What follows belongs to an exercise in optimizing a design on an open flow for small area; a production flow would make more cautious choices. RTL that was checked went through simulation tests only; none was proved equivalent to the original. Some runs may be left out. An edit can pass the tests and still lose a function that they never use. The RTL of runs 2 to 7 was laid out without a check of its function. Power is estimated from default activity; no workload was simulated.

## flow/constraint.sdc

```tcl
create_clock -name core_clock -period 10.0 [get_ports {clk}]
set_input_delay 2.0000 -clock core_clock [delete_from_list [all_inputs] [get_ports {clk}]]
set_output_delay 2.0000 -clock core_clock [all_outputs]
set_load 0.01 [all_outputs]
```

## flow/run.sh

```bash
#!/bin/bash
# synth_recipe.tcl (not shown) runs the flow's synth.tcl, then flattens the netlist and writes it again
# the make line also repeats each setting of config.mk as NAME=value (left out here)
make -C /OpenROAD-flow-scripts/flow DESIGN_CONFIG=/design/flow/config.mk WORK_HOME=/design/flow/orfs CLKGATE_MAP_FILE= SYNTH_SCRIPT=/design/flow/synth_recipe.tcl finish
```

## flow/design.v

```verilog
module debounc_1 (
	clk,
	n_rst,
	din,
	dout
);
parameter T_20MS = 15'd20_000;  
input clk;
input n_rst;
input din;
output dout;
reg [14:0] cnt;
wire cnt_restart;
reg din_d1;
always @(posedge clk or negedge n_rst)
	if(!n_rst) begin
		din_d1 <= 1'b0;
	end
	else begin
		din_d1 <= din;
	end
assign cnt_restart = (din != din_d1)? 1'b1 : 1'b0;
always @(posedge clk or negedge n_rst)
	if(!n_rst) begin
		cnt <= 15'h0000;
	end
	else begin
		cnt <= (cnt_restart == 1'b1)? T_20MS :
			   (cnt > 15'h0000)? cnt - 15'h0001 : cnt;
	end
reg dout_rdy;
always @(posedge clk or negedge n_rst)
	if(!n_rst) begin
		dout_rdy <= 1'b0;
	end
	else begin
		dout_rdy <= ((cnt == 15'h0000) && (cnt_restart == 1'b0))? din : dout_rdy;
	end	
assign dout = dout_rdy;
endmodule
module debounc_2 (
	clk,
	n_rst,
	din,
	dout
);
parameter T_20MS = 15'd20_000;  
input clk;
input n_rst;
input din;
output dout;
reg [14:0] cnt;
wire cnt_restart;
reg din_d1;
always @(posedge clk or negedge n_rst)
	if(!n_rst) begin
		din_d1 <= 1'b0;
	end
	else begin
		din_d1 <= din;
	end
assign cnt_restart = (din != din_d1)? 1'b1 : 1'b0;
always @(posedge clk or negedge n_rst)
	if(!n_rst) begin
		cnt <= 15'h0000;
	end
	else begin
		 cnt <= ((cnt_restart == 1'b1) && (cnt == 15'h0000))? T_20MS :
            (cnt > 15'h0000)? cnt - 15'h0001 : cnt;
	end
reg dout_rdy;
always @(posedge clk or negedge n_rst)
   if(!n_rst) begin
      dout_rdy <= 1'b0;
   end
   else begin
      dout_rdy <= (cnt == T_20MS)? din_d1 : dout_rdy;
   end   assign dout = dout_rdy;
endmodule
module debounc_3 (
	clk,
	n_rst,
	din,
	dout
);
parameter T_20MS = 15'd20_000;  
input clk;
input n_rst;
input din;
output dout;
reg [14:0] cnt;
wire cnt_restart;
reg din_d1;
always @(posedge clk or negedge n_rst)
	if(!n_rst) begin
		din_d1 <= 1'b0;
	end
	else begin
		din_d1 <= din;
	end
assign cnt_restart = (din != din_d1)? 1'b1 : 1'b0;
always @(posedge clk or negedge n_rst)
	if(!n_rst) begin
		cnt <= 15'h0000;
	end
	else begin
		 cnt <= ((cnt_restart == 1'b1) && (cnt == 15'h0000))? T_20MS :
            (cnt > 15'h0000)? cnt - 15'h0001 : cnt;
	end
reg dout_rdy;
always @(posedge clk or negedge n_rst)
	if(!n_rst) begin
		dout_rdy <= 1'b0;
	end
	else begin
		dout_rdy <= ((cnt == 15'h0000) && (cnt_restart == 1'b0))? din : dout_rdy;
	end	
assign dout = dout_rdy;
endmodule
module edge_det_p(
    clk,
    n_rst,
    b0,
    b0_on
);
input clk;
input n_rst;
input b0;
output b0_on;
reg b0_d1;
reg b0_d2;
wire b0_on;
always @(posedge clk or negedge n_rst)  
if(!n_rst) begin
    b0_d1 <= 1'b0;
    b0_d2 <= 1'b0;
end
else begin
    b0_d1 <= b0;
    b0_d2 <= b0_d1;
end
assign b0_on = (b0_d1 && !b0_d2) ? 1'b1 : 1'b0;  
endmodule
module led(
  clk,
  n_rst,
  din,
  dout
  );
input clk;
input n_rst;
input din;
output reg dout;
parameter T_1S = 20'd1_000_000; 
reg [19:0] counter; 
reg din_prev; 
always @(posedge clk or negedge n_rst) begin
  if (!n_rst) begin
    counter <= 0;
    dout <= 0;
    din_prev <= 0;
  end 
  else begin
    if (din != din_prev) begin
      counter <= 0;  
      dout <= 1;  
    end 
    else if (counter >= T_1S) begin
      dout <= 0;
      counter <= counter;  
    end 
    else begin
      counter <= counter + 1;  
    end
    din_prev <= din;  
  end
end
endmodule
module doorlock_hdl(
  clk,
  n_rst,
  bt,
  btstar,
  led
);
input clk;
input n_rst;
input [9:0] bt;
input btstar;
output led;
parameter S_IDLE = 3'h0;
parameter S_FIRST = 3'h1;
parameter S_SEC = 3'h2;
parameter S_LAST = 3'h3;
parameter S_OPEN = 3'h4;
parameter S_FAKE = 3'h5;
wire bt_any;
reg [2:0] c_state, n_state;
always @(posedge clk or negedge n_rst)
  if(!n_rst) begin
    c_state <= S_IDLE;
  end
  else begin
    c_state <= n_state;
  end
assign bt_any = (bt == 10'h000)? 1'b0 : 1'b1;
always @(c_state or bt or btstar or bt_any)
  case (c_state)
    S_IDLE : begin
      n_state = (bt[1] == 1'b1)? S_FIRST : c_state;
    end
    S_FIRST : begin
      n_state = (bt[2] == 1'b1)? S_SEC : ((btstar == 1'b1) || (bt_any == 1'b1))? S_IDLE : c_state;
    end
    S_SEC : begin
      n_state = (bt[7] == 1'b1)? S_LAST : (btstar == 1'b1) ? S_IDLE : (bt_any == 1'b1) ? S_FAKE : c_state;
    end
    S_LAST : begin
      n_state = (btstar == 1'b1)? S_OPEN : (bt[7] == 1'b1) ? c_state : (bt_any == 1'b1)? S_FAKE : c_state;
    end
    S_OPEN : begin
      n_state = S_IDLE;
    end
    S_FAKE : begin
      n_state = (bt[7] == 1'b1) ? S_LAST : (btstar == 1'b1) ? S_IDLE : c_state;
    end
    default : begin
      n_state = S_IDLE;
    end
  endcase
assign led = (c_state == S_OPEN)? 1'b1 : 1'b0;
endmodule
module bd_if(
  clk,
  n_rst,
  bt_i,
  btstar_i,
  led_i,
  bt_o,
  btstar_o,
  led_o
  );
parameter T_1S = 20'd1_000_000;
parameter T_20MS = 15'd20_000;
input clk;
input n_rst;
input [9:0] bt_i;
input btstar_i;
input led_i;
output [9:0] bt_o;
output btstar_o;
output led_o;
wire [9:0] dwire;
debounc_1 #(.T_20MS(T_20MS)) u_debounc0(
  .clk(clk),
  .n_rst(n_rst),
  .din(bt_i[0]),
  .dout(dwire[0])
);
edge_det_p u_edgedet_p0 (
  .clk(clk),
  .n_rst(n_rst),
  .b0(dwire[0]),
  .b0_on(bt_o[0])
  );
debounc_1 #(.T_20MS(T_20MS)) u_debounc1(
  .clk(clk),
  .n_rst(n_rst),
  .din(bt_i[1]),
  .dout(dwire[1])
);
edge_det_p u_edgedet_p1 (
  .clk(clk),
  .n_rst(n_rst),
  .b0(dwire[1]),
  .b0_on(bt_o[1])
  );
debounc_2 #(.T_20MS(T_20MS)) u_debounc2(
  .clk(clk),
  .n_rst(n_rst),
  .din(bt_i[2]),
  .dout(dwire[2])
);
edge_det_p u_edgedet_p2 (
  .clk(clk),
  .n_rst(n_rst),
  .b0(dwire[2]),
  .b0_on(bt_o[2])
  );
debounc_2 #(.T_20MS(T_20MS)) u_debounc3(
  .clk(clk),
  .n_rst(n_rst),
  .din(bt_i[3]),
  .dout(dwire[3])
);
edge_det_p u_edgedet_p3 (
  .clk(clk),
  .n_rst(n_rst),
  .b0(dwire[3]),
  .b0_on(bt_o[3])
  );
debounc_2 #(.T_20MS(T_20MS)) u_debounc4(
  .clk(clk),
  .n_rst(n_rst),
  .din(bt_i[4]),
  .dout(dwire[4])
);
edge_det_p u_edgedet_p4 (
  .clk(clk),
  .n_rst(n_rst),
  .b0(dwire[4]),
  .b0_on(bt_o[4])
  );
debounc_2 #(.T_20MS(T_20MS)) u_debounc5(
  .clk(clk),
  .n_rst(n_rst),
  .din(bt_i[5]),
  .dout(dwire[5])
);
edge_det_p u_edgedet_p5 (
  .clk(clk),
  .n_rst(n_rst),
  .b0(dwire[5]),
  .b0_on(bt_o[5])
  );
debounc_3 #(.T_20MS(T_20MS)) u_debounc6(
  .clk(clk),
  .n_rst(n_rst),
  .din(bt_i[6]),
  .dout(dwire[6])
);
edge_det_p u_edgedet_p6 (
  .clk(clk),
  .n_rst(n_rst),
  .b0(dwire[6]),
  .b0_on(bt_o[6])
  );
debounc_3 #(.T_20MS(T_20MS)) u_debounc7(
  .clk(clk),
  .n_rst(n_rst),
  .din(bt_i[7]),
  .dout(dwire[7])
);
edge_det_p u_edgedet_p7(
  .clk(clk),
  .n_rst(n_rst),
  .b0(dwire[7]),
  .b0_on(bt_o[7])
  );
debounc_3 #(.T_20MS(T_20MS)) u_debounc8(
  .clk(clk),
  .n_rst(n_rst),
  .din(bt_i[8]),
  .dout(dwire[8])
);
edge_det_p u_edgedet_p8 (
  .clk(clk),
  .n_rst(n_rst),
  .b0(dwire[8]),
  .b0_on(bt_o[8])
  );
debounc_3 #(.T_20MS(T_20MS)) u_debounc9(
  .clk(clk),
  .n_rst(n_rst),
  .din(bt_i[9]),
  .dout(dwire[9])
);
edge_det_p u_edgedet_p9 (
  .clk(clk),
  .n_rst(n_rst),
  .b0(dwire[9]),
  .b0_on(bt_o[9])
  );
edge_det_p u_edgedet_pstar (
  .clk(clk),
  .n_rst(n_rst),
  .b0(~btstar_i),
  .b0_on(btstar_o)
  );
led #(.T_1S(T_1S)) u_led(
  .clk(clk),
  .n_rst(n_rst),
  .din(led_i),
  .dout(led_o)
);
endmodule
module top(
	clk,
	n_rst,
	bt,
	btstar,
	led
);
parameter T_1S = 20'd1_000_000;  
parameter T_20MS = 15'd20_000;  
input clk;
input n_rst;
input [9:0] bt;
input btstar;
output led;
wire [9:0] bt_w;
wire btstar_w;
wire led_w;
bd_if #(
	.T_1S(T_1S),
	.T_20MS(T_20MS)
) u_bd_if(
    .clk(clk),
    .n_rst(n_rst),
    .bt_i(bt),
    .btstar_i(btstar),
    .led_i(led_w),
    .bt_o(bt_w),
    .btstar_o(btstar_w),
    .led_o(led)
);
doorlock_hdl u_doorlock(
    .clk(clk),
    .n_rst(n_rst),
    .bt(bt_w),
    .btstar(btstar_w),
    .led(led_w)
);
endmodule
```

## flow/config.mk

```make
export PLATFORM = sky130hd
export DESIGN_NAME = top
export DESIGN_NICKNAME = top
export VERILOG_FILES = /design/flow/design.v
export SDC_FILE = /design/flow/constraint.sdc
export NUM_CORES = 4
export LEC_CHECK = 0
export CAP_MARGIN = 20
export CORE_MARGIN = 2
export CORE_UTILIZATION = 40
export SLEW_MARGIN = 20
```

### Routing congestion map, run 1

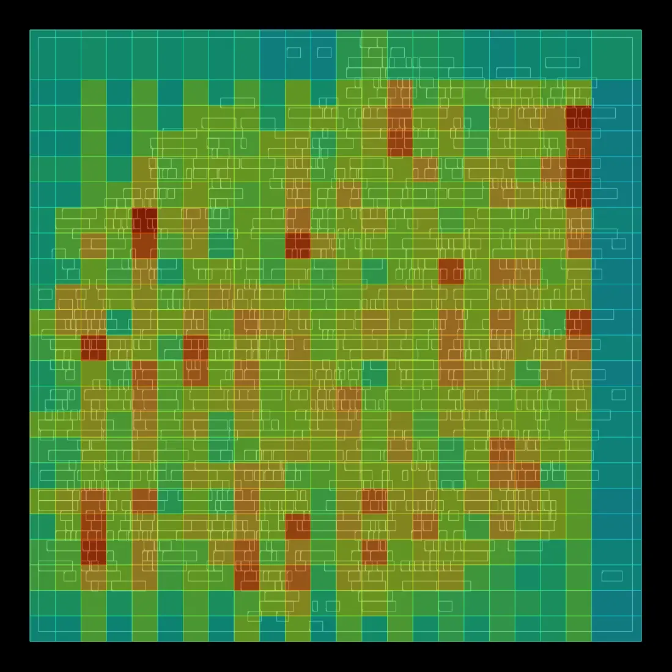
met1 GRT Util: 0.211
Final Util: 0.456
wire length per cell: 13.7 um
met3 Resource Use GR: 0.0227
met2 usage: 0.236

### Zoomed window, run 1

Window x 63 to 103, y 63 to 103 um. Cells in grey, sequential cells in the stronger grey; small squares are vias.
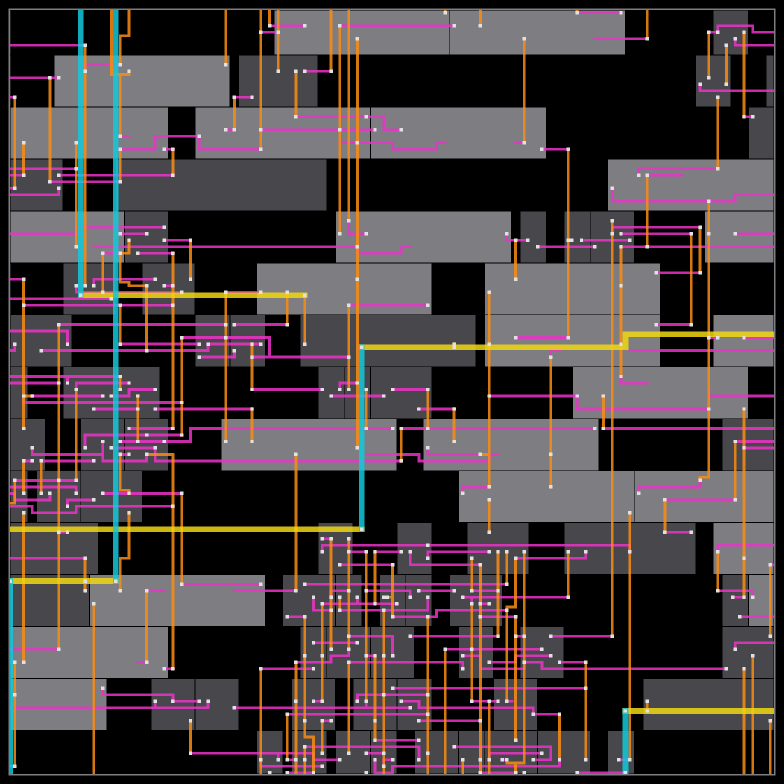
Key: yellow = M3; magenta = M1; cyan = M4; orange = M2
80 logic cells have their middle in the window. Most frequent: dfrtp_1 (20), inv_1 (5), nand2_1 (5). Sequential cells in the window: 20. Netlist names of flops here include u_bd_if.u_debounc7.cnt (7), u_bd_if.u_debounc3.cnt (3).

### Signal routing as the flow saved it, run 1

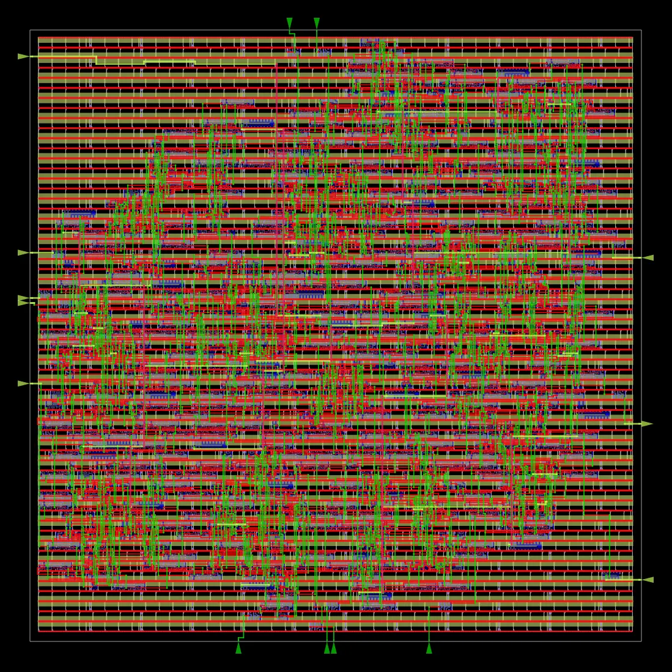
DR top layer: met4
wl on met1: 9550 um

==> impl_results.md, run 1 <==
* Outcome: timing/DRC/antenna clean
* GPL Wtd Cong at 0.809
* Final #Nets at 1,078
* CP max FO at 85
* Crit path max-delay family: buffers and inverters
* Critical-path cell list: buf_8 > buf_4 > buf_4
* Clock skew at 0.00815 ns
* Yosys Warn Count at 6
* Initial antenna violation count at 0
* Share of layout cells above drive strength 1 at 0.0689
* Initial core utilization at 0.404
* Switching share of power at 0.278
* Buf/Inv on CP at 3
* Sequential share of power at 0.476
* Highest clock rate at 279 MHz
* Non-clk invs at 38
* Number of top-level pins at 14
* Compound-gate portion of the synthesized area at 0.0908
* P_seq at 1.09 mW
* Synth Area in Adders at 0.0265
* Post-CTS Setup Inserts at 0
* Count of non-CTS buffers in the layout at 18
* Synth Area per Inst at 10.2 um2
* Worst setup path start: n_rst
* Hold Violations, Final at 0
* Worst flop-to-flop path startpoint: u_doorlock.c_state[0]
* Synth Area in XOR/XNOR at 0.0817
* GRT Total Usage at 0.148
* First-pass GRT wire length at 34,200 um
* Total CTS buffers at 25
* Most frequent cells in the layout: dfrtp_1 (217), nor2_1 (101), nand2_1 (71), xor2_1 (51)
* Logic pwr share at 0.127
* CP required at 10.52 ns
* FP Rows at 59
* Count of hold-fix buffers inserted at cts at 0
* Clk slew on worst S/H paths at 0.06 ns
* Seq/total area at 0.462
* Worst EP arrival at 4.10 ns
* Buffer share of cell area at 0.0147
* Sequential fraction of the synthesis area at 0.522
* Hold slack at 0.366 ns
* Die Wd at 165 um
* Core ar. at 25,800 um2
* Number of port buffers at 13
* DRC at 0
* Max Slew Vio Count at 0
* Final setup TNS at 0 ns
* DP Area at 10,900 um2
* Fraction of area in multi-input gates at 0.405
* Worst VDD drop at 121 uV
* DP Worst Slack at 5.69 ns
* Drt total wl at 19,100 um
* Clock latency on the worst-skew pair at 0.52 ns
* Critical path's slowest cell: buf_4
* Seq_cells at 217
* CTS HTree Levels at 1
* Setup CP Type: in -> async
* CTS resizes at 0
* Via Count at 7,397
* Max-area cell class: registers
* Starting DRC count in detailed routing at 358
* Area of the multi-input gates at 4750 um2
* Cells after synthesis at 1,015
* Setup ws final at 6.42 ns
* Int Pwr at 1.65 mW
* Ys async rst share at 1.00
* Area grow syn2layout at 12.9%
* Hold Path Class: reg -> reg
* Vias per cell at 5.30
* CP peak stage delay at 0.82 ns
* GR peak layer: met2
* WL met2 at 8640 um
* Cell leakage power at 4.73 nW
* Overall die area at 27,300 um2
* P_clk at 0.907 mW
* Clk tree area frac at 0.0703
* Top Consumer: sequential cells
* Mux contribution to synthesized area at 0.0200
* Comb power at 0.290 mW
* Inst Count DP at 1,351
* Largest net degree at the start of global routing at 86
* Worst Setup End Kind: async pin
* Tap cells at 335
* Clk buf depth at 3
* CTS sink count at 217
* Max Cap Viol at 0
* Vias in the first global route at 7,183
* Final setup violation count at 0
* Post-Synth Simple-Gate Area at 0.238
* Final instance area at 11,700 um2
* Congestion Overflow GR at 0
* Largest family of logic cells by synthesized area: simple AND/OR/NAND/NOR gates
* WL met3 at 505 um
* CTS tree: done
* Max FFs per register at 20
* Synth area leader: dfrtp_1
* Sw Pwr at 0.634 mW
* Cell Area, Synth at 10,400 um2
* R2R Path End: u_bd_if.u_led.counter[10]
* Hold worst-path end: u_bd_if.u_edgedet_p6.b0_d2
* Worst Max-Slew Pin Slew at 0.990 ns
* Top post-synthesis cells by count: dfrtp_1 (217), nor2_1 (101), nand2_1 (71)
* Synth top area share at 0.522
* Min-delay src: u_bd_if.u_edgedet_p6.b0_d1
* Crit start category: primary input
* Comb_multi_in at 743
* Antenna Violating Nets Remaining at 0
* CP Capture Point: u_bd_if.u_debounc5.cnt[6]
* Synth Register Bits at 217
* Hold path depth at 0
### Signal metal coverage by tile, run 1

Scale: 2 px per um. The die is cut into 33 by 33 equal tiles; black is low, pale yellow is high, scaled to the fullest tile. Values are wire area over tile area, all layers added.
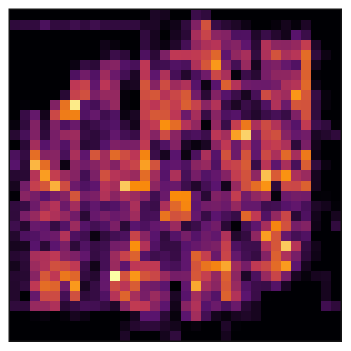

==> run 2: a larger rewrite; changed files in full <==
==> flow/design.v <==
module debounc_1 (
	clk,
	n_rst,
	din,
	rise
);
input clk;
input n_rst;
input din;
output reg rise;
localparam [14:0] LOAD = 15'h2908;
reg [14:0] cnt;
reg din_d1;
reg dout_rdy;
wire restart = din ^ din_d1;
wire idle = ~|cnt;
wire [14:0] cnt_step = {cnt[13:0], ~(cnt[14] ^ cnt[7]) & ~idle};
wire take = idle & ~restart;
always @(posedge clk or negedge n_rst)
	if(!n_rst) begin
		din_d1 <= 1'b0;
		cnt <= 15'h0;
		dout_rdy <= 1'b0;
		rise <= 1'b0;
	end
	else begin
		din_d1 <= din;
		cnt <= restart ? LOAD : cnt_step;
		if (take) dout_rdy <= din;
		rise <= take & din & ~dout_rdy;
	end
endmodule
module debounc_2 (
	clk,
	n_rst,
	din,
	rise
);
input clk;
input n_rst;
input din;
output rise;
localparam [14:0] LOAD = 15'h2908;
reg [14:0] cnt;
reg din_d1;
reg dnext;
reg up;
wire restart = din ^ din_d1;
wire low0 = ~|{cnt[13], cnt[11], cnt[10], cnt[8], cnt[7], cnt[6], cnt[5], cnt[3], cnt[2], cnt[1]};
wire idle = low0 & ~|{cnt[14], cnt[12], cnt[9], cnt[4], cnt[0]};
assign rise = up & low0 & (&{cnt[14], cnt[12], cnt[9], cnt[4], cnt[0]});
wire [14:0] cnt_step = {cnt[13:0], ~(cnt[14] ^ cnt[7]) & ~idle};
wire start = idle & restart;
always @(posedge clk or negedge n_rst)
	if(!n_rst) begin
		din_d1 <= 1'b0;
		cnt <= 15'h0;
		dnext <= 1'b0;
		up <= 1'b0;
	end
	else begin
		din_d1 <= din;
		cnt <= cnt_step | ({15{start}} & LOAD);
		if (start) begin
			dnext <= din;
			up <= din & ~dnext;
		end
	end
endmodule
module debounc_3 (
	clk,
	n_rst,
	din,
	rise
);
input clk;
input n_rst;
input din;
output reg rise;
localparam [14:0] LOAD = 15'h2908;
reg [14:0] cnt;
reg din_d1;
reg dout_rdy;
wire restart = din ^ din_d1;
wire idle = ~|cnt;
wire [14:0] cnt_step = {cnt[13:0], ~(cnt[14] ^ cnt[7]) & ~idle};
wire take = idle & ~restart;
wire start = idle & restart;
always @(posedge clk or negedge n_rst)
	if(!n_rst) begin
		din_d1 <= 1'b0;
		cnt <= 15'h0;
		dout_rdy <= 1'b0;
		rise <= 1'b0;
	end
	else begin
		din_d1 <= din;
		cnt <= cnt_step | ({15{start}} & LOAD);
		if (take) dout_rdy <= din;
		rise <= take & din & ~dout_rdy;
	end
endmodule
module edge_det_p(
    clk,
    n_rst,
    b0,
    b0_on
);
input clk;
input n_rst;
input b0;
output b0_on;
reg b0_d1;
always @(posedge clk or negedge n_rst)
if(!n_rst) begin
    b0_d1 <= 1'b0;
end
else begin
    b0_d1 <= b0;
end
assign b0_on = b0 & ~b0_d1;
endmodule
module led(
  clk,
  n_rst,
  din,
  dout
  );
input clk;
input n_rst;
input din;
output dout;
localparam [19:0] LOAD = 20'haccb;
reg [19:0] counter;
wire idle = ~|counter;
wire [19:0] step = {counter[18:0], ~(counter[19] ^ counter[16]) & ~idle};
always @(posedge clk or negedge n_rst)
  if (!n_rst) counter <= 20'h0;
  else counter <= din ? LOAD : step;
assign dout = ~idle;
endmodule
module doorlock_hdl(
  clk,
  n_rst,
  bt,
  btstar,
  opened
);
input clk;
input n_rst;
input [9:0] bt;
input btstar;
output opened;
parameter S_IDLE = 3'h0;
parameter S_FIRST = 3'h1;
parameter S_SEC = 3'h2;
parameter S_LAST = 3'h3;
parameter S_OPEN = 3'h4;
parameter S_FAKE = 3'h5;
parameter S_IDLE_O = 3'h6;
reg [2:0] c_state, n_state;
wire bt_any = |bt;
always @(posedge clk or negedge n_rst)
  if(!n_rst) c_state <= S_IDLE;
  else c_state <= n_state;
always @(*)
  case (c_state)
    S_IDLE, S_IDLE_O : n_state = bt[1] ? S_FIRST : S_IDLE;
    S_FIRST : n_state = bt[2] ? S_SEC : (btstar | bt_any) ? S_IDLE : S_FIRST;
    S_SEC : n_state = bt[7] ? S_LAST : btstar ? S_IDLE : bt_any ? S_FAKE : S_SEC;
    S_LAST : n_state = btstar ? S_OPEN : bt[7] ? S_LAST : bt_any ? S_FAKE : S_LAST;
    S_OPEN : n_state = S_IDLE_O;
    S_FAKE : n_state = bt[7] ? S_LAST : btstar ? S_IDLE : S_FAKE;
    default : n_state = S_IDLE;
  endcase
assign opened = (c_state == S_IDLE_O);
endmodule
module bd_if(
  clk,
  n_rst,
  bt_i,
  btstar_i,
  led_i,
  bt_o,
  btstar_o,
  led_o
  );
input clk;
input n_rst;
input [9:0] bt_i;
input btstar_i;
input led_i;
output [9:0] bt_o;
output btstar_o;
output led_o;
debounc_1 u_debounc0(.clk(clk), .n_rst(n_rst), .din(bt_i[0]), .rise(bt_o[0]));
debounc_1 u_debounc1(.clk(clk), .n_rst(n_rst), .din(bt_i[1]), .rise(bt_o[1]));
debounc_2 u_debounc2(.clk(clk), .n_rst(n_rst), .din(bt_i[2]), .rise(bt_o[2]));
debounc_2 u_debounc3(.clk(clk), .n_rst(n_rst), .din(bt_i[3]), .rise(bt_o[3]));
debounc_2 u_debounc4(.clk(clk), .n_rst(n_rst), .din(bt_i[4]), .rise(bt_o[4]));
debounc_2 u_debounc5(.clk(clk), .n_rst(n_rst), .din(bt_i[5]), .rise(bt_o[5]));
debounc_3 u_debounc6(.clk(clk), .n_rst(n_rst), .din(bt_i[6]), .rise(bt_o[6]));
debounc_3 u_debounc7(.clk(clk), .n_rst(n_rst), .din(bt_i[7]), .rise(bt_o[7]));
debounc_3 u_debounc8(.clk(clk), .n_rst(n_rst), .din(bt_i[8]), .rise(bt_o[8]));
debounc_3 u_debounc9(.clk(clk), .n_rst(n_rst), .din(bt_i[9]), .rise(bt_o[9]));
edge_det_p u_edgedet_pstar(.clk(clk), .n_rst(n_rst), .b0(~btstar_i), .b0_on(btstar_o));
led u_led(.clk(clk), .n_rst(n_rst), .din(led_i), .dout(led_o));
endmodule
module top(
	clk,
	n_rst,
	bt,
	btstar,
	led
);
input clk;
input n_rst;
input [9:0] bt;
input btstar;
output led;
wire [9:0] bt_w;
wire btstar_w;
wire open_w;
bd_if u_bd_if(
    .clk(clk),
    .n_rst(n_rst),
    .bt_i(bt),
    .btstar_i(btstar),
    .led_i(open_w),
    .bt_o(bt_w),
    .btstar_o(btstar_w),
    .led_o(led)
);
doorlock_hdl u_doorlock(
    .clk(clk),
    .n_rst(n_rst),
    .bt(bt_w),
    .btstar(btstar_w),
    .opened(open_w)
);
endmodule
==> flow/config.mk <==
export PLATFORM = sky130hd
export DESIGN_NAME = top
export DESIGN_NICKNAME = top
export VERILOG_FILES = /design/flow/design.v
export SDC_FILE = /design/flow/constraint.sdc
export NUM_CORES = 4
export LEC_CHECK = 0
export CAP_MARGIN = 20
export CORE_MARGIN = 2
export CORE_UTILIZATION = 40
export CTS_BUF_LIST = sky130_fd_sc_hd__clkbuf_16
export CTS_CLUSTER_DIAMETER = 60
export CTS_CLUSTER_SIZE = 30
export SLEW_MARGIN = 20
### Signal metal coverage by tile, run 2

Scale: 3 px per um. The die is cut into 27 by 27 equal tiles; black is low, pale yellow is high, scaled to the fullest tile. Values are wire area over tile area, all layers added.
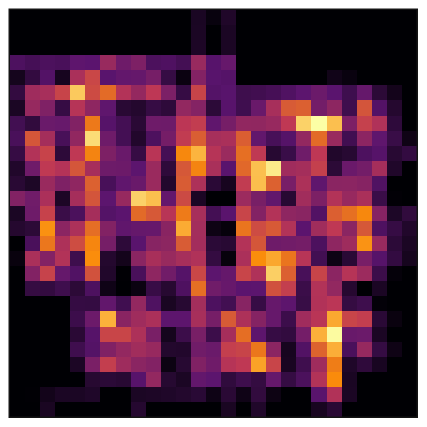
The emptiest ninth of the die: lower left. The mean over all tiles is 0.091. The fullest tile reaches 0.37.
drt total wl: 10,800 um
GRT Total Usage: 0.126
wire length per cell: 14.1 um

### Sequential cells coloured by instance or generate block, run 2

Scale: 4 px per um. Other cells in grey.
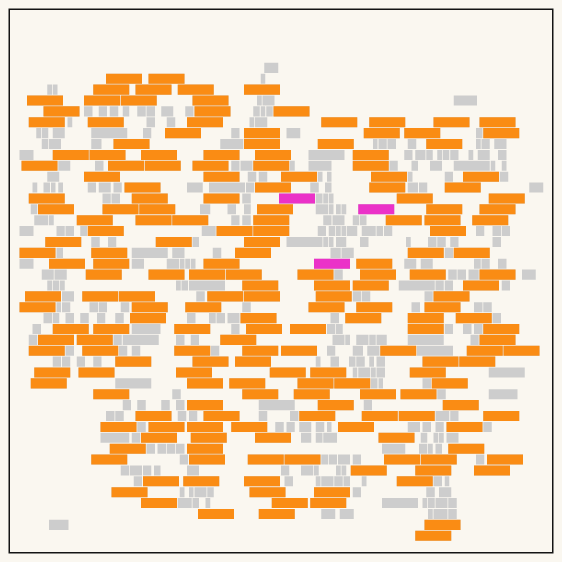
Key: magenta = u_doorlock [placed flops 3]; orange = u_bd_if [placed flops 201, where all over the die]

==> run 2 against run 1 <==
  * Still clean
  * Synthesized area is 33% lower
  * Sequential power is 15% higher
  * Global-route usage is 2.2 points lower
  * First-iteration DRC count is 45% lower
  * Die area is 33% lower
  * Critical endpoint is now led
  * Largest power group unchanged
  * Highest routed layer unchanged
==> impl_results.md, run 2 <==
* Outcome: timing/DRC/antenna clean
* DRC at 0
* Crit path max-delay family: simple AND/OR/NAND/NOR gates
* Max Cap Viol at 0
* Initial core utilization at 0.404
* Via Count at 3,765
* Antenna Violating Nets Remaining at 0
* Synth Area in XOR/XNOR at 0.0266
* Setup ws final at 6.00 ns
* Worst setup path start: u_bd_if.u_led.counter[2]
* WL met3 at 267 um
* Worst Setup End Kind: output pin
* Max-area cell class: registers
* Sequential fraction of the synthesis area at 0.738
* DP Area at 7320 um2
* Largest family of logic cells by synthesized area: simple AND/OR/NAND/NOR gates
* Final Util at 0.458
* Yosys Warn Count at 6
* Cell leakage power at 3.37 nW
* CTS HTree Levels at 1
* Area of the multi-input gates at 1750 um2
* Int Pwr at 1.51 mW
* Hold slack at 0.381 ns
* Critical path's slowest cell: clkdlybuf4s50_1
* Ys async rst share at 1.00
* R2R Path End: u_doorlock.c_state[2]
* Top Consumer: sequential cells
* Max Slew Vio Count at 0
* Final setup violation count at 0
* Mux contribution to synthesized area at 0
* Total CTS buffers at 14
* GR peak layer: met2
* Core ar. at 17,100 um2
* Overall die area at 18,400 um2
* Fraction of area in multi-input gates at 0.223
* GPL Wtd Cong at 0.788
* Comb power at 0.209 mW
* Synth Register Bits at 204
* CTS sink count at 204
* Synth Area in Adders at 0
* Min-delay src: u_bd_if.u_debounc4.cnt[6]
* Synth area leader: dfrtp_1
* Count of hold-fix buffers inserted at cts at 0
* Non-clk invs at 12
* Worst Max-Slew Pin Slew at 0.911 ns
* CP required at 8.00 ns
* Synth Area per Inst at 13.6 um2
* Sequential share of power at 0.598
* Hold Path Class: reg -> reg
* Setup CP Type: reg -> out
* CP max FO at 2
* P_clk at 0.633 mW
* Comb_multi_in at 287
* Hold worst-path end: u_bd_if.u_debounc4.cnt[7]
* Synth top area share at 0.738
* Most frequent cells in the layout: dfrtp_1 (204), nor4_1 (36), and2_1 (35), nand2b_1 (34), nor2_1 (25)
* Vias per cell at 4.92
* Share of layout cells above drive strength 1 at 0.0795
* Buf/Inv on CP at 1
* CTS tree: done
* Congestion Overflow GR at 0
* Post-Synth Simple-Gate Area at 0.189
* Cell Area, Synth at 6920 um2
* CTS resizes at 0
* Logic pwr share at 0.100
* Initial antenna violation count at 0
* Crit start category: register
* Cells after synthesis at 508
* P_seq at 1.25 mW
* Count of non-CTS buffers in the layout at 14
### Local utilization, run 2

Scale: 3 px per um. The die is cut into 14 by 14 equal tiles; black is low, pale yellow is high, 0 to 100% covered.
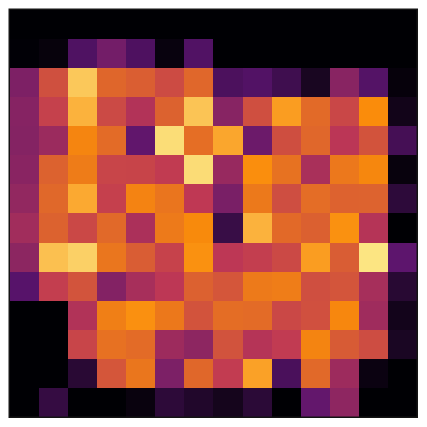

==> inputs of run 3 (changes only) <==
--- a/flow/config.mk
+++ b/flow/config.mk
@@ -9,6 +9,6 @@
 export CORE_MARGIN = 2
 export CORE_UTILIZATION = 40
-export CTS_BUF_LIST = sky130_fd_sc_hd__clkbuf_16
-export CTS_CLUSTER_DIAMETER = 60
-export CTS_CLUSTER_SIZE = 30
+export CTS_BUF_LIST = sky130_fd_sc_hd__clkbuf_8
+export CTS_CLUSTER_DIAMETER = 50
+export CTS_CLUSTER_SIZE = 16
 export SLEW_MARGIN = 20
### Local utilization, run 3

Scale: 3 px per um. The die is cut into 14 by 14 equal tiles; black is low, pale yellow is high, 0 to 100% covered.
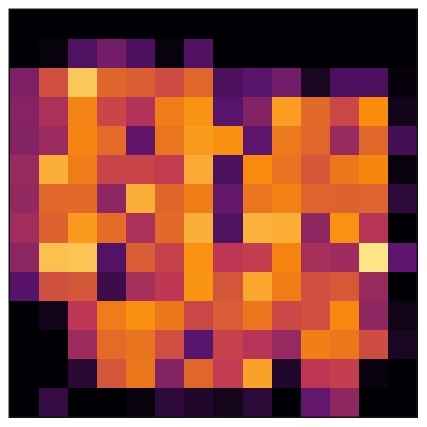
The mean over all tiles is 40%. 11% of the tiles are over 75% full. The fullest tile reaches 94%. 19% of the tiles are nearly empty.
Core ar.: 17,100 um2
Final Util: 0.450
initial core utilization: 0.404

### Routing congestion map, run 3

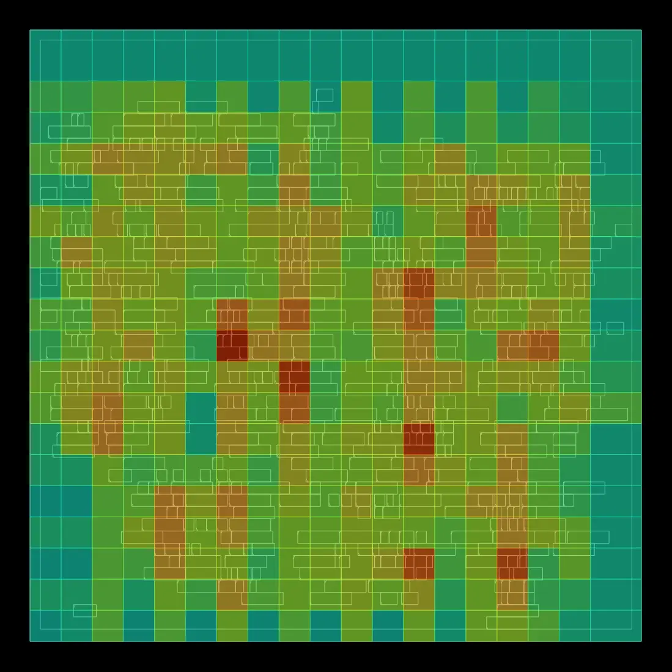
met1 GRT Util: 0.184
met2 usage: 0.189
met3 Resource Use GR: 0.0262

==> run 3 against run 2 <==
  * Still clean on timing, DRC and antenna
  * Synthesized area unchanged
  * Sequential cell count unchanged
  * Die area unchanged
  * Setup slack got worse by 0.017 ns
  * Hold slack got worse by 0.011 ns
  * Critical path type unchanged
  * Largest power group unchanged
==> impl_results.md, run 3 <==
* Die Wd at 136 um
* Overall die area at 18,400 um2
* Synth Area in XOR/XNOR at 0.0266
* Count of non-CTS buffers in the layout at 14
* Largest Register: u_bd_if.u_led.counter
* Clock latency on the worst-skew pair at 0.51 ns
* Worst EP arrival at 2.01 ns
* Worst flop-to-flop path startpoint: u_bd_if.u_debounc7.rise
* Vias in the first global route at 3,975
* Number of top-level pins at 14
* Clock buffer count at 22
* Slew headroom at 0.388
* Number of port buffers at 13
* First-pass iteration count of the detailed router at 4
* Wire length per cell at 14.0 um
* Final Power at 1.95 mW
* WP depth at 4
* Area grow syn2layout at 11.3%
* Most common cell in the synthesized netlist: dfrtp_1
* Congestion Overflow GR at 0
* Clock network power share at 0.250
* CP required at 8.00 ns
* R2R Setup Slk at 7.90 ns
* Total CTS buffers at 19
* Hold Path Class: reg -> reg
* Buf/Inv on CP at 1
* Logic pwr share at 0.108
* Sequential share of power at 0.642
* Int Pwr at 1.41 mW
* Synth area leaders: dfrtp_1 (74%), nor4_1 (3.3%), and2_1 (3.2%)
* Min-delay src: u_bd_if.u_debounc4.cnt[5]
* Register area at 5100 um2
* Crit path max-delay family: simple AND/OR/NAND/NOR gates
* P_clk at 0.488 mW
* Diodes inserted at 0
* DP Worst Slack at 6.16 ns
* Inst Count DP at 742
* Die Ht at 136 um
* Most frequent cells in the layout: dfrtp_1 (204), nor4_1 (36), and2_1 (35), nand2b_1 (34), nor2_1 (25)
* Switching share of power at 0.276
* WL met2 at 4850 um
* Distinct cells, synth at 37
* Hold slack at 0.370 ns
* Seq/total area at 0.663
* Critical-path cell list: nor4_1 > nand3_1 > nand3b_1 > clkdlybuf4s50_1
* Filler cell count at 1,561
* Tmin final at 4.01 ns
* Ys async rst share at 1.00
* Count of hold-fix buffers inserted at cts at 0
* Post-synth EDFFs at 0
* DR top layer: met4
* Highest clock rate at 249 MHz
* Clock skew at 0.0147 ns
* Final instance area at 7700 um2
* Top post-synthesis cells by count: dfrtp_1 (204), nor4_1 (36), and2_1 (35)
* CP Capture Point: led
* Drt total wl at 10,800 um
* CTS resizes at 0
* R2R Path End: u_doorlock.c_state[0]
* Non-Filler Instances at 772
* GR peak layer: met2
* Vias per cell at 4.94
* Max FFs per register at 20
* Seq_cells at 204
* Pwr Density at 253 nW/um2
* Largest family of logic cells by synthesized area: simple AND/OR/NAND/NOR gates
* Compound-gate portion of the synthesized area at 0.0369
* Top Consumer: sequential cells
* Hold path depth at 0
* Synth Area per Inst at 13.6 um2
* Max Cap Viol at 0
* Synth area leader: dfrtp_1
* Post-CTS Setup Inserts at 0
* Initial antenna violation count at 0
* Hold Violations, Final at 0
* Comb power at 0.210 mW
* Clk slew on worst S/H paths at 0.09 ns
* Final setup TNS at 0 ns
* Final #Nets at 551
* WL met3 at 325 um
* Worst Max-Slew Pin Slew at 0.917 ns
* Starting DRC count in detailed routing at 195
* Worst Setup End Kind: output pin
* Final setup violation count at 0
* Non-clk invs at 12
* Reg2reg path depth at 5
* Sw Pwr at 0.539 mW
* Share of layout cells above drive strength 1 at 0.0896
* Clk root buf: clkbuf_8
* P_seq at 1.25 mW
* CP max FO at 2
* Clk tree area frac at 0.0484
* GPL Wtd Cong at 0.788
* Crit start category: register
* Synth Register Bits at 204
* Setup CP Type: reg -> out
* Synth top area share at 0.738
* Fraction of area in multi-input gates at 0.227
* Cell leakage power at 3.32 nW
* Outcome: timing/DRC/antenna clean
* Fin crit share at 0.401
* CTS HTree Levels at 1
* Area of the multi-input gates at 1750 um2
* Max Slew Vio Count at 0
* Worst VDD drop at 122 uV
* Critical path's slowest cell: clkdlybuf4s50_1
* Antenna Violating Nets Remaining at 0
* Wl on met1 at 5330 um
* CTS sink count at 204
* Via Count at 3,812
* Setup ws final at 5.99 ns
* RSZ-0062 raised after global routing: false
* Detailed Place HPWL at 7000 um
* Hold worst-path end: u_bd_if.u_debounc4.cnt[6]
* CP peak stage delay at 0.51 ns
* Largest net degree at the start of global routing at 120
* DP Area at 7320 um2
* CTS tree: done
* Tap cells at 225
* Cell Area, Synth at 6920 um2
* Yosys Warn Count at 6
* Post-Synth Simple-Gate Area at 0.189
* Clk buf depth at 3
* Commonest non-fill, non-tap cell in the layout: dfrtp_1
* Post-Syn Nets at 521
* Buffer share of cell area at 0.0189
* First-pass GRT wire length at 18,900 um
* Comb_multi_in at 287
* Worst setup path start: u_bd_if.u_led.counter[2]
* Cells after synthesis at 508
* Max-area cell class: registers
* Synth Flop Type: dfrtp_1
* Sequential fraction of the synthesis area at 0.738
* GRT Total Usage at 0.126
* Mux contribution to synthesized area at 0
* DRC at 0
* Synth Area in Adders at 0
* FP Rows at 48
### Signal metal coverage by tile, run 3

Scale: 3 px per um. The die is cut into 27 by 27 equal tiles; black is low, pale yellow is high, scaled to the fullest tile. Values are wire area over tile area, all layers added.
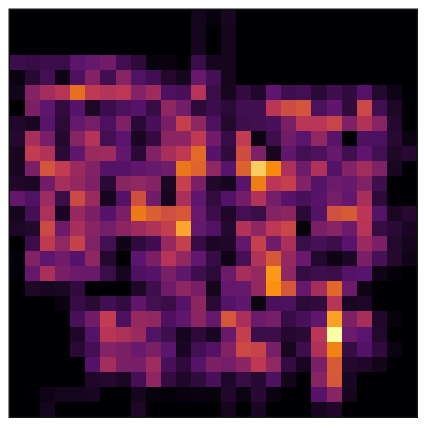

==> inputs of run 4 (changes only) <==
--- a/flow/config.mk
+++ b/flow/config.mk
@@ -10,5 +10,5 @@
 export CORE_UTILIZATION = 40
 export CTS_BUF_LIST = sky130_fd_sc_hd__clkbuf_8
-export CTS_CLUSTER_DIAMETER = 50
-export CTS_CLUSTER_SIZE = 16
+export CTS_CLUSTER_DIAMETER = 40
+export CTS_CLUSTER_SIZE = 12
 export SLEW_MARGIN = 20
### Signal metal coverage by tile, run 4

Scale: 3 px per um. The die is cut into 27 by 27 equal tiles; black is low, pale yellow is high, scaled to the fullest tile. Values are wire area over tile area, all layers added.
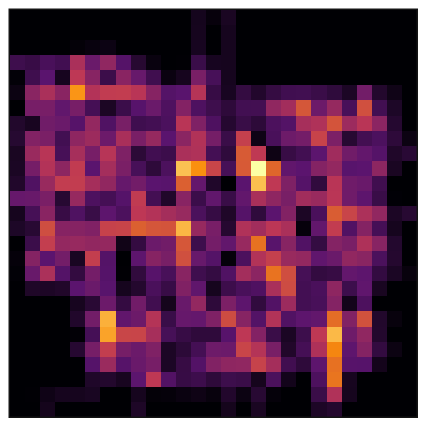
GRT Total Usage: 0.128
drt total wl: 11,000 um
Via Count: 3,835
wire length per cell: 14.0 um

==> run 4 against run 3 <==
  * Still clean on timing, DRC and antenna
  * First-iteration DRC count up 1.5%
  * Power is 3.4% higher
  * Sequential cell count unchanged
  * Routed wire length increased by 1.8%
  * Register-to-register slack about the same
  * Synthesized area is the same
  * Clock power up 13%
  * Sequential power is essentially flat
  * Hold slack better by 0.0017 ns
  * Clock skew rose by 0.0024 ns
  * Largest cell class unchanged
  * Largest power group unchanged
  * Highest routed layer unchanged
==> impl_results.md, run 4 <==
* Max-area cell class: registers
* Largest net degree at the start of global routing at 120
* Clock network power share at 0.274
* First-pass iteration count of the detailed router at 4
* Final instance area at 7790 um2
* P_seq at 1.25 mW
* DR top layer: met4
* Synth area leader: dfrtp_1
* Critical-path cell list: nor4_1 > nand3_1 > nand3b_1 > clkdlybuf4s50_1
* Max Cap Viol at 0
* Switching share of power at 0.274
* Outcome: timing/DRC/antenna clean
* Max FFs per register at 20
* Setup ws final at 5.94 ns
* Final setup violation count at 0
* Max Slew Vio Count at 0
* Tmin final at 4.06 ns
* First-pass GRT wire length at 19,200 um
* Post-Synth Simple-Gate Area at 0.189
* Critical path's slowest cell: clkdlybuf4s50_1
* Non-Filler Instances at 783
* Cells after synthesis at 508
* CTS sink count at 204
* Clock skew at 0.0171 ns
* Synth Flop Type: dfrtp_1
* Initial core utilization at 0.404
* Post-CTS Setup Inserts at 0
* Synth top area share at 0.738
* Buf/Inv on CP at 1
* Largest family of logic cells by synthesized area: simple AND/OR/NAND/NOR gates
* CP max FO at 2
* Antenna Violating Nets Remaining at 0
* Crit start category: register
* DP Worst Slack at 6.16 ns
* Clk tree area frac at 0.0597
* Initial antenna violation count at 0
* Clk slew on worst S/H paths at 0.07 ns
* Detailed Place HPWL at 7000 um
* Worst VDD drop at 117 uV
* Clk root buf: clkbuf_8
* Synth Register Bits at 204
* Comb_multi_in at 287
* Met1 GRT Util at 0.188
* RSZ-0062 raised after global routing: false
* Compound-gate portion of the synthesized area at 0.0369
* Clk buf depth at 3
* GR peak layer: met1
* Sw Pwr at 0.552 mW
* Die Wd at 136 um
* Synth area leaders: dfrtp_1 (74%), nor4_1 (3.3%), and2_1 (3.2%)
* Comb power at 0.210 mW
* Tap cells at 225
* Reg2reg path depth at 5
* GPL Wtd Cong at 0.788
* CTS tree: done
* Most frequent cells in the layout: dfrtp_1 (204), nor4_1 (36), and2_1 (35), nand2b_1 (34), clkbuf_8 (29)
* Cell leakage power at 3.37 nW
* Number of port buffers at 13
* Final Power at 2.02 mW
* Filler cell count at 1,555
* Count of hold-fix buffers inserted at cts at 0
* Area of the multi-input gates at 1750 um2
* CP peak stage delay at 0.51 ns
* Seq/total area at 0.655
* P_clk at 0.553 mW
* Final setup TNS at 0 ns
* Count of non-CTS buffers in the layout at 14
* Cell Area, Synth at 6920 um2
* R2R Setup Slk at 7.90 ns
* Setup CP Type: reg -> out
* Final #Nets at 557
* Ys async rst share at 1.00
* Clock buffer count at 28
* Worst setup path start: u_bd_if.u_led.counter[2]
* Worst EP arrival at 2.06 ns
* Top Consumer: sequential cells
* DP Area at 7320 um2
* Vias in the first global route at 4,002
* Most common cell in the synthesized netlist: dfrtp_1
* Commonest non-fill, non-tap cell in the layout: dfrtp_1
* Inst Count DP at 742
* Buffer share of cell area at 0.0186
* Synth Area in Adders at 0
* Worst Setup End Kind: output pin
* Core ar. at 17,100 um2
* Hold path depth at 0
* Diodes inserted at 0
* Int Pwr at 1.46 mW
* Fin crit share at 0.406
* Largest Register: u_bd_if.u_led.counter
* FP Rows at 48
* Die Ht at 136 um
* Top post-synthesis cells by count: dfrtp_1 (204), nor4_1 (36), and2_1 (35)
* Seq_cells at 204
* Area grow syn2layout at 12.6%
* Share of layout cells above drive strength 1 at 0.106
* Met2 usage at 0.188
* Worst flop-to-flop path startpoint: u_bd_if.u_debounc7.rise
* Overall die area at 18,400 um2
* Logic pwr share at 0.104
* Total CTS buffers at 25
* Sequential fraction of the synthesis area at 0.738
* Starting DRC count in detailed routing at 198
* Clock latency on the worst-skew pair at 0.52 ns
* Number of top-level pins at 14
* CTS HTree Levels at 1
### Signal routing as the flow saved it, run 4

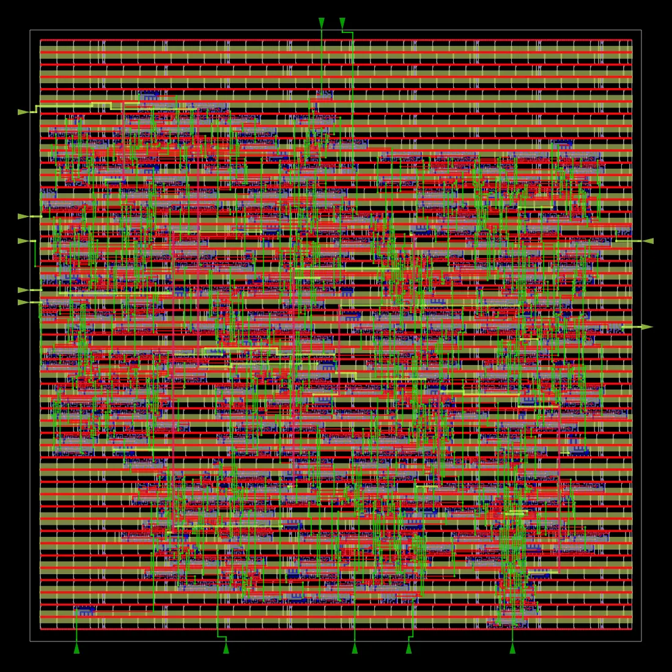
wl on met1: 5460 um
WL met2: 4880 um

### Sequential cells coloured by instance or generate block, run 4

Scale: 4 px per um. Other cells in grey.
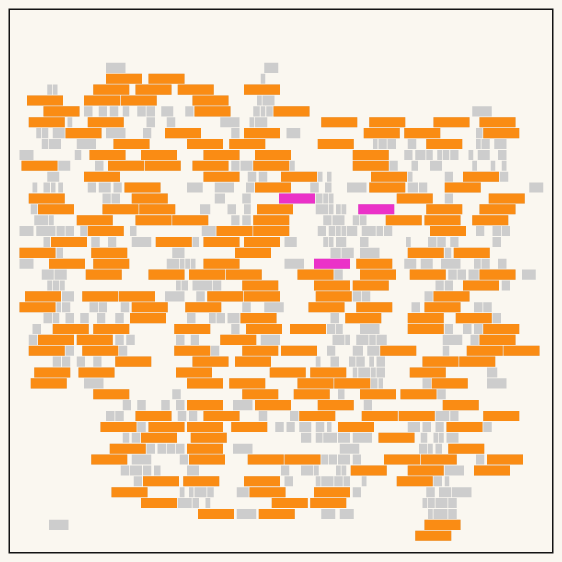

==> inputs of run 5 (changes only) <==
==> flow/flow/run.sh (new file) <==
#!/bin/bash
# The standard layout (standard.sh), with two changes made through the ORFS
# variables it reads: the port buffers are the smallest buffer, and clock tree
# synthesis inserts no dummy loads and uses clkbuf_8 in small clusters.
set -euo pipefail
export BUFFER_PORTS_ARGS="-buffer_cell sky130_fd_sc_hd__buf_1"
export CTS_ARGS="-sink_clustering_enable -repair_clock_nets -dont_use_dummy_load -buf_list sky130_fd_sc_hd__clkbuf_8 -sink_clustering_size 16 -sink_clustering_max_diameter 50"
bash standard.sh > standard.log 2>&1
==> flow/standard.sh (new file) <==
#!/bin/bash
# synth_recipe.tcl (not shown) runs the flow's synth.tcl, then flattens the netlist and writes it again
# the make line also repeats each setting of config.mk as NAME=value (left out here)
make -C /OpenROAD-flow-scripts/flow DESIGN_CONFIG=/design/flow/config.mk WORK_HOME=/design/flow/orfs CLKGATE_MAP_FILE= SYNTH_SCRIPT=/design/flow/synth_recipe.tcl "${@:-finish}"
--- a/flow/config.mk
+++ b/flow/config.mk
@@ -9,6 +9,3 @@
 export CORE_MARGIN = 2
 export CORE_UTILIZATION = 40
-export CTS_BUF_LIST = sky130_fd_sc_hd__clkbuf_8
-export CTS_CLUSTER_DIAMETER = 40
-export CTS_CLUSTER_SIZE = 12
 export SLEW_MARGIN = 20
removed: flow/run.sh
### Sequential cells coloured by instance or generate block, run 5

Scale: 4 px per um. Other cells in grey.
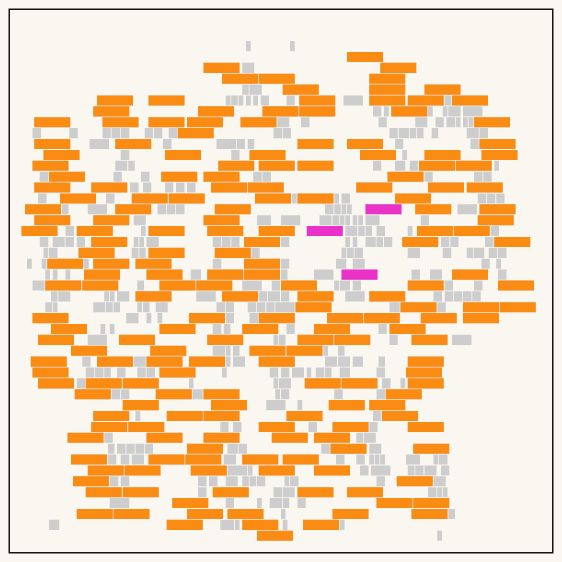
Non-Filler Instances: 761
overall die area: 18,400 um2
Final Util: 0.438

==> run 5 against run 4 <==
  * Critical path depth down 1
  * Synthesized area unchanged
  * Setup slack better by 0.22 ns
  * Core utilization down 1.7 points
  * Critical path type is now in -> async
  * Via count down 2.4%
  * Largest power group unchanged
  * Maximum frequency up 5.6%
  * Die area unchanged
==> impl_results.md, run 5 <==
* Vias per cell at 4.92
* WP depth at 3
* Sequential share of power at 0.674
* Clk tree area frac at 0.0330
* Critical path's slowest cell: buf_4
* Buf/Inv on CP at 3
* Synth top area share at 0.738
* Largest Register: u_bd_if.u_led.counter
* Crit path max-delay family: buffers and inverters
* Largest family of logic cells by synthesized area: simple AND/OR/NAND/NOR gates
* Clock network power share at 0.215
* Final setup TNS at 0 ns
* CTS sink count at 204
* Synth Register Bits at 204
* Met1 GRT Util at 0.184
* Max FFs per register at 20
* Cell leakage power at 3.22 nW
* Hold slack at 0.359 ns
* First-pass GRT wire length at 19,700 um
* Most frequent cells in the layout: dfrtp_1 (204), nor4_1 (36), and2_1 (35), nand2b_1 (34), nor2_1 (25)
* Hold Path Class: reg -> reg
* Crit start category: primary input
* Top post-synthesis cells by count: dfrtp_1 (204), nor4_1 (36), and2_1 (35)
* CP Capture Point: u_bd_if.u_led.counter[8]
* Max-area cell class: registers
* Synth area leader: dfrtp_1
* Area grow syn2layout at 8.36%
* Count of hold-fix buffers inserted at cts at 0
* Vias in the first global route at 4,016
* Tap cells at 225
* Tmin final at 3.85 ns
* Logic pwr share at 0.111
* DP Area at 7250 um2
* Final Power at 1.86 mW
* RSZ-0062 raised after global routing: false
* Worst Max-Slew Pin Slew at 0.917 ns
* Seq/total area at 0.681
* Detailed Place HPWL at 7290 um
* Yosys Warn Count at 6
* Final instance area at 7500 um2
* DR top layer: met4
* Seq_cells at 204
* Met3 Resource Use GR at 0.0243
* Antenna Violating Nets Remaining at 0
* Clk buf depth at 3
* Area of the multi-input gates at 1750 um2
* Most common cell in the synthesized netlist: dfrtp_1
* Congestion Overflow GR at 0
* Clk root buf: clkbuf_8
* Total CTS buffers at 18
* Worst Setup End Kind: async pin
* Int Pwr at 1.36 mW
* Synth area leaders: dfrtp_1 (74%), nor4_1 (3.3%), and2_1 (3.2%)
* Filler cell count at 1,563
* P_seq at 1.25 mW
* FP Rows at 48
* Synth Flop Type: dfrtp_1
* First-pass iteration count of the detailed router at 4
* Post-Syn Nets at 521
* Cell Area, Synth at 6920 um2
* GR peak layer: met2
* Worst EP arrival at 4.34 ns
* Post-synth EDFFs at 0
* Pwr Density at 248 nW/um2
* Synth Area per Inst at 13.6 um2
* CTS resizes at 0
* Reg2reg path depth at 5
* Critical-path cell list: clkbuf_4 > buf_4 > buf_4
* Number of top-level pins at 14
* Comb_multi_in at 287
* Synth Area in Adders at 0
* Outcome: timing/DRC/antenna clean
* Highest clock rate at 260 MHz
* Synth Area in XOR/XNOR at 0.0266
* GRT Total Usage at 0.132
* Core ar. at 17,100 um2
* Setup CP Type: in -> async
* Met2 usage at 0.211
* Drt total wl at 11,000 um
* Non-clk invs at 12
* Count of non-CTS buffers in the layout at 15
* CTS tree: done
* Worst setup path start: n_rst
* CTS HTree Levels at 1
* Largest net degree at the start of global routing at 73
* Fin crit share at 0.385
* CP peak stage delay at 0.77 ns
* Worst flop-to-flop path startpoint: u_bd_if.u_debounc7.rise
* Buffer share of cell area at 0.00901
* Ys async rst share at 1.00
* Die Wd at 136 um
* Die Ht at 136 um
* Inst Count DP at 743
* Slew headroom at 0.389
* R2R Path End: u_doorlock.c_state[2]
* Hold worst-path end: u_bd_if.u_debounc5.cnt[6]
* Clock latency on the worst-skew pair at 0.49 ns
* GPL Wtd Cong at 0.757
* CP required at 10.49 ns
* Switching share of power at 0.269
* Number of port buffers at 13
* Setup ws final at 6.15 ns
* Top Consumer: sequential cells
* Min-delay src: u_bd_if.u_debounc5.cnt[5]
* CP dominant cell by count: buf_4
* Fraction of area in multi-input gates at 0.233
* Clock buffer count at 18
* Register area at 5100 um2
* DP Worst Slack at 5.53 ns
* Initial core utilization at 0.404
* Commonest non-fill, non-tap cell in the layout: dfrtp_1
* Sw Pwr at 0.500 mW
* Max Slew Vio Count at 0
* Comb power at 0.207 mW
* Clock skew at 0.0312 ns
* Final #Nets at 551
* Wire length per cell at 14.5 um
* Diodes inserted at 0
* DRC at 0
* Hold path depth at 0
* R2R Setup Slk at 7.95 ns
* Max Cap Viol at 0
* Share of layout cells above drive strength 1 at 0.0709
* Hold Violations, Final at 0
* Initial antenna violation count at 0
* Worst VDD drop at 105 uV
* Clk slew on worst S/H paths at 0.09 ns
* Distinct cells, synth at 37
* Starting DRC count in detailed routing at 148
* P_clk at 0.399 mW
* Final setup violation count at 0
* Post-CTS Setup Inserts at 0
* Post-Synth Simple-Gate Area at 0.189
* CP max FO at 72
* Mux contribution to synthesized area at 0
* Cells after synthesis at 508
* Sequential fraction of the synthesis area at 0.738
* Compound-gate portion of the synthesized area at 0.0369
### Signal routing as the flow saved it, run 5

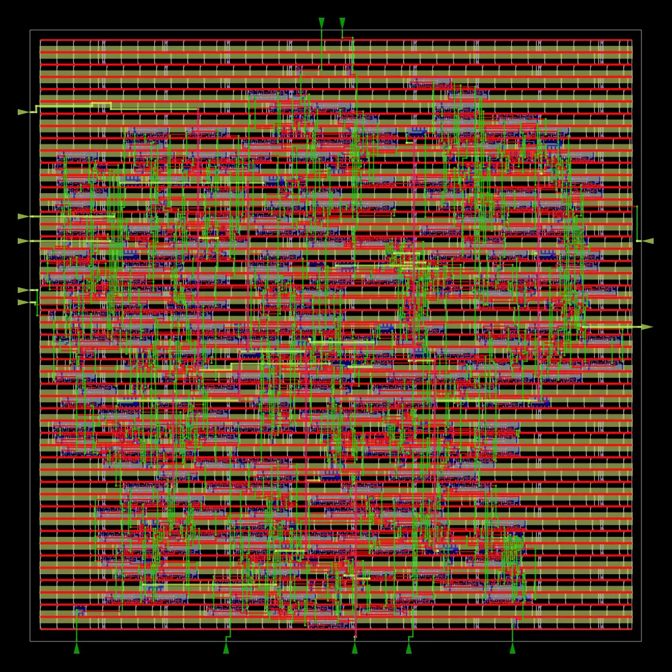
Via Count: 3,744
WL met2: 4980 um
wl on met1: 5360 um
WL met3: 332 um

### Local utilization, run 5

Scale: 3 px per um. The die is cut into 14 by 14 equal tiles; black is low, pale yellow is high, 0 to 100% covered.
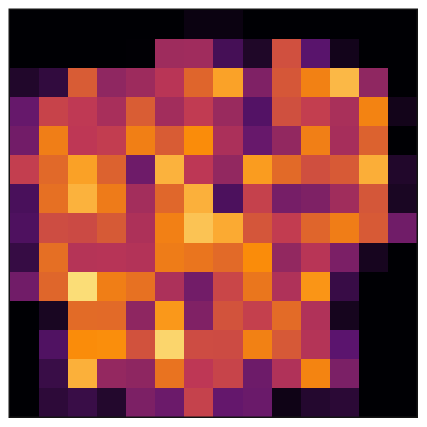

==> inputs of run 6 (changes only) <==
--- a/flow/design.v
+++ b/flow/design.v
@@ -40,5 +40,5 @@
 input n_rst;
 input din;
-output rise;
+output reg rise;
 localparam [14:0] LOAD = 15'h2908;
 reg [14:0] cnt;
@@ -47,7 +47,5 @@
 reg up;
 wire restart = din ^ din_d1;
-wire low0 = ~|{cnt[13], cnt[11], cnt[10], cnt[8], cnt[7], cnt[6], cnt[5], cnt[3], cnt[2], cnt[1]};
-wire idle = low0 & ~|{cnt[14], cnt[12], cnt[9], cnt[4], cnt[0]};
-assign rise = up & low0 & (&{cnt[14], cnt[12], cnt[9], cnt[4], cnt[0]});
+wire idle = ~|cnt;
 wire [14:0] cnt_step = {cnt[13:0], ~(cnt[14] ^ cnt[7]) & ~idle};
 wire start = idle & restart;
@@ -58,12 +56,12 @@
 		dnext <= 1'b0;
 		up <= 1'b0;
+		rise <= 1'b0;
 	end
 	else begin
 		din_d1 <= din;
 		cnt <= cnt_step | ({15{start}} & LOAD);
-		if (start) begin
-			dnext <= din;
-			up <= din & ~dnext;
-		end
+		if (start) dnext <= din;
+		up <= start & din & ~dnext;
+		rise <= up;
 	end
 endmodule
@@ -154,9 +152,9 @@
 parameter S_IDLE = 3'h0;
 parameter S_FIRST = 3'h1;
-parameter S_SEC = 3'h2;
-parameter S_LAST = 3'h3;
+parameter S_SEC = 3'h3;
+parameter S_LAST = 3'h6;
 parameter S_OPEN = 3'h4;
-parameter S_FAKE = 3'h5;
-parameter S_IDLE_O = 3'h6;
+parameter S_FAKE = 3'h2;
+parameter S_IDLE_O = 3'h5;
 reg [2:0] c_state, n_state;
 wire bt_any = |bt;
==> flow/flow/run.sh (replaced) <==
#!/bin/bash
# The standard layout (standard.sh), with two changes made through the ORFS
# variables it reads: the port buffers are the smallest buffer, and clock tree
# synthesis inserts no dummy loads and uses small clusters.
set -euo pipefail
export BUFFER_PORTS_ARGS="-buffer_cell sky130_fd_sc_hd__buf_1"
export CTS_ARGS="-sink_clustering_enable -repair_clock_nets -dont_use_dummy_load -buf_list {sky130_fd_sc_hd__clkbuf_8} -sink_clustering_size 16 -sink_clustering_max_diameter 50"
bash standard.sh > standard.log 2>&1
### Local utilization, run 6

Scale: 3 px per um. The die is cut into 13 by 13 equal tiles; black is low, pale yellow is high, 0 to 100% covered.
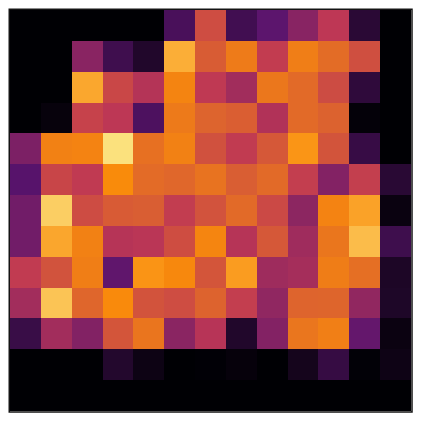
Final Util: 0.442
Core ar.: 16,500 um2
initial core utilization: 0.407

==> run 6 against run 5 <==
  * Power fell by 9.7%
  * Sequential cell count rose by 4
  * Core utilization rose by 0.43 points
  * Sequential power fell by 9%
  * Highest routed layer unchanged
==> impl_results.md, run 6 <==
* Most common cell in the synthesized netlist: dfrtp_1
* Count of hold-fix buffers inserted at cts at 0
* GRT Total Usage at 0.118
* Sw Pwr at 0.408 mW
* Top post-synthesis cells by count: dfrtp_1 (208), nor4_1 (41), and2_1 (36)
* WL met2 at 4400 um
* Max FFs per register at 20
* Hold slack at 0.337 ns
* Ys async rst share at 1.00
* Distinct cells, synth at 29
* Min-delay src: u_bd_if.u_debounc4.cnt[9]
* Final setup violation count at 0
* Number of port buffers at 13
* Most frequent cells in the layout: dfrtp_1 (208), nor4_1 (41), and2_1 (36), xnor2_1 (21), clkbuf_8 (18)
* Post-Synth Simple-Gate Area at 0.166
* Buf/Inv on CP at 1
* GR peak layer: met2
* CTS tree: done
* Synth area leader: dfrtp_1
* Congestion Overflow GR at 0
* Via Count at 3,366
* Synth top area share at 0.773
* CP Capture Point: led
* Worst setup path start: u_bd_if.u_led.counter[6]
* Worst VDD drop at 123 uV
* Sequential fraction of the synthesis area at 0.773
* Area of the multi-input gates at 1490 um2
* P_seq at 1.14 mW
* WL met3 at 349 um
* Mux contribution to synthesized area at 0
* Cell leakage power at 3.26 nW
* DP Worst Slack at 6.30 ns
* Yosys Warn Count at 6
* Hold Path Class: reg -> reg
* Final instance area at 7310 um2
* Non-clk invs at 5
* Worst EP arrival at 1.64 ns
* CTS sink count at 208
* Antenna Violating Nets Remaining at 0
* Synth Area per Inst at 14.7 um2
* Seq_cells at 208
* Final Power at 1.68 mW
* Comb_multi_in at 242
* Hold Violations, Final at 0
* Int Pwr at 1.27 mW
* RSZ-0062 raised after global routing: false
* Synth Register Bits at 208
* Comb power at 0.136 mW
* Clock skew at 0.0355 ns
* Cells after synthesis at 459
* Wl on met1 at 4830 um
* Post-CTS Setup Inserts at 0
* Count of non-CTS buffers in the layout at 15
* Pwr Density at 229 nW/um2
* Max-area cell class: registers
* Switching share of power at 0.243
* Synth area leaders: dfrtp_1 (77%), nor4_1 (3.8%), and2_1 (3.3%)
* Setup ws final at 6.36 ns
* Synth Area in Adders at 0
* Inst Count DP at 690
* CP peak stage delay at 0.39 ns
* Cell Area, Synth at 6730 um2
* Highest clock rate at 275 MHz
* Clk root buf: clkbuf_8
* Diodes inserted at 0
* Clk tree area frac at 0.0339
* Initial antenna violation count at 0
* Crit start category: register
* Sequential share of power at 0.682
* Tmin final at 3.64 ns
* First-pass GRT wire length at 17,300 um
* Hold worst-path end: u_bd_if.u_debounc4.cnt[10]
* Post-Syn Nets at 472
* Max Cap Viol at 0
* Register area at 5200 um2
* GPL Wtd Cong at 0.779
* Largest Register: u_bd_if.u_led.counter
* Total CTS buffers at 18
* Top Consumer: sequential cells
* WP depth at 4
* Fraction of area in multi-input gates at 0.204
* Clock buffer count at 18
* CP required at 8.00 ns
* Synth Flop Type: dfrtp_1
* CP max FO at 2
* R2R Setup Slk at 8.51 ns
* Vias in the first global route at 3,584
* Filler cell count at 1,440
* Die Wd at 134 um
* Final #Nets at 503
* Max Slew Vio Count at 0
* Met1 GRT Util at 0.170
* R2R Path End: u_bd_if.u_debounc0.cnt[0]
* Met2 usage at 0.179
* Starting DRC count in detailed routing at 193
* Setup CP Type: reg -> out
* Worst flop-to-flop path startpoint: u_bd_if.u_debounc0.din_d1
* DP Area at 7060 um2
* DR top layer: met4
* Share of layout cells above drive strength 1 at 0.0820
* Synth Area in XOR/XNOR at 0.0286
* Largest family of logic cells by synthesized area: simple AND/OR/NAND/NOR gates
* Area grow syn2layout at 8.55%
* Non-Filler Instances at 708
* Met3 Resource Use GR at 0.0285
* Logic pwr share at 0.081
* P_clk at 0.397 mW
* Worst Max-Slew Pin Slew at 0.930 ns
* Outcome: timing/DRC/antenna clean
* First-pass iteration count of the detailed router at 4
* Hold path depth at 0
* Clk buf depth at 3
* Critical path's slowest cell: dfrtp_1
* Number of top-level pins at 14
* Die Ht at 134 um
* Overall die area at 17,900 um2
* FP Rows at 47
* DRC at 0
* Crit path max-delay family: simple AND/OR/NAND/NOR gates
* CTS resizes at 0
* Critical-path cell list: nor4_1 > and3_1 > nand3_1 > buf_1
* CTS HTree Levels at 1
* Final setup TNS at 0 ns
* Slew headroom at 0.376
* Commonest non-fill, non-tap cell in the layout: dfrtp_1
* Reg2reg path depth at 2
* Vias per cell at 4.75
* Seq/total area at 0.712
* Clk slew on worst S/H paths at 0.09 ns
* Largest net degree at the start of global routing at 74
* Clock latency on the worst-skew pair at 0.48 ns
* Compound-gate portion of the synthesized area at 0.0271
* Fin crit share at 0.364
* Detailed Place HPWL at 6300 um
* Post-synth EDFFs at 0
* Buffer share of cell area at 0.00924
* Worst Setup End Kind: output pin
* Clock network power share at 0.237
* Tap cells at 220
### Signal routing as the flow saved it, run 6

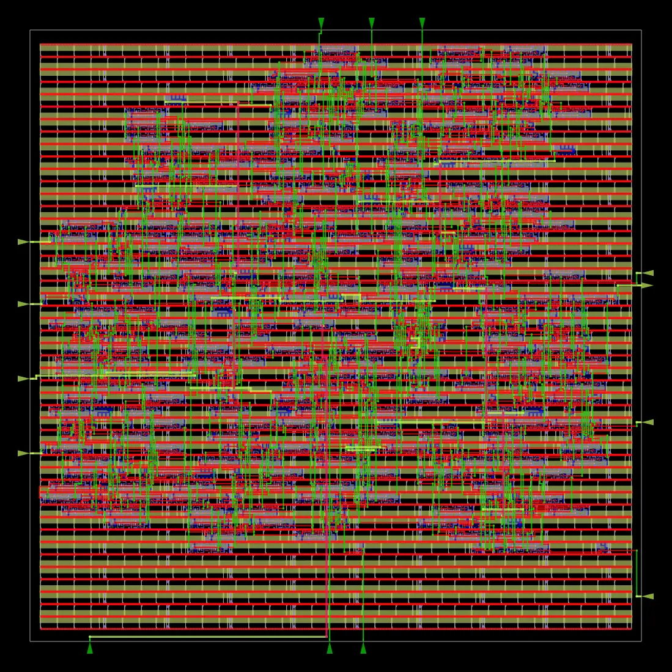
wire length per cell: 13.8 um
drt total wl: 9760 um

### Sequential cells coloured by instance or generate block, run 6

Scale: 4 px per um. Other cells in grey.
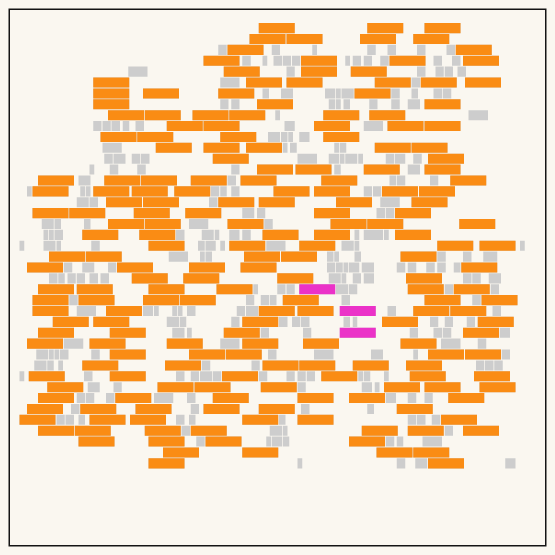

==> inputs of run 7 (changes only) <==
==> flow/flow/run.sh (replaced) <==
#!/bin/bash
# The standard layout (standard.sh), with two changes made through the ORFS
# variables it reads: the port buffers are the smallest buffer, and clock tree
# synthesis inserts no dummy loads and uses small clusters.
set -euo pipefail
export BUFFER_PORTS_ARGS="-buffer_cell sky130_fd_sc_hd__buf_1"
export CTS_ARGS="-sink_clustering_enable -repair_clock_nets -dont_use_dummy_load -buf_list {sky130_fd_sc_hd__clkbuf_4} -sink_clustering_size 10 -sink_clustering_max_diameter 40"
bash standard.sh > standard.log 2>&1
### Sequential cells coloured by instance or generate block, run 7

Scale: 4 px per um. Other cells in grey.
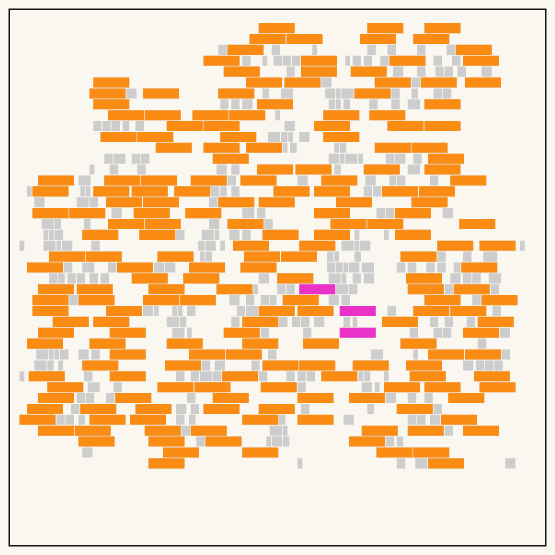
Key: orange = u_bd_if [placed flops 205, where all over the die]; magenta = u_doorlock [placed flops 3]
Non-Filler Instances: 719
Final Util: 0.440

==> run 7 against run 6 <==
  * Highest routed layer unchanged
  * Clock-buffer cell count is 10 higher
  * Critical endpoint unchanged
  * Non-clock buffer count did not move
  * Hold slack improved by 0.0091 ns
  * Final cell count up 1.6%
==> impl_results.md, run 7 <==
* Final #Nets at 513
* Post-CTS Setup Inserts at 0
* Fin crit share at 0.377
* Register area at 5200 um2
* P_clk at 0.374 mW
* Inst Count DP at 690
* Post-synth EDFFs at 0
* Initial core utilization at 0.407
* Detailed Place HPWL at 6300 um
* Reg2reg path depth at 2
* Worst flop-to-flop path startpoint: u_bd_if.u_debounc0.din_d1
* Post-Synth Simple-Gate Area at 0.166
* Synth Area in XOR/XNOR at 0.0286
* Congestion Overflow GR at 0
* CTS sink count at 208
* Hold slack at 0.346 ns
* Max Cap Viol at 0
* First-pass iteration count of the detailed router at 4
* Starting DRC count in detailed routing at 178
* Hold Violations, Final at 0
* WL met3 at 379 um
* Wire length per cell at 13.8 um
* Logic pwr share at 0.082
* Die Wd at 134 um
* Clock buffer count at 28
* Cells after synthesis at 459
* Hold worst-path end: u_bd_if.u_debounc3.cnt[14]
* Count of hold-fix buffers inserted at cts at 0
* Share of layout cells above drive strength 1 at 0.100
* Most common cell in the synthesized netlist: dfrtp_1
* Area grow syn2layout at 8.03%
* Worst Setup End Kind: output pin
* Final setup violation count at 0
* Largest family of logic cells by synthesized area: simple AND/OR/NAND/NOR gates
* Min-delay src: u_bd_if.u_debounc3.cnt[13]
* P_seq at 1.14 mW
* Hold Path Class: reg -> reg
* Sequential fraction of the synthesis area at 0.773
* Cell Area, Synth at 6730 um2
* Tmin final at 3.77 ns
* Die Ht at 134 um
* Max Slew Vio Count at 0
* Synth Flop Type: dfrtp_1
* Clk buf depth at 3
* Clock skew at 0.0476 ns
* GR peak layer: met2
* Outcome: timing/DRC/antenna clean
* Wl on met1 at 4810 um
* FP Rows at 47
* Clock latency on the worst-skew pair at 0.62 ns
* Top post-synthesis cells by count: dfrtp_1 (208), nor4_1 (41), and2_1 (36)
* Setup ws final at 6.23 ns
* Critical-path cell list: nor4_1 > and3_1 > nand3_1 > buf_1
* Core ar. at 16,500 um2
* CTS resizes at 0
* Compound-gate portion of the synthesized area at 0.0271
* Top Consumer: sequential cells
* Synth area leaders: dfrtp_1 (77%), nor4_1 (3.8%), and2_1 (3.3%)
* Worst VDD drop at 108 uV
* CTS HTree Levels at 1
* Initial antenna violation count at 1
### Signal metal coverage by tile, run 7

Scale: 3 px per um. The die is cut into 27 by 27 equal tiles; black is low, pale yellow is high, scaled to the fullest tile. Values are wire area over tile area, all layers added.
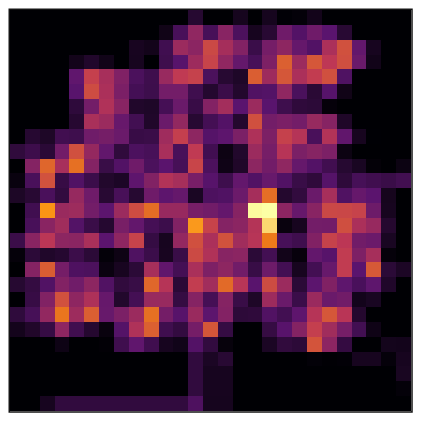
The mean over all tiles is 0.087. The emptiest ninth of the die: upper left. 30% of the tiles are nearly empty. The densest ninth of the die: centre.

### Zoomed window, run 7

Window x 47 to 87, y 47 to 87 um. Cells in grey, sequential cells in the stronger grey; small squares are vias.
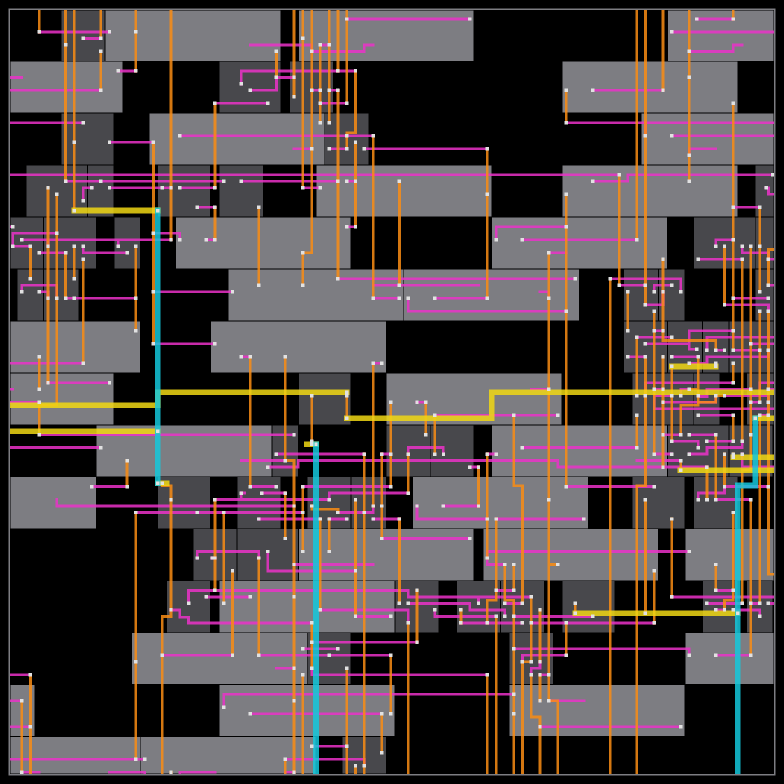

==> inputs of run 8 (changes only) <==
--- a/flow/design.v
+++ b/flow/design.v
@@ -8,25 +8,24 @@
 input n_rst;
 input din;
-output reg rise;
-localparam [14:0] LOAD = 15'h2908;
+output rise;
+localparam [14:0] LOAD = 15'h1484;
 reg [14:0] cnt;
 reg din_d1;
-reg dout_rdy;
+reg dout_d1;
 wire restart = din ^ din_d1;
-wire idle = ~|cnt;
+wire idle = ~|cnt[13:0];
+wire zero = idle & ~cnt[14];
 wire [14:0] cnt_step = {cnt[13:0], ~(cnt[14] ^ cnt[7]) & ~idle};
-wire take = idle & ~restart;
+assign rise = zero & din_d1 & ~dout_d1;
 always @(posedge clk or negedge n_rst)
 	if(!n_rst) begin
 		din_d1 <= 1'b0;
 		cnt <= 15'h0;
-		dout_rdy <= 1'b0;
-		rise <= 1'b0;
+		dout_d1 <= 1'b0;
 	end
 	else begin
 		din_d1 <= din;
 		cnt <= restart ? LOAD : cnt_step;
-		if (take) dout_rdy <= din;
-		rise <= take & din & ~dout_rdy;
+		if (zero) dout_d1 <= din_d1;
 	end
 endmodule
@@ -75,26 +74,24 @@
 input n_rst;
 input din;
-output reg rise;
-localparam [14:0] LOAD = 15'h2908;
+output rise;
+localparam [14:0] LOAD = 15'h1484;
 reg [14:0] cnt;
 reg din_d1;
-reg dout_rdy;
+reg dout_d1;
 wire restart = din ^ din_d1;
-wire idle = ~|cnt;
+wire idle = ~|cnt[13:0];
+wire zero = idle & ~cnt[14];
 wire [14:0] cnt_step = {cnt[13:0], ~(cnt[14] ^ cnt[7]) & ~idle};
-wire take = idle & ~restart;
-wire start = idle & restart;
+assign rise = zero & din_d1 & ~dout_d1;
 always @(posedge clk or negedge n_rst)
 	if(!n_rst) begin
 		din_d1 <= 1'b0;
 		cnt <= 15'h0;
-		dout_rdy <= 1'b0;
-		rise <= 1'b0;
+		dout_d1 <= 1'b0;
 	end
 	else begin
 		din_d1 <= din;
-		cnt <= cnt_step | ({15{start}} & LOAD);
-		if (take) dout_rdy <= din;
-		rise <= take & din & ~dout_rdy;
+		cnt <= cnt_step | ({15{idle & restart}} & LOAD);
+		if (zero) dout_d1 <= din_d1;
 	end
 endmodule
--- a/flow/config.mk
+++ b/flow/config.mk
@@ -8,4 +8,4 @@
 export CAP_MARGIN = 20
 export CORE_MARGIN = 2
-export CORE_UTILIZATION = 40
+export CORE_UTILIZATION = 70
 export SLEW_MARGIN = 20
### Zoomed window, run 8

Window x 31 to 71, y 31 to 71 um. Cells in grey, sequential cells in the stronger grey; small squares are vias.
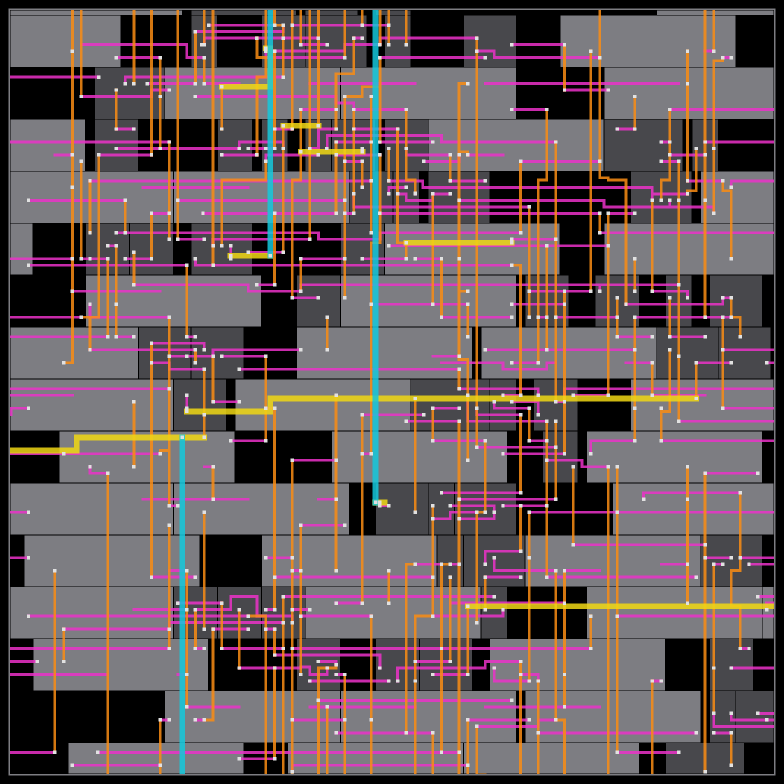
Key: cyan = M4; magenta = M1; orange = M2; yellow = M3
Sequential cells in the window: 38. Most frequent: dfrtp_1 (38), nor2_1 (9), clkbuf_4 (7). 91 logic cells have their middle in the window. Netlist names of flops here include u_bd_if.u_debounc8.cnt (14), u_bd_if.u_debounc6.cnt (12), u_bd_if.u_debounc2.cnt (2).

==> run 8 against run 7 <==
  * Still clean
  * Non-clock buffer count is the same
  * Global-route usage grew 9.2 points
  * Combinational power grew 5%
  * Sequential cell count shrank 6
  * Setup slack gained 0.056 ns
  * Synthesized area shrank 1.8%
  * Sequential share of layout area grew 0.77 points
  * Core utilization grew 32 points
  * Clock skew grew 0.00092 ns
  * Maximum frequency grew 1.5%
  * Critical endpoint unchanged
==> impl_results.md, run 8 <==
* Via Count at 3,350
* Diodes inserted at 0
* Sequential share of power at 0.705
* Highest clock rate at 269 MHz
* DP Area at 6800 um2
* Int Pwr at 1.22 mW
* CTS HTree Levels at 1
* RSZ-0062 raised after global routing: false
* Yosys Warn Count at 6
* CP Capture Point: led
* Compound-gate portion of the synthesized area at 0.0174
* Sw Pwr at 0.431 mW
* Min-delay src: u_bd_if.u_debounc3.cnt[8]
* Crit start category: register
* Clk tree area frac at 0.0269
* Clock network power share at 0.209
* Max Slew Vio Count at 0
* Fraction of area in multi-input gates at 0.217
* Clk buf depth at 3
* Overall die area at 10,200 um2
* DP Worst Slack at 6.44 ns
* CTS sink count at 202
* Wire length per cell at 16.6 um
* GRT Total Usage at 0.212
* Final Util at 0.760
* Synth Area per Inst at 14.8 um2
* Outcome: timing/DRC/antenna clean
* P_clk at 0.345 mW
* Tmin final at 3.71 ns
* Final #Nets at 496
* Clock skew at 0.0485 ns
* Final instance area at 6990 um2
* Drt total wl at 9850 um
* Number of top-level pins at 14
* Initial antenna violation count at 0
* Most frequent cells in the layout: dfrtp_1 (202), and2_1 (34), nor4_1 (33), or2_2 (32)
* Share of layout cells above drive strength 1 at 0.154
* Clk slew on worst S/H paths at 0.10 ns
* Fin crit share at 0.371
* Inst Count DP at 567
* Synth Flop Type: dfrtp_1
* R2R Setup Slk at 8.01 ns
* Ys async rst share at 1.00
* CP peak stage delay at 0.39 ns
* Sequential fraction of the synthesis area at 0.764
* Comb_multi_in at 233
* Antenna Violating Nets Remaining at 0
* Worst EP arrival at 1.71 ns
* P_seq at 1.17 mW
* Hold slack at 0.331 ns
* Clock latency on the worst-skew pair at 0.58 ns
* Hold Path Class: reg -> reg
* Max Cap Viol at 0
* Most common cell in the synthesized netlist: dfrtp_1
* Count of hold-fix buffers inserted at cts at 0
* Number of port buffers at 13
* Hold path depth at 0
* Die Wd at 101 um
* Non-Filler Instances at 592
* Critical-path cell list: nor4_1 > nand3_1 > nand3b_1 > buf_1
* Congestion Overflow GR at 0
* GR peak layer: met1
* Hold worst-path end: u_bd_if.u_debounc3.cnt[9]
* Initial core utilization at 0.719
* Met2 usage at 0.320
* Slew headroom at 0.401
* CP max FO at 2
* R2R Path End: u_doorlock.c_state[0]
* Logic pwr share at 0.086
* Worst setup path start: u_bd_if.u_led.counter[2]
* Starting DRC count in detailed routing at 180
* First-pass iteration count of the detailed router at 4
* CTS tree: done
* Max-area cell class: registers
* CP required at 8.00 ns
* Largest family of logic cells by synthesized area: simple AND/OR/NAND/NOR gates
* Met3 Resource Use GR at 0.0414
* WP depth at 4
* Die Ht at 101 um
* Worst flop-to-flop path startpoint: u_bd_if.u_debounc1.cnt[9]
* Filler cell count at 574
* Register area at 5050 um2
* Worst Setup End Kind: output pin
* Worst Max-Slew Pin Slew at 0.892 ns
* Setup CP Type: reg -> out
* Detailed Place HPWL at 6460 um
* Synth area leader: dfrtp_1
* WL met2 at 4540 um
* Synth top area share at 0.764
* Clk root buf: clkbuf_4
* Seq/total area at 0.723
* Wl on met1 at 4790 um
* Hold Violations, Final at 0
* Final setup violation count at 0
* Mux contribution to synthesized area at 0.0102
* First-pass GRT wire length at 17,100 um
* Synth Area in XOR/XNOR at 0.0291
* Post-synth EDFFs at 0
* Synth Register Bits at 202
* WL met3 at 338 um
* Area of the multi-input gates at 1520 um2
* Worst VDD drop at 153 uV
* Comb power at 0.143 mW
* Core ar. at 9200 um2
* Max FFs per register at 20
### Signal metal coverage by tile, run 8

Scale: 4 px per um. The die is cut into 20 by 20 equal tiles; black is low, pale yellow is high, scaled to the fullest tile. Values are wire area over tile area, all layers added.
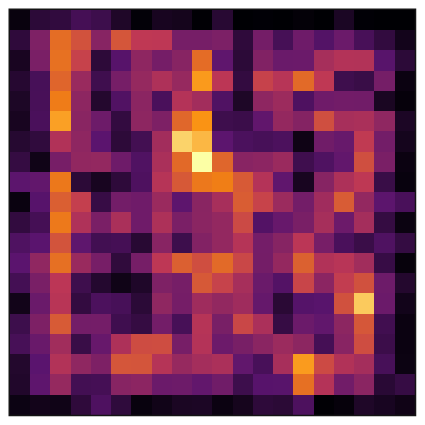
The fullest tile reaches 0.48. 3.5% of the tiles are nearly empty. The mean over all tiles is 0.15. The densest ninth of the die: centre. 16% of the tiles are over half the peak.

### Local utilization, run 8

Scale: 4 px per um. The die is cut into 10 by 10 equal tiles; black is low, pale yellow is high, 0 to 100% covered.
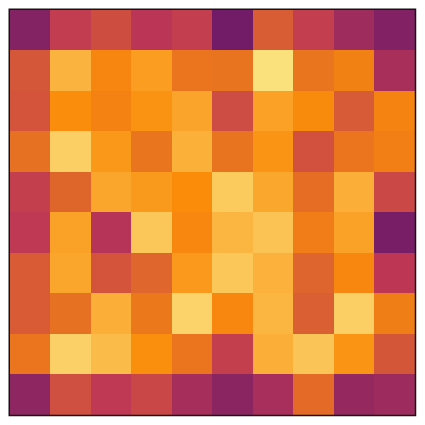

==> inputs of run 9 (changes only) <==
--- a/flow/config.mk
+++ b/flow/config.mk
@@ -8,4 +8,4 @@
 export CAP_MARGIN = 20
 export CORE_MARGIN = 2
-export CORE_UTILIZATION = 70
+export CORE_UTILIZATION = 40
 export SLEW_MARGIN = 20
### Local utilization, run 9

Scale: 3 px per um. The die is cut into 13 by 13 equal tiles; black is low, pale yellow is high, 0 to 100% covered.
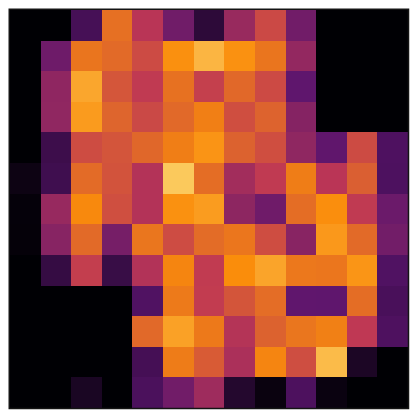
The fullest tile reaches 88%. 23% of the tiles are nearly empty. 9.5% of the tiles are over 75% full. The emptiest ninth of the die: lower left. The mean over all tiles is 39%.

### Signal routing as the flow saved it, run 9

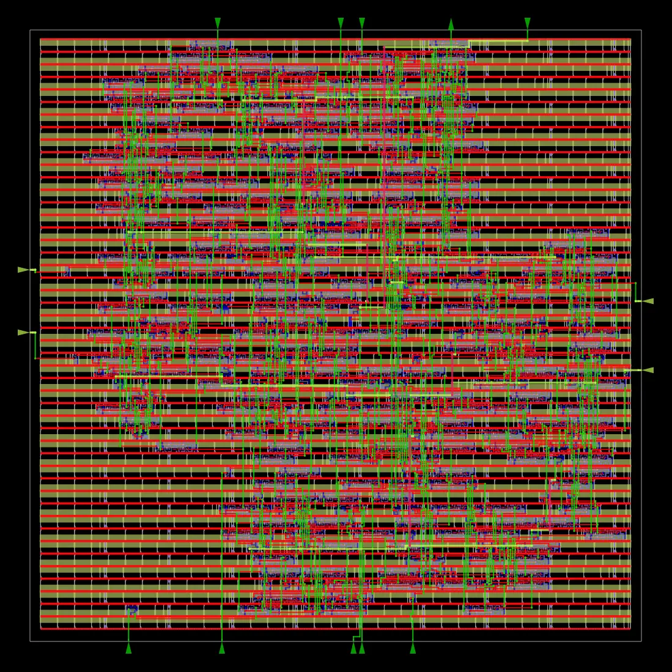
GRT Total Usage: 0.117
WL met3: 364 um
wl on met1: 4510 um
Via Count: 3,374
wire length per cell: 13.8 um

==> run 9 against run 8 <==
  * Sequential share of layout area is 1.6 points lower
  * Clock skew shrank 0.0031 ns
  * Clock power grew 3%
  * Highest routed layer unchanged
==> impl_results.md, run 9 <==
* Outcome: timing/DRC/antenna clean
* Clk buf depth at 3
* Comb_multi_in at 233
* Number of port buffers at 13
* Comb power at 0.140 mW
* Hold Path Class: reg -> reg
* Die Ht at 133 um
* Clock skew at 0.0454 ns
* Worst VDD drop at 73.5 uV
* Compound-gate portion of the synthesized area at 0.0174
* Switching share of power at 0.256
* Ys async rst share at 1.00
* Seq_cells at 202
* Share of layout cells above drive strength 1 at 0.157
* Int Pwr at 1.23 mW
* Cell Area, Synth at 6610 um2
* Buffer share of cell area at 0.00998
* Number of top-level pins at 14
* Met3 Resource Use GR at 0.0268
* Area of the multi-input gates at 1520 um2
* R2R Path End: u_doorlock.c_state[0]
* Sequential share of power at 0.700
* Final Util at 0.437
* Overall die area at 17,600 um2
* Cell leakage power at 3.15 nW
* Hold worst-path end: u_bd_if.u_debounc4.rise
* Final setup violation count at 0
* Clk slew on worst S/H paths at 0.10 ns
* CTS tree: done
* Largest Register: u_bd_if.u_led.counter
* Hold slack at 0.355 ns
* WL met2 at 4690 um
* Area grow syn2layout at 8.06%
* CTS HTree Levels at 1
* Hold path depth at 0
* Core ar. at 16,300 um2
* Fin crit share at 0.375
* Initial antenna violation count at 1
* Post-CTS Setup Inserts at 0
* Slew headroom at 0.404
* Worst EP arrival at 1.75 ns
* Initial core utilization at 0.404
* Final setup TNS at 0 ns
* Sw Pwr at 0.424 mW
* Post-Synth Simple-Gate Area at 0.173
* Final instance area at 7150 um2
* CP required at 8.00 ns
* Total CTS buffers at 27
* Antenna Violating Nets Remaining at 0
* First-pass iteration count of the detailed router at 4
* Starting DRC count in detailed routing at 168
* Buf/Inv on CP at 1
* Non-Filler Instances at 704
* Clock latency on the worst-skew pair at 0.60 ns
* FP Rows at 47
* Worst Max-Slew Pin Slew at 0.894 ns
* Drt total wl at 9700 um
* GPL Wtd Cong at 0.708
* Min-delay src: u_bd_if.u_debounc4.up
* Synth area leaders: dfrtp_1 (76%), and2_1 (3.2%), nor4_1 (3.1%)
* Tap cells at 220
* Inst Count DP at 676
* Critical path's slowest cell: dfrtp_1
* Filler cell count at 1,517
* Synth Flop Type: dfrtp_1
* Worst Setup End Kind: output pin
* RSZ-0062 raised after global routing: false
* Synth Area in Adders at 0
* Clock buffer count at 27
* Count of hold-fix buffers inserted at cts at 0
* Vias per cell at 4.79
* CTS sink count at 202
* Reg2reg path depth at 6
* Commonest non-fill, non-tap cell in the layout: dfrtp_1
* CP Capture Point: led
* Most frequent cells in the layout: dfrtp_1 (202), and2_1 (34), nor4_1 (33), or2_2 (32), clkbuf_4 (28)
* Crit path max-delay family: simple AND/OR/NAND/NOR gates
* Yosys Warn Count at 6
* CTS resizes at 0
* DP Worst Slack at 6.41 ns
* Synth Area in XOR/XNOR at 0.0291
* Final Power at 1.66 mW
* CP peak stage delay at 0.39 ns
### Sequential cells coloured by instance or generate block, run 9

Scale: 4 px per um. Other cells in grey.
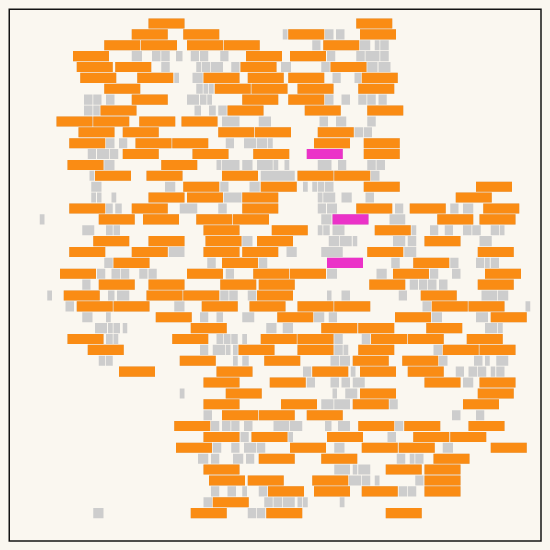

==> inputs of run 10 (changes only) <==
==> flow/flow/run.sh (replaced) <==
#!/bin/bash
# The standard layout (standard.sh), with two changes made through the ORFS
# variables it reads: the port buffers are the smallest buffer, and clock tree
# synthesis inserts no dummy loads and uses small clusters.
set -euo pipefail
export BUFFER_PORTS_ARGS="-buffer_cell sky130_fd_sc_hd__buf_1"
export CTS_ARGS="-sink_clustering_enable -repair_clock_nets -dont_use_dummy_load -buf_list {sky130_fd_sc_hd__clkbuf_2} -sink_clustering_size 5 -sink_clustering_max_diameter 25"
bash standard.sh > standard.log 2>&1
--- a/flow/config.mk
+++ b/flow/config.mk
@@ -8,4 +8,4 @@
 export CAP_MARGIN = 20
 export CORE_MARGIN = 2
-export CORE_UTILIZATION = 40
+export CORE_UTILIZATION = 70
 export SLEW_MARGIN = 20
### Sequential cells coloured by instance or generate block, run 10

Scale: 6 px per um. Other cells in grey.
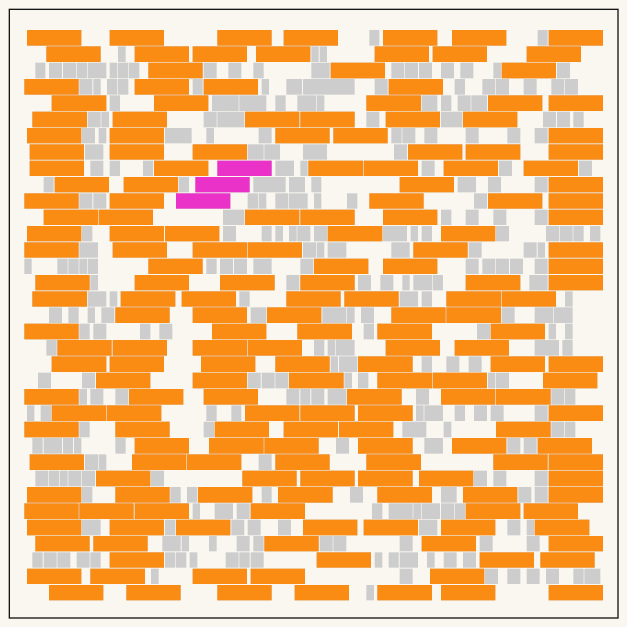
Key: orange = u_bd_if [placed flops 199, where all over the die]; magenta = u_doorlock [placed flops 3]
overall die area: 10,200 um2
Final Util: 0.766
Non-Filler Instances: 616

==> run 10 against run 9 <==
  * Combinational power barely moved
  * First-iteration DRC count fell by 20%
  * Setup slack got worse by 0.0078 ns
  * Power rose by 2.4%
  * Routed wire length rose by 4.0%
  * Final cell count fell by 13%
  * Sequential cell count did not move
  * Critical path depth did not move
  * Critical path type unchanged
  * Clock skew rose by 0.0065 ns
  * Highest routed layer unchanged
  * Clock-buffer cell count rose by 22
==> impl_results.md, run 10 <==
* Synth Register Bits at 202
* Largest family of logic cells by synthesized area: simple AND/OR/NAND/NOR gates
* First-pass iteration count of the detailed router at 4
* Share of layout cells above drive strength 1 at 0.194
* Largest net degree at the start of global routing at 76
* CP Capture Point: led
* Initial antenna violation count at 0
* Largest Register: u_bd_if.u_led.counter
* Fraction of area in multi-input gates at 0.215
* Comb power at 0.143 mW
* Yosys Warn Count at 6
* Final setup TNS at 0 ns
* Ys async rst share at 1.00
* Met1 GRT Util at 0.318
* Buf/Inv on CP at 1
* Worst Max-Slew Pin Slew at 0.893 ns
* Die Ht at 101 um
* Total CTS buffers at 49
* Int Pwr at 1.24 mW
* CP required at 8.00 ns
* Max Slew Vio Count at 0
* Pwr Density at 241 nW/um2
* Area grow syn2layout at 6.55%
* Worst Setup End Kind: output pin
* Count of non-CTS buffers in the layout at 15
* Area of the multi-input gates at 1520 um2
* Detailed Place HPWL at 6460 um
* CP peak stage delay at 0.39 ns
* Synth top area share at 0.764
* Setup CP Type: reg -> out
* Clock buffer count at 49
* Min-delay src: u_bd_if.u_debounc6.cnt[4]
* Max-area cell class: registers
* Synth area leaders: dfrtp_1 (76%), and2_1 (3.2%), nor4_1 (3.1%)
* Mux contribution to synthesized area at 0.0102
* Number of top-level pins at 14
* Post-Synth Simple-Gate Area at 0.173
* Hold path depth at 0
* Clock latency on the worst-skew pair at 0.65 ns
* CTS sink count at 202
* Final setup violation count at 0
* Clk slew on worst S/H paths at 0.09 ns
* Sequential share of power at 0.688
* Clock skew at 0.0519 ns
* Final #Nets at 520
* Post-Syn Nets at 459
* Crit start category: register
* Clk buf depth at 3
* DRC at 0
* Synth Area per Inst at 14.8 um2
* Switching share of power at 0.271
* DP Worst Slack at 6.44 ns
* Post-synth EDFFs at 0
* R2R Path End: u_doorlock.c_state[0]
* Synth area leader: dfrtp_1
* Final Power at 1.70 mW
* Highest clock rate at 266 MHz
* Cells after synthesis at 446
* Worst VDD drop at 151 uV
* Tmin final at 3.76 ns
* Clock network power share at 0.228
* Logic pwr share at 0.085
* Most common cell in the synthesized netlist: dfrtp_1
* Filler cell count at 574
* Antenna Violating Nets Remaining at 0
* DP Area at 6800 um2
* WP depth at 4
* P_clk at 0.386 mW
* CTS resizes at 0
* Sequential fraction of the synthesis area at 0.764
* Count of hold-fix buffers inserted at cts at 0
* Max Cap Viol at 0
* RSZ-0062 raised after global routing: false
* GR peak layer: met2
* Inst Count DP at 567
* Hold Violations, Final at 0
* Clk tree area frac at 0.0348
* Wire length per cell at 16.4 um
* Critical path's slowest cell: dfrtp_1
* WL met3 at 375 um
* Vias in the first global route at 3,752
* Distinct cells, synth at 33
* First-pass GRT wire length at 17,500 um
* Buffer share of cell area at 0.00959
* CTS tree: done
* Fin crit share at 0.376
* Commonest non-fill, non-tap cell in the layout: dfrtp_1
* Top post-synthesis cells by count: dfrtp_1 (202), and2_1 (34), nor4_1 (33)
* DR top layer: met4
* Worst setup path start: u_bd_if.u_led.counter[2]
* Worst EP arrival at 1.76 ns
* Cell Area, Synth at 6610 um2
* Synth Area in Adders at 0
* Met3 Resource Use GR at 0.0566
* P_seq at 1.17 mW
* Initial core utilization at 0.719
* Diodes inserted at 0
* Vias per cell at 5.57
* Synth Flop Type: dfrtp_1
* Hold Path Class: reg -> reg
* Tap cells at 111
* Register area at 5050 um2
* CTS HTree Levels at 2
* Congestion Overflow GR at 0
* Outcome: timing/DRC/antenna clean
* Cell leakage power at 3.23 nW
* Seq_cells at 202
* Max FFs per register at 20
* Hold worst-path end: u_bd_if.u_debounc6.cnt[5]
* Synth Area in XOR/XNOR at 0.0291
* Reg2reg path depth at 6
* Seq/total area at 0.717
* Non-clk invs at 6
* Die Wd at 101 um
* Starting DRC count in detailed routing at 135
* Number of port buffers at 13
* CP max FO at 2
* FP Rows at 35
* Critical-path cell list: nor4_1 > nand3_1 > nand3b_1 > buf_1
* Setup ws final at 6.24 ns
* GPL Wtd Cong at 0.745
* Slew headroom at 0.400
* Most frequent cells in the layout: dfrtp_1 (202), clkbuf_2 (49), and2_1 (34), nor4_1 (33), or2_2 (32)
* Sw Pwr at 0.460 mW
* Post-CTS Setup Inserts at 0
* Worst flop-to-flop path startpoint: u_bd_if.u_debounc1.cnt[7]
* Hold slack at 0.354 ns
* Core ar. at 9200 um2
* Final instance area at 7050 um2
* Met2 usage at 0.326
* R2R Setup Slk at 8.01 ns
* Comb_multi_in at 233
* Crit path max-delay family: simple AND/OR/NAND/NOR gates
* Compound-gate portion of the synthesized area at 0.0174
* Top Consumer: sequential cells
* Clk root buf: clkbuf_2
### Signal routing as the flow saved it, run 10

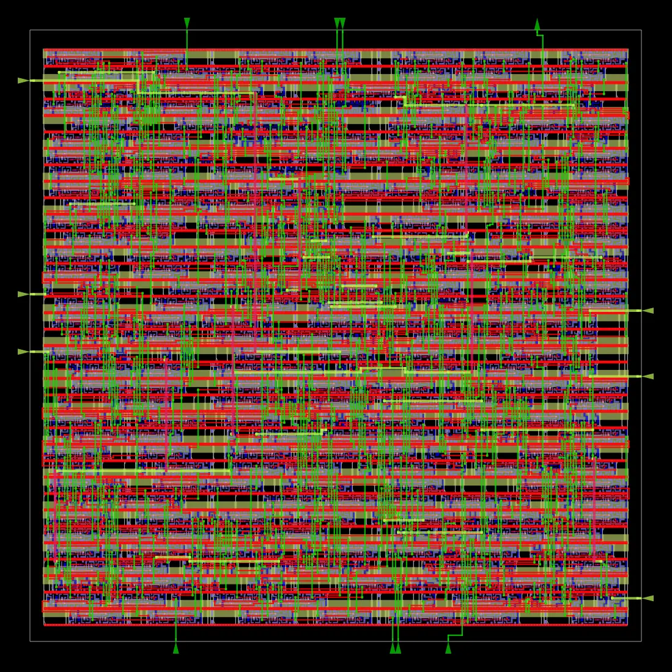
Via Count: 3,431
WL met2: 4640 um
drt total wl: 10,100 um
wl on met1: 4890 um
GRT Total Usage: 0.219

### Routing congestion map, run 10

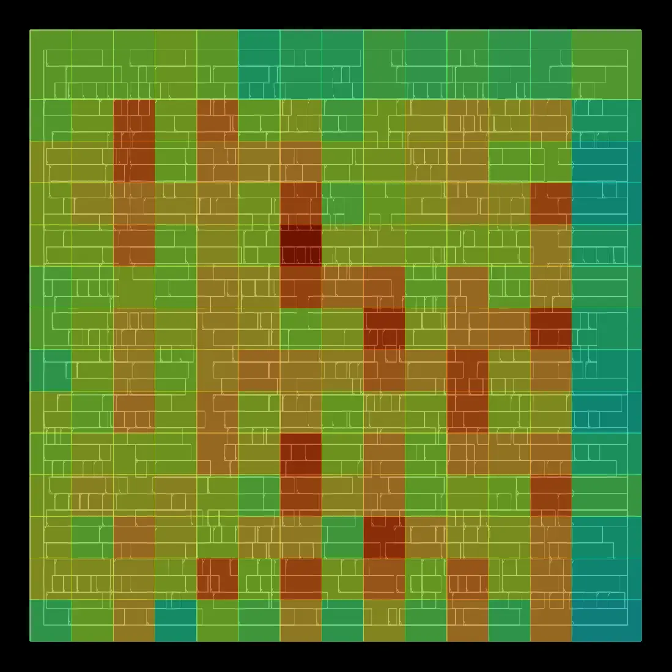

==> inputs of run 11 (changes only) <==
--- a/flow/design.v
+++ b/flow/design.v
@@ -8,24 +8,25 @@
 input n_rst;
 input din;
-output rise;
-localparam [14:0] LOAD = 15'h1484;
+output reg rise;
+localparam [14:0] LOAD = 15'h2908;
 reg [14:0] cnt;
 reg din_d1;
-reg dout_d1;
+reg dout_rdy;
 wire restart = din ^ din_d1;
-wire idle = ~|cnt[13:0];
-wire zero = idle & ~cnt[14];
+wire idle = ~|cnt;
 wire [14:0] cnt_step = {cnt[13:0], ~(cnt[14] ^ cnt[7]) & ~idle};
-assign rise = zero & din_d1 & ~dout_d1;
+wire take = idle & ~restart;
 always @(posedge clk or negedge n_rst)
 	if(!n_rst) begin
 		din_d1 <= 1'b0;
 		cnt <= 15'h0;
-		dout_d1 <= 1'b0;
+		dout_rdy <= 1'b0;
+		rise <= 1'b0;
 	end
 	else begin
 		din_d1 <= din;
 		cnt <= restart ? LOAD : cnt_step;
-		if (zero) dout_d1 <= din_d1;
+		if (take) dout_rdy <= din;
+		rise <= take & din & ~dout_rdy;
 	end
 endmodule
@@ -74,24 +75,26 @@
 input n_rst;
 input din;
-output rise;
-localparam [14:0] LOAD = 15'h1484;
+output reg rise;
+localparam [14:0] LOAD = 15'h2908;
 reg [14:0] cnt;
 reg din_d1;
-reg dout_d1;
+reg dout_rdy;
 wire restart = din ^ din_d1;
-wire idle = ~|cnt[13:0];
-wire zero = idle & ~cnt[14];
+wire idle = ~|cnt;
 wire [14:0] cnt_step = {cnt[13:0], ~(cnt[14] ^ cnt[7]) & ~idle};
-assign rise = zero & din_d1 & ~dout_d1;
+wire take = idle & ~restart;
+wire start = idle & restart;
 always @(posedge clk or negedge n_rst)
 	if(!n_rst) begin
 		din_d1 <= 1'b0;
 		cnt <= 15'h0;
-		dout_d1 <= 1'b0;
+		dout_rdy <= 1'b0;
+		rise <= 1'b0;
 	end
 	else begin
 		din_d1 <= din;
-		cnt <= cnt_step | ({15{idle & restart}} & LOAD);
-		if (zero) dout_d1 <= din_d1;
+		cnt <= cnt_step | ({15{start}} & LOAD);
+		if (take) dout_rdy <= din;
+		rise <= take & din & ~dout_rdy;
 	end
 endmodule
@@ -149,9 +152,9 @@
 parameter S_IDLE = 3'h0;
 parameter S_FIRST = 3'h1;
-parameter S_SEC = 3'h3;
-parameter S_LAST = 3'h6;
+parameter S_SEC = 3'h2;
+parameter S_LAST = 3'h3;
 parameter S_OPEN = 3'h4;
-parameter S_FAKE = 3'h2;
-parameter S_IDLE_O = 3'h5;
+parameter S_FAKE = 3'h5;
+parameter S_IDLE_O = 3'h6;
 reg [2:0] c_state, n_state;
 wire bt_any = |bt;
==> flow/run.sh (new file) <==
#!/bin/bash
# synth_recipe.tcl (not shown) runs the flow's synth.tcl, then flattens the netlist and writes it again
# the make line also repeats each setting of config.mk as NAME=value (left out here)
make -C /OpenROAD-flow-scripts/flow DESIGN_CONFIG=/design/flow/config.mk WORK_HOME=/design/flow/orfs CLKGATE_MAP_FILE= SYNTH_SCRIPT=/design/flow/synth_recipe.tcl finish
--- a/flow/config.mk
+++ b/flow/config.mk
@@ -8,4 +8,4 @@
 export CAP_MARGIN = 20
 export CORE_MARGIN = 2
-export CORE_UTILIZATION = 70
+export CORE_UTILIZATION = 40
 export SLEW_MARGIN = 20
removed: flow/flow/run.sh
removed: flow/standard.sh
### Routing congestion map, run 11

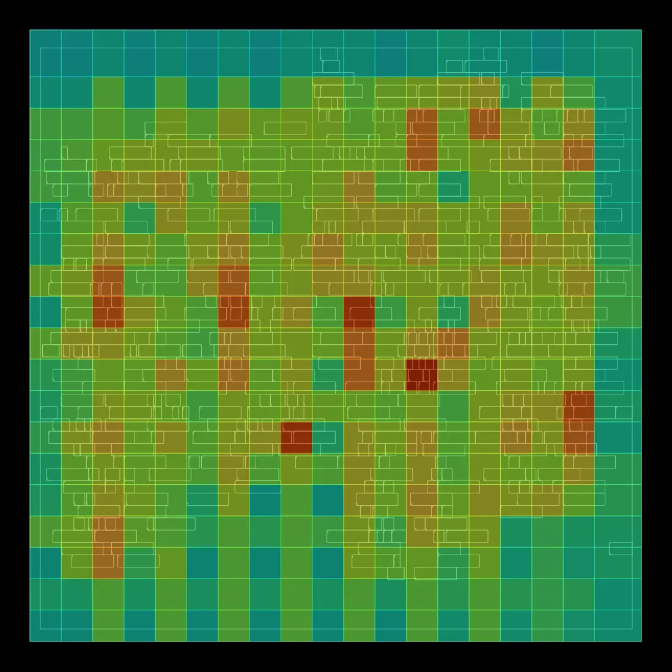
GR peak layer: met1
wire length per cell: 13.7 um
Final Util: 0.476
GRT Total Usage: 0.119

### Local utilization, run 11

Scale: 3 px per um. The die is cut into 13 by 13 equal tiles; black is low, pale yellow is high, 0 to 100% covered.
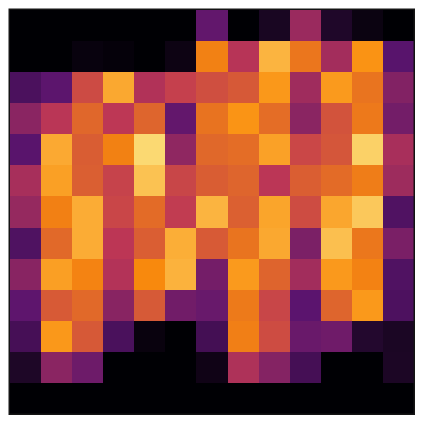
The mean over all tiles is 42%. The densest ninth of the die: centre. The fullest tile reaches 92%. 16% of the tiles are over 75% full.
Core ar.: 16,600 um2
initial core utilization: 0.409

==> run 11 against run 10 <==
  * Synthesized cell count is 4.9% higher
  * Non-clock buffer count stayed put
  * Combinational power is 43% higher
  * Via count increased by 3.3%
  * Clock-buffer cell count shrank 15
  * Maximum frequency is 4.4% lower
  * Critical path depth unchanged
  * Clock skew down 0.042 ns
  * Power is 29% higher
  * Critical path type unchanged
  * Highest routed layer unchanged
==> impl_results.md, run 11 <==
* Outcome: timing/DRC/antenna clean
* Synth Area in Adders at 0
* Setup CP Type: reg -> out
* CP Capture Point: led
* Int Pwr at 1.65 mW
* Met3 Resource Use GR at 0.0285
* Switching share of power at 0.241
* Yosys Warn Count at 6
* R2R Setup Slk at 8.26 ns
* FP Rows at 47
* Share of layout cells above drive strength 1 at 0.138
* CTS tree: done
* R2R Path End: u_doorlock.c_state[0]
* Seq_cells at 208
* Worst Setup End Kind: output pin
* Synth top area share at 0.764
* Met1 GRT Util at 0.178
* Min-delay src: u_bd_if.u_debounc2.up
* Count of hold-fix buffers inserted at cts at 0
* Hold Path Class: reg -> reg
* DP Area at 7210 um2
* CTS sink count at 208
* Max-area cell class: registers
* Cell leakage power at 3.45 nW
* Sequential fraction of the synthesis area at 0.764
* Clock buffer count at 34
* Clk root buf: clkbuf_16
* Synth area leaders: dfrtp_1 (76%), and2_1 (3.6%), nor4_1 (3.6%)
* Mux contribution to synthesized area at 0.00147
* Commonest non-fill, non-tap cell in the layout: dfrtp_1
* Tap cells at 220
* Filler cell count at 1,430
* Met2 usage at 0.173
* Setup ws final at 6.07 ns
* Sequential share of power at 0.559
* Tmin final at 3.93 ns
* Worst VDD drop at 132 uV
* Vias in the first global route at 3,763
* Count of non-CTS buffers in the layout at 15
* Wl on met1 at 5120 um
* Most frequent cells in the layout: dfrtp_1 (208), and2_1 (39), nor4_1 (39), or2_2 (32), clkbuf_16 (23)
* WL met3 at 353 um
* Largest net degree at the start of global routing at 131
* Hold slack at 0.353 ns
* Critical path's slowest cell: clkdlybuf4s50_1
* First-pass GRT wire length at 17,900 um
* Register area at 5200 um2
* CP max FO at 2
* Max Slew Vio Count at 0
* Most common cell in the synthesized netlist: dfrtp_1
* Distinct cells, synth at 31
* Detailed Place HPWL at 6200 um
* Drt total wl at 10,100 um
* Overall die area at 18,100 um2
* Final setup TNS at 0 ns
* Worst Max-Slew Pin Slew at 0.936 ns
* CP required at 8.00 ns
* Non-Filler Instances at 736
* Compound-gate portion of the synthesized area at 0.0314
* Logic pwr share at 0.093
* Final Power at 2.18 mW
* DR top layer: met4
* Worst flop-to-flop path startpoint: u_bd_if.u_debounc7.rise
* Hold worst-path end: u_bd_if.u_debounc2.rise
* Slew headroom at 0.376
* Area grow syn2layout at 16.4%
* CTS HTree Levels at 1
* Clk tree area frac at 0.0870
* Number of top-level pins at 14
* Diodes inserted at 0
* Synth Flop Type: dfrtp_1
* Cells after synthesis at 468
* Area of the multi-input gates at 1570 um2
* Largest Register: u_bd_if.u_led.counter
* Max FFs per register at 20
* Reg2reg path depth at 4
* Fin crit share at 0.393
* Die Wd at 135 um
* Comb power at 0.204 mW
* Buf/Inv on CP at 1
* Post-CTS Setup Inserts at 0
* Synth area leader: dfrtp_1
* GPL Wtd Cong at 0.739
* Ys async rst share at 1.00
* Via Count at 3,544
* WP depth at 4
* Comb_multi_in at 249
* Worst setup path start: u_bd_if.u_led.counter[6]
* Total CTS buffers at 22
* Pwr Density at 275 nW/um2
* Largest family of logic cells by synthesized area: simple AND/OR/NAND/NOR gates
* CTS resizes at 0
* WL met2 at 4380 um
* Number of port buffers at 13
* Crit start category: register
* CP peak stage delay at 0.50 ns
* Inst Count DP at 697
* Antenna Violating Nets Remaining at 0
* P_clk at 0.758 mW
* Vias per cell at 4.82
* Max Cap Viol at 0
* Post-synth EDFFs at 0
### Zoomed window, run 11

Window x 47 to 87, y 47 to 87 um. Cells in grey, sequential cells in the stronger grey; small squares are vias.
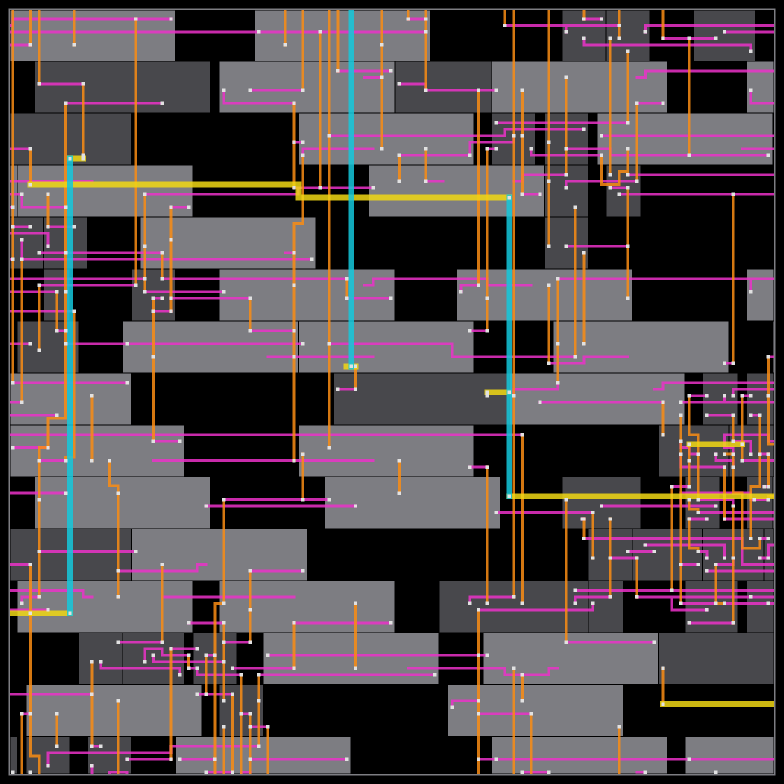

--- run 12: outline of the changes from run 11 ---
flow/design.v: 239 -> 236 lines; modules unchanged: 3
  debounc_1: edited, 32 -> 31 lines
  debounc_2: edited, 35 -> 35 lines
  debounc_3: edited, 33 -> 31 lines
  led: edited, 19 -> 19 lines
  doorlock_hdl: edited, 36 -> 36 lines
==> module debounc_2 as of run 12 <==
module debounc_2 (
	clk,
	n_rst,
	din,
	rise
);
input clk;
input n_rst;
input din;
output reg rise;
localparam [14:0] LOAD = 15'h1484;
reg [14:0] cnt;
reg din_d1;
reg dnext;
reg up;
wire restart = din ^ din_d1;
wire idle = ~|cnt[13:0];    
wire [14:0] cnt_step = {cnt[13:0], ~(cnt[14] ^ cnt[7]) & ~idle};
wire start = idle & restart;
always @(posedge clk or negedge n_rst)
	if(!n_rst) begin
		din_d1 <= 1'b0;
		cnt <= 15'h0;
		dnext <= 1'b0;
		up <= 1'b0;
		rise <= 1'b0;
	end
	else begin
		din_d1 <= din;
		cnt <= cnt_step | ({15{start}} & LOAD);
		if (start) dnext <= din;
		up <= start & din & ~dnext;
		rise <= up;
	end
endmodule
==> module led as of run 12 <==
module led(
  clk,
  n_rst,
  din,
  dout
  );
input clk;
input n_rst;
input din;
output dout;
localparam [19:0] LOAD = 20'h5665;
reg [19:0] counter;
wire idle = ~|counter[18:0];    
wire [19:0] step = {counter[18:0], ~(counter[19] ^ counter[16]) & ~idle};
always @(posedge clk or negedge n_rst)
  if (!n_rst) counter <= 20'h0;
  else counter <= din ? LOAD : step;
assign dout = ~idle;
endmodule
==> module doorlock_hdl as of run 12 <==
module doorlock_hdl(
  clk,
  n_rst,
  bt,
  btstar,
  opened
);
input clk;
input n_rst;
input [9:0] bt;
input btstar;
output opened;
parameter S_IDLE = 3'h0;
parameter S_FIRST = 3'h1;
parameter S_SEC = 3'h3;
parameter S_LAST = 3'h6;
parameter S_OPEN = 3'h4;
parameter S_FAKE = 3'h2;
parameter S_IDLE_O = 3'h5;
reg [2:0] c_state, n_state;
wire bt_any = |bt;
always @(posedge clk or negedge n_rst)
  if(!n_rst) c_state <= S_IDLE;
  else c_state <= n_state;
always @(*)
  case (c_state)
    S_IDLE, S_IDLE_O : n_state = bt[1] ? S_FIRST : S_IDLE;
    S_FIRST : n_state = bt[2] ? S_SEC : (btstar | bt_any) ? S_IDLE : S_FIRST;
    S_SEC : n_state = bt[7] ? S_LAST : btstar ? S_IDLE : bt_any ? S_FAKE : S_SEC;
    S_LAST : n_state = btstar ? S_OPEN : bt[7] ? S_LAST : bt_any ? S_FAKE : S_LAST;
    S_OPEN : n_state = S_IDLE_O;
    S_FAKE : n_state = bt[7] ? S_LAST : btstar ? S_IDLE : S_FAKE;
    default : n_state = S_IDLE;
  endcase
assign opened = (c_state == S_IDLE_O);
endmodule
==> module debounc_3 as of run 12 <==
module debounc_3 (
	clk,
	n_rst,
	din,
	rise
);
input clk;
input n_rst;
input din;
output rise;
localparam [14:0] LOAD = 15'h1484;
reg [14:0] cnt;
reg din_d1;
reg dout_d1;
wire restart = din ^ din_d1;
wire idle = ~|cnt[13:0];
wire zero = idle & ~cnt[14];
wire [14:0] cnt_step = {cnt[13:0], ~(cnt[14] ^ cnt[7]) & ~idle};
assign rise = zero & din_d1 & ~dout_d1;
always @(posedge clk or negedge n_rst)
	if(!n_rst) begin
		din_d1 <= 1'b0;
		cnt <= 15'h0;
		dout_d1 <= 1'b0;
	end
	else begin
		din_d1 <= din;
		cnt <= cnt_step | ({15{idle & restart}} & LOAD);
		if (zero) dout_d1 <= din_d1;
	end
endmodule
==> module debounc_1 as of run 12 <==
module debounc_1 (
	clk,
	n_rst,
	din,
	rise
);
input clk;
input n_rst;
input din;
output rise;
localparam [14:0] LOAD = 15'h1484;
reg [14:0] cnt;
reg din_d1;
reg dout_d1;
wire restart = din ^ din_d1;
wire idle = ~|cnt[13:0];
wire zero = idle & ~cnt[14];
wire [14:0] cnt_step = {cnt[13:0], ~(cnt[14] ^ cnt[7]) & ~idle};
assign rise = zero & din_d1 & ~dout_d1;
always @(posedge clk or negedge n_rst)
	if(!n_rst) begin
		din_d1 <= 1'b0;
		cnt <= 15'h0;
		dout_d1 <= 1'b0;
	end
	else begin
		din_d1 <= din;
		cnt <= restart ? LOAD : cnt_step;
		if (zero) dout_d1 <= din_d1;
	end
endmodule
==> flow/flow/run.sh (new file) <==
#!/bin/bash
# The standard layout (standard.sh) with three changes:
# - after the standard synthesis, its combinational logic is re-mapped by
#   flow/reopt.ys (registers untouched), and the layout continues from that;
# - the port buffers are the smallest buffer (BUFFER_PORTS_ARGS);
# - clock tree synthesis inserts no dummy loads and uses small clusters
#   of small buffers (CTS_ARGS).
# Each tool's output goes to a log file in this folder.
set -euo pipefail
export BUFFER_PORTS_ARGS="-buffer_cell sky130_fd_sc_hd__buf_1"
export CTS_ARGS="-sink_clustering_enable -repair_clock_nets -dont_use_dummy_load -buf_list {sky130_fd_sc_hd__clkbuf_8} -sink_clustering_size 20 -sink_clustering_max_diameter 50"
R=$PWD/orfs/results/$FLOW_PLATFORM/top/base
LIB=$FLOW_HOME/platforms/$FLOW_PLATFORM/lib/sky130_fd_sc_hd__tt_025C_1v80.lib
YOSYS=$(command -v yosys || echo $FLOW_HOME/../tools/install/yosys/bin/yosys)
bash standard.sh $R/1_2_yosys.v > synth.log 2>&1
cp $R/1_2_yosys.v standard_1_2_yosys.v
sed -e "s#LIBFILE#$LIB#g; s#IN_NETLIST#$PWD/standard_1_2_yosys.v#; s#OUT_NETLIST#$PWD/reopt_1_2_yosys.v#" flow/reopt.ys > reopt_run.ys
"$YOSYS" -s reopt_run.ys > reopt.log 2>&1
cp reopt_1_2_yosys.v $R/1_2_yosys.v
bash standard.sh > standard.log 2>&1
==> flow/flow/reopt.ys (new file) <==
# Re-map the combinational logic of the standard synthesis netlist with a
# stronger area-oriented ABC script. Flip-flops (and tie cells) are kept as
# black boxes, so every register keeps its name and cell type.
read_liberty -ignore_miss_func LIBFILE
read_verilog IN_NETLIST
hierarchy -top top
setattr -mod -set blackbox 1 sky130_fd_sc_hd__df* sky130_fd_sc_hd__sdf* sky130_fd_sc_hd__edf* sky130_fd_sc_hd__sedf* sky130_fd_sc_hd__dl* sky130_fd_sc_hd__conb_1
flatten -noscopeinfo
opt_clean
abc -liberty LIBFILE -dont_use sky130_fd_sc_hd__probe_p_8 -dont_use sky130_fd_sc_hd__probec_p_8 -dont_use sky130_fd_sc_hd__lpflow_* -script +strash;&get,-n;&dch,-f;&nf,-a,-R,1000;&put
opt_clean -purge
hierarchy -top top
rename -enumerate
hilomap -singleton -hicell sky130_fd_sc_hd__conb_1 HI -locell sky130_fd_sc_hd__conb_1 LO
insbuf -buf sky130_fd_sc_hd__buf_4 A X
opt_clean -purge
tee -o reopt_stat.txt stat -liberty LIBFILE
write_verilog -noattr -noexpr -nohex -nodec OUT_NETLIST
==> flow/standard.sh (new file) <==
#!/bin/bash
# synth_recipe.tcl (not shown) runs the flow's synth.tcl, then flattens the netlist and writes it again
# the make line also repeats each setting of config.mk as NAME=value (left out here)
make -C /OpenROAD-flow-scripts/flow DESIGN_CONFIG=/design/flow/config.mk WORK_HOME=/design/flow/orfs CLKGATE_MAP_FILE= SYNTH_SCRIPT=/design/flow/synth_recipe.tcl "${@:-finish}"
--- a/flow/config.mk
+++ b/flow/config.mk
@@ -8,4 +8,4 @@
 export CAP_MARGIN = 20
 export CORE_MARGIN = 2
-export CORE_UTILIZATION = 40
+export CORE_UTILIZATION = 70
 export SLEW_MARGIN = 20
removed: flow/run.sh
### Zoomed window, run 12

Window x 30 to 70, y 30 to 70 um. Cells in grey, sequential cells in the stronger grey; small squares are vias.
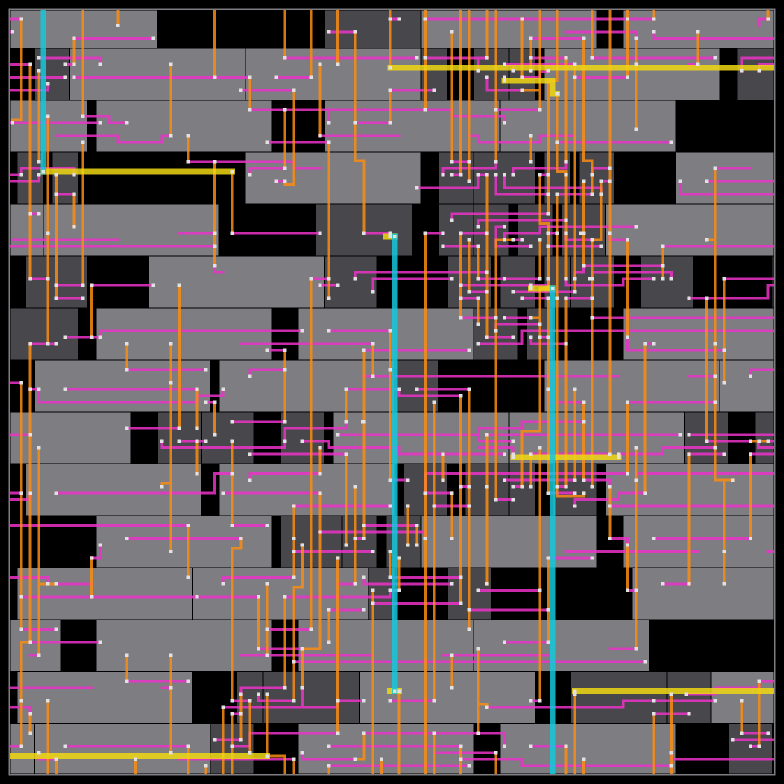
Key: magenta = M1; orange = M2; cyan = M4; yellow = M3
Netlist names of flops here include u_bd_if.u_debounc8.cnt (15), u_bd_if.u_led.counter (3), u_doorlock.c_state (3). Most frequent: dfrtp_1 (40). 87 logic cells have their middle in the window. Sequential cells in the window: 40.

==> run 12 against run 11 <==
  * Still clean
  * Sequential share of layout area grew 7.2 points
  * Power is 21% lower
  * Register-to-register slack got worse by 0.69 ns
  * Core utilization up 28 points
  * Clock skew up 0.025 ns
  * Maximum frequency is 5.4% higher
  * Hold slack worse by 0.0097 ns
  * Clock power decreased by 52%
  * Global-route usage grew 8.3 points
  * Routed wire length down 8.0%
  * Highest routed layer unchanged
==> impl_results.md, run 12 <==
* Outcome: timing/DRC/antenna clean
* R2R Setup Slk at 7.57 ns
* GPL Wtd Cong at 0.886
* Switching share of power at 0.254
* Clock buffer count at 15
* Crit path max-delay family: simple AND/OR/NAND/NOR gates
* First-pass GRT wire length at 16,200 um
* Crit start category: register
* Met3 Resource Use GR at 0.0312
* DP Area at 6730 um2
* Synth Area per Inst at 14.6 um2
* Share of layout cells above drive strength 1 at 0.0377
* Worst Max-Slew Pin Slew at 0.948 ns
* Worst EP arrival at 1.73 ns
* Fraction of area in multi-input gates at 0.209
* GRT Total Usage at 0.203
* Sw Pwr at 0.435 mW
* Clock skew at 0.0343 ns
* Hold Violations, Final at 0
* FP Rows at 35
* Hold Path Class: reg -> reg
* Congestion Overflow GR at 0
* First-pass iteration count of the detailed router at 4
* Post-CTS Setup Inserts at 0
* WL met3 at 232 um
* Filler cell count at 583
* Max Cap Viol at 0
* Inst Count DP at 573
* Starting DRC count in detailed routing at 169
* Post-Syn Nets at 460
* Tmin final at 3.73 ns
* Drt total wl at 9300 um
* Number of port buffers at 13
* Setup CP Type: reg -> out
* DP Worst Slack at 6.28 ns
* Vias per cell at 5.61
* WP depth at 5
* Count of hold-fix buffers inserted at cts at 0
* Buf/Inv on CP at 1
* Final #Nets at 492
* P_clk at 0.361 mW
* Comb_multi_in at 241
* Worst Setup End Kind: output pin
* CP peak stage delay at 0.39 ns
* Critical path's slowest cell: dfrtp_1
* Area grow syn2layout at 6.39%
* Antenna Violating Nets Remaining at 0
* Largest Register: u_bd_if.u_led.counter
* CTS resizes at 0
* Max FFs per register at 20
* Hold slack at 0.344 ns
* Cell leakage power at 2.92 nW
* Initial antenna violation count at 0
* Critical-path cell list: nor4_1 > nand2_1 > nor4_1 > nand3_1 > buf_1
* Fin crit share at 0.373
* Hold worst-path end: u_bd_if.u_debounc3.rise
* Overall die area at 10,100 um2
* P_seq at 1.21 mW
* DR top layer: met4
* Worst setup path start: u_bd_if.u_led.counter[12]
* Worst flop-to-flop path startpoint: u_bd_if.u_debounc1.cnt[7]
* Detailed Place HPWL at 6110 um
* Comb power at 0.147 mW
* Yosys Warn Count at 6
* WL met2 at 4260 um
* Largest net degree at the start of global routing at 90
* CP required at 8.00 ns
* Total CTS buffers at 15
* Clk buf depth at 3
* Highest clock rate at 268 MHz
* Min-delay src: u_bd_if.u_debounc3.up
* CP dominant cell by count: nor4_1
* Final instance area at 6940 um2
* Clk slew on worst S/H paths at 0.11 ns
* Tap cells at 111
* Slew headroom at 0.363
* Seq/total area at 0.729
* Met1 GRT Util at 0.315
### Local utilization, run 12

Scale: 4 px per um. The die is cut into 10 by 10 equal tiles; black is low, pale yellow is high, 0 to 100% covered.
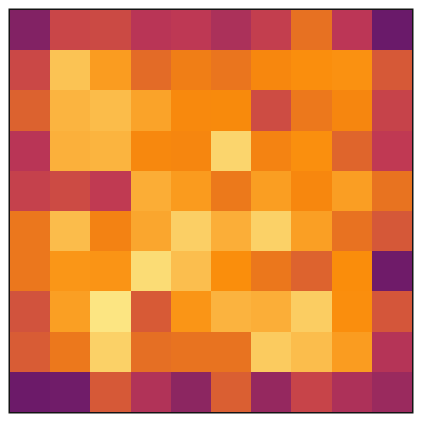
Core ar.: 9150 um2
Final Util: 0.758
initial core utilization: 0.713

-- port drivers added, routing unchanged --
Ports are ideal in the flow. The routed layouts listed here were re-timed in OpenROAD. Step 1 (the two cells are an assumption about what drives the block):
set clk [get_ports {clk}]
set_driving_cell -lib_cell sky130_fd_sc_hd__clkbuf_16 $clk
set_driving_cell -lib_cell sky130_fd_sc_hd__buf_2 [delete_from_list [all_inputs] $clk]
Step 2 moves the port delays by t, midway between the first and last clock arrival at a register: inputs arrive t later, outputs are due t later. That takes back most of the time a late clock gives input paths. Three values: ideal, step 1, step 2; two values: the first two.
run | shift t [ns] | setup WS [ns] | hold WS [ns] | worst setup path after step 2
run 1 | 0.557 | 6.416 / 6.410 / 5.852 | 0.366 / 0.366 / 0.366 | input, reset recovery
run 2 | 0.514 | 6.005 / 5.964 / 6.472 | 0.381 / 0.381 / 0.381 | input to register
run 3 | 0.537 | 5.988 / 5.952 / 6.461 | 0.370 / 0.370 / 0.370 | input to register
run 4 | 0.545 | 5.938 / 5.902 / 6.447 | 0.372 / 0.372 / 0.372 | register to output
run 5 | 0.514 | 6.155 / 6.169 / 5.655 | 0.359 / 0.359 / 0.359 | input, reset recovery
run 6 | 0.501 | 6.359 / 6.325 / 6.377 | 0.337 / 0.337 / 0.337 | input, reset recovery
run 7 | 0.633 | 6.232 / 6.198 / 6.372 | 0.346 / 0.346 / 0.346 | input, reset recovery
run 8 | 0.591 | 6.287 / 6.254 / 6.528 | 0.331 / 0.331 / 0.331 | input, reset recovery
run 9 | 0.611 | 6.246 / 6.213 / 6.710 | 0.355 / 0.355 / 0.355 | input, reset recovery
run 10 | 0.660 | 6.238 / 6.206 / 6.514 | 0.354 / 0.354 / 0.354 | input, reset recovery
run 11 | 0.522 | 6.065 / 6.026 / 6.384 | 0.353 / 0.353 / 0.353 | input, reset recovery
run 12 | 0.496 | 6.267 / 6.236 / 6.705 | 0.344 / 0.344 / 0.344 | input, reset recovery
After both steps every run listed still meets setup and hold. The setup slack of run 1, which loses most, moves by -0.006 ns with the drivers and by -0.564 ns with both steps. The worst setup slack also covers recovery checks on asynchronous resets.
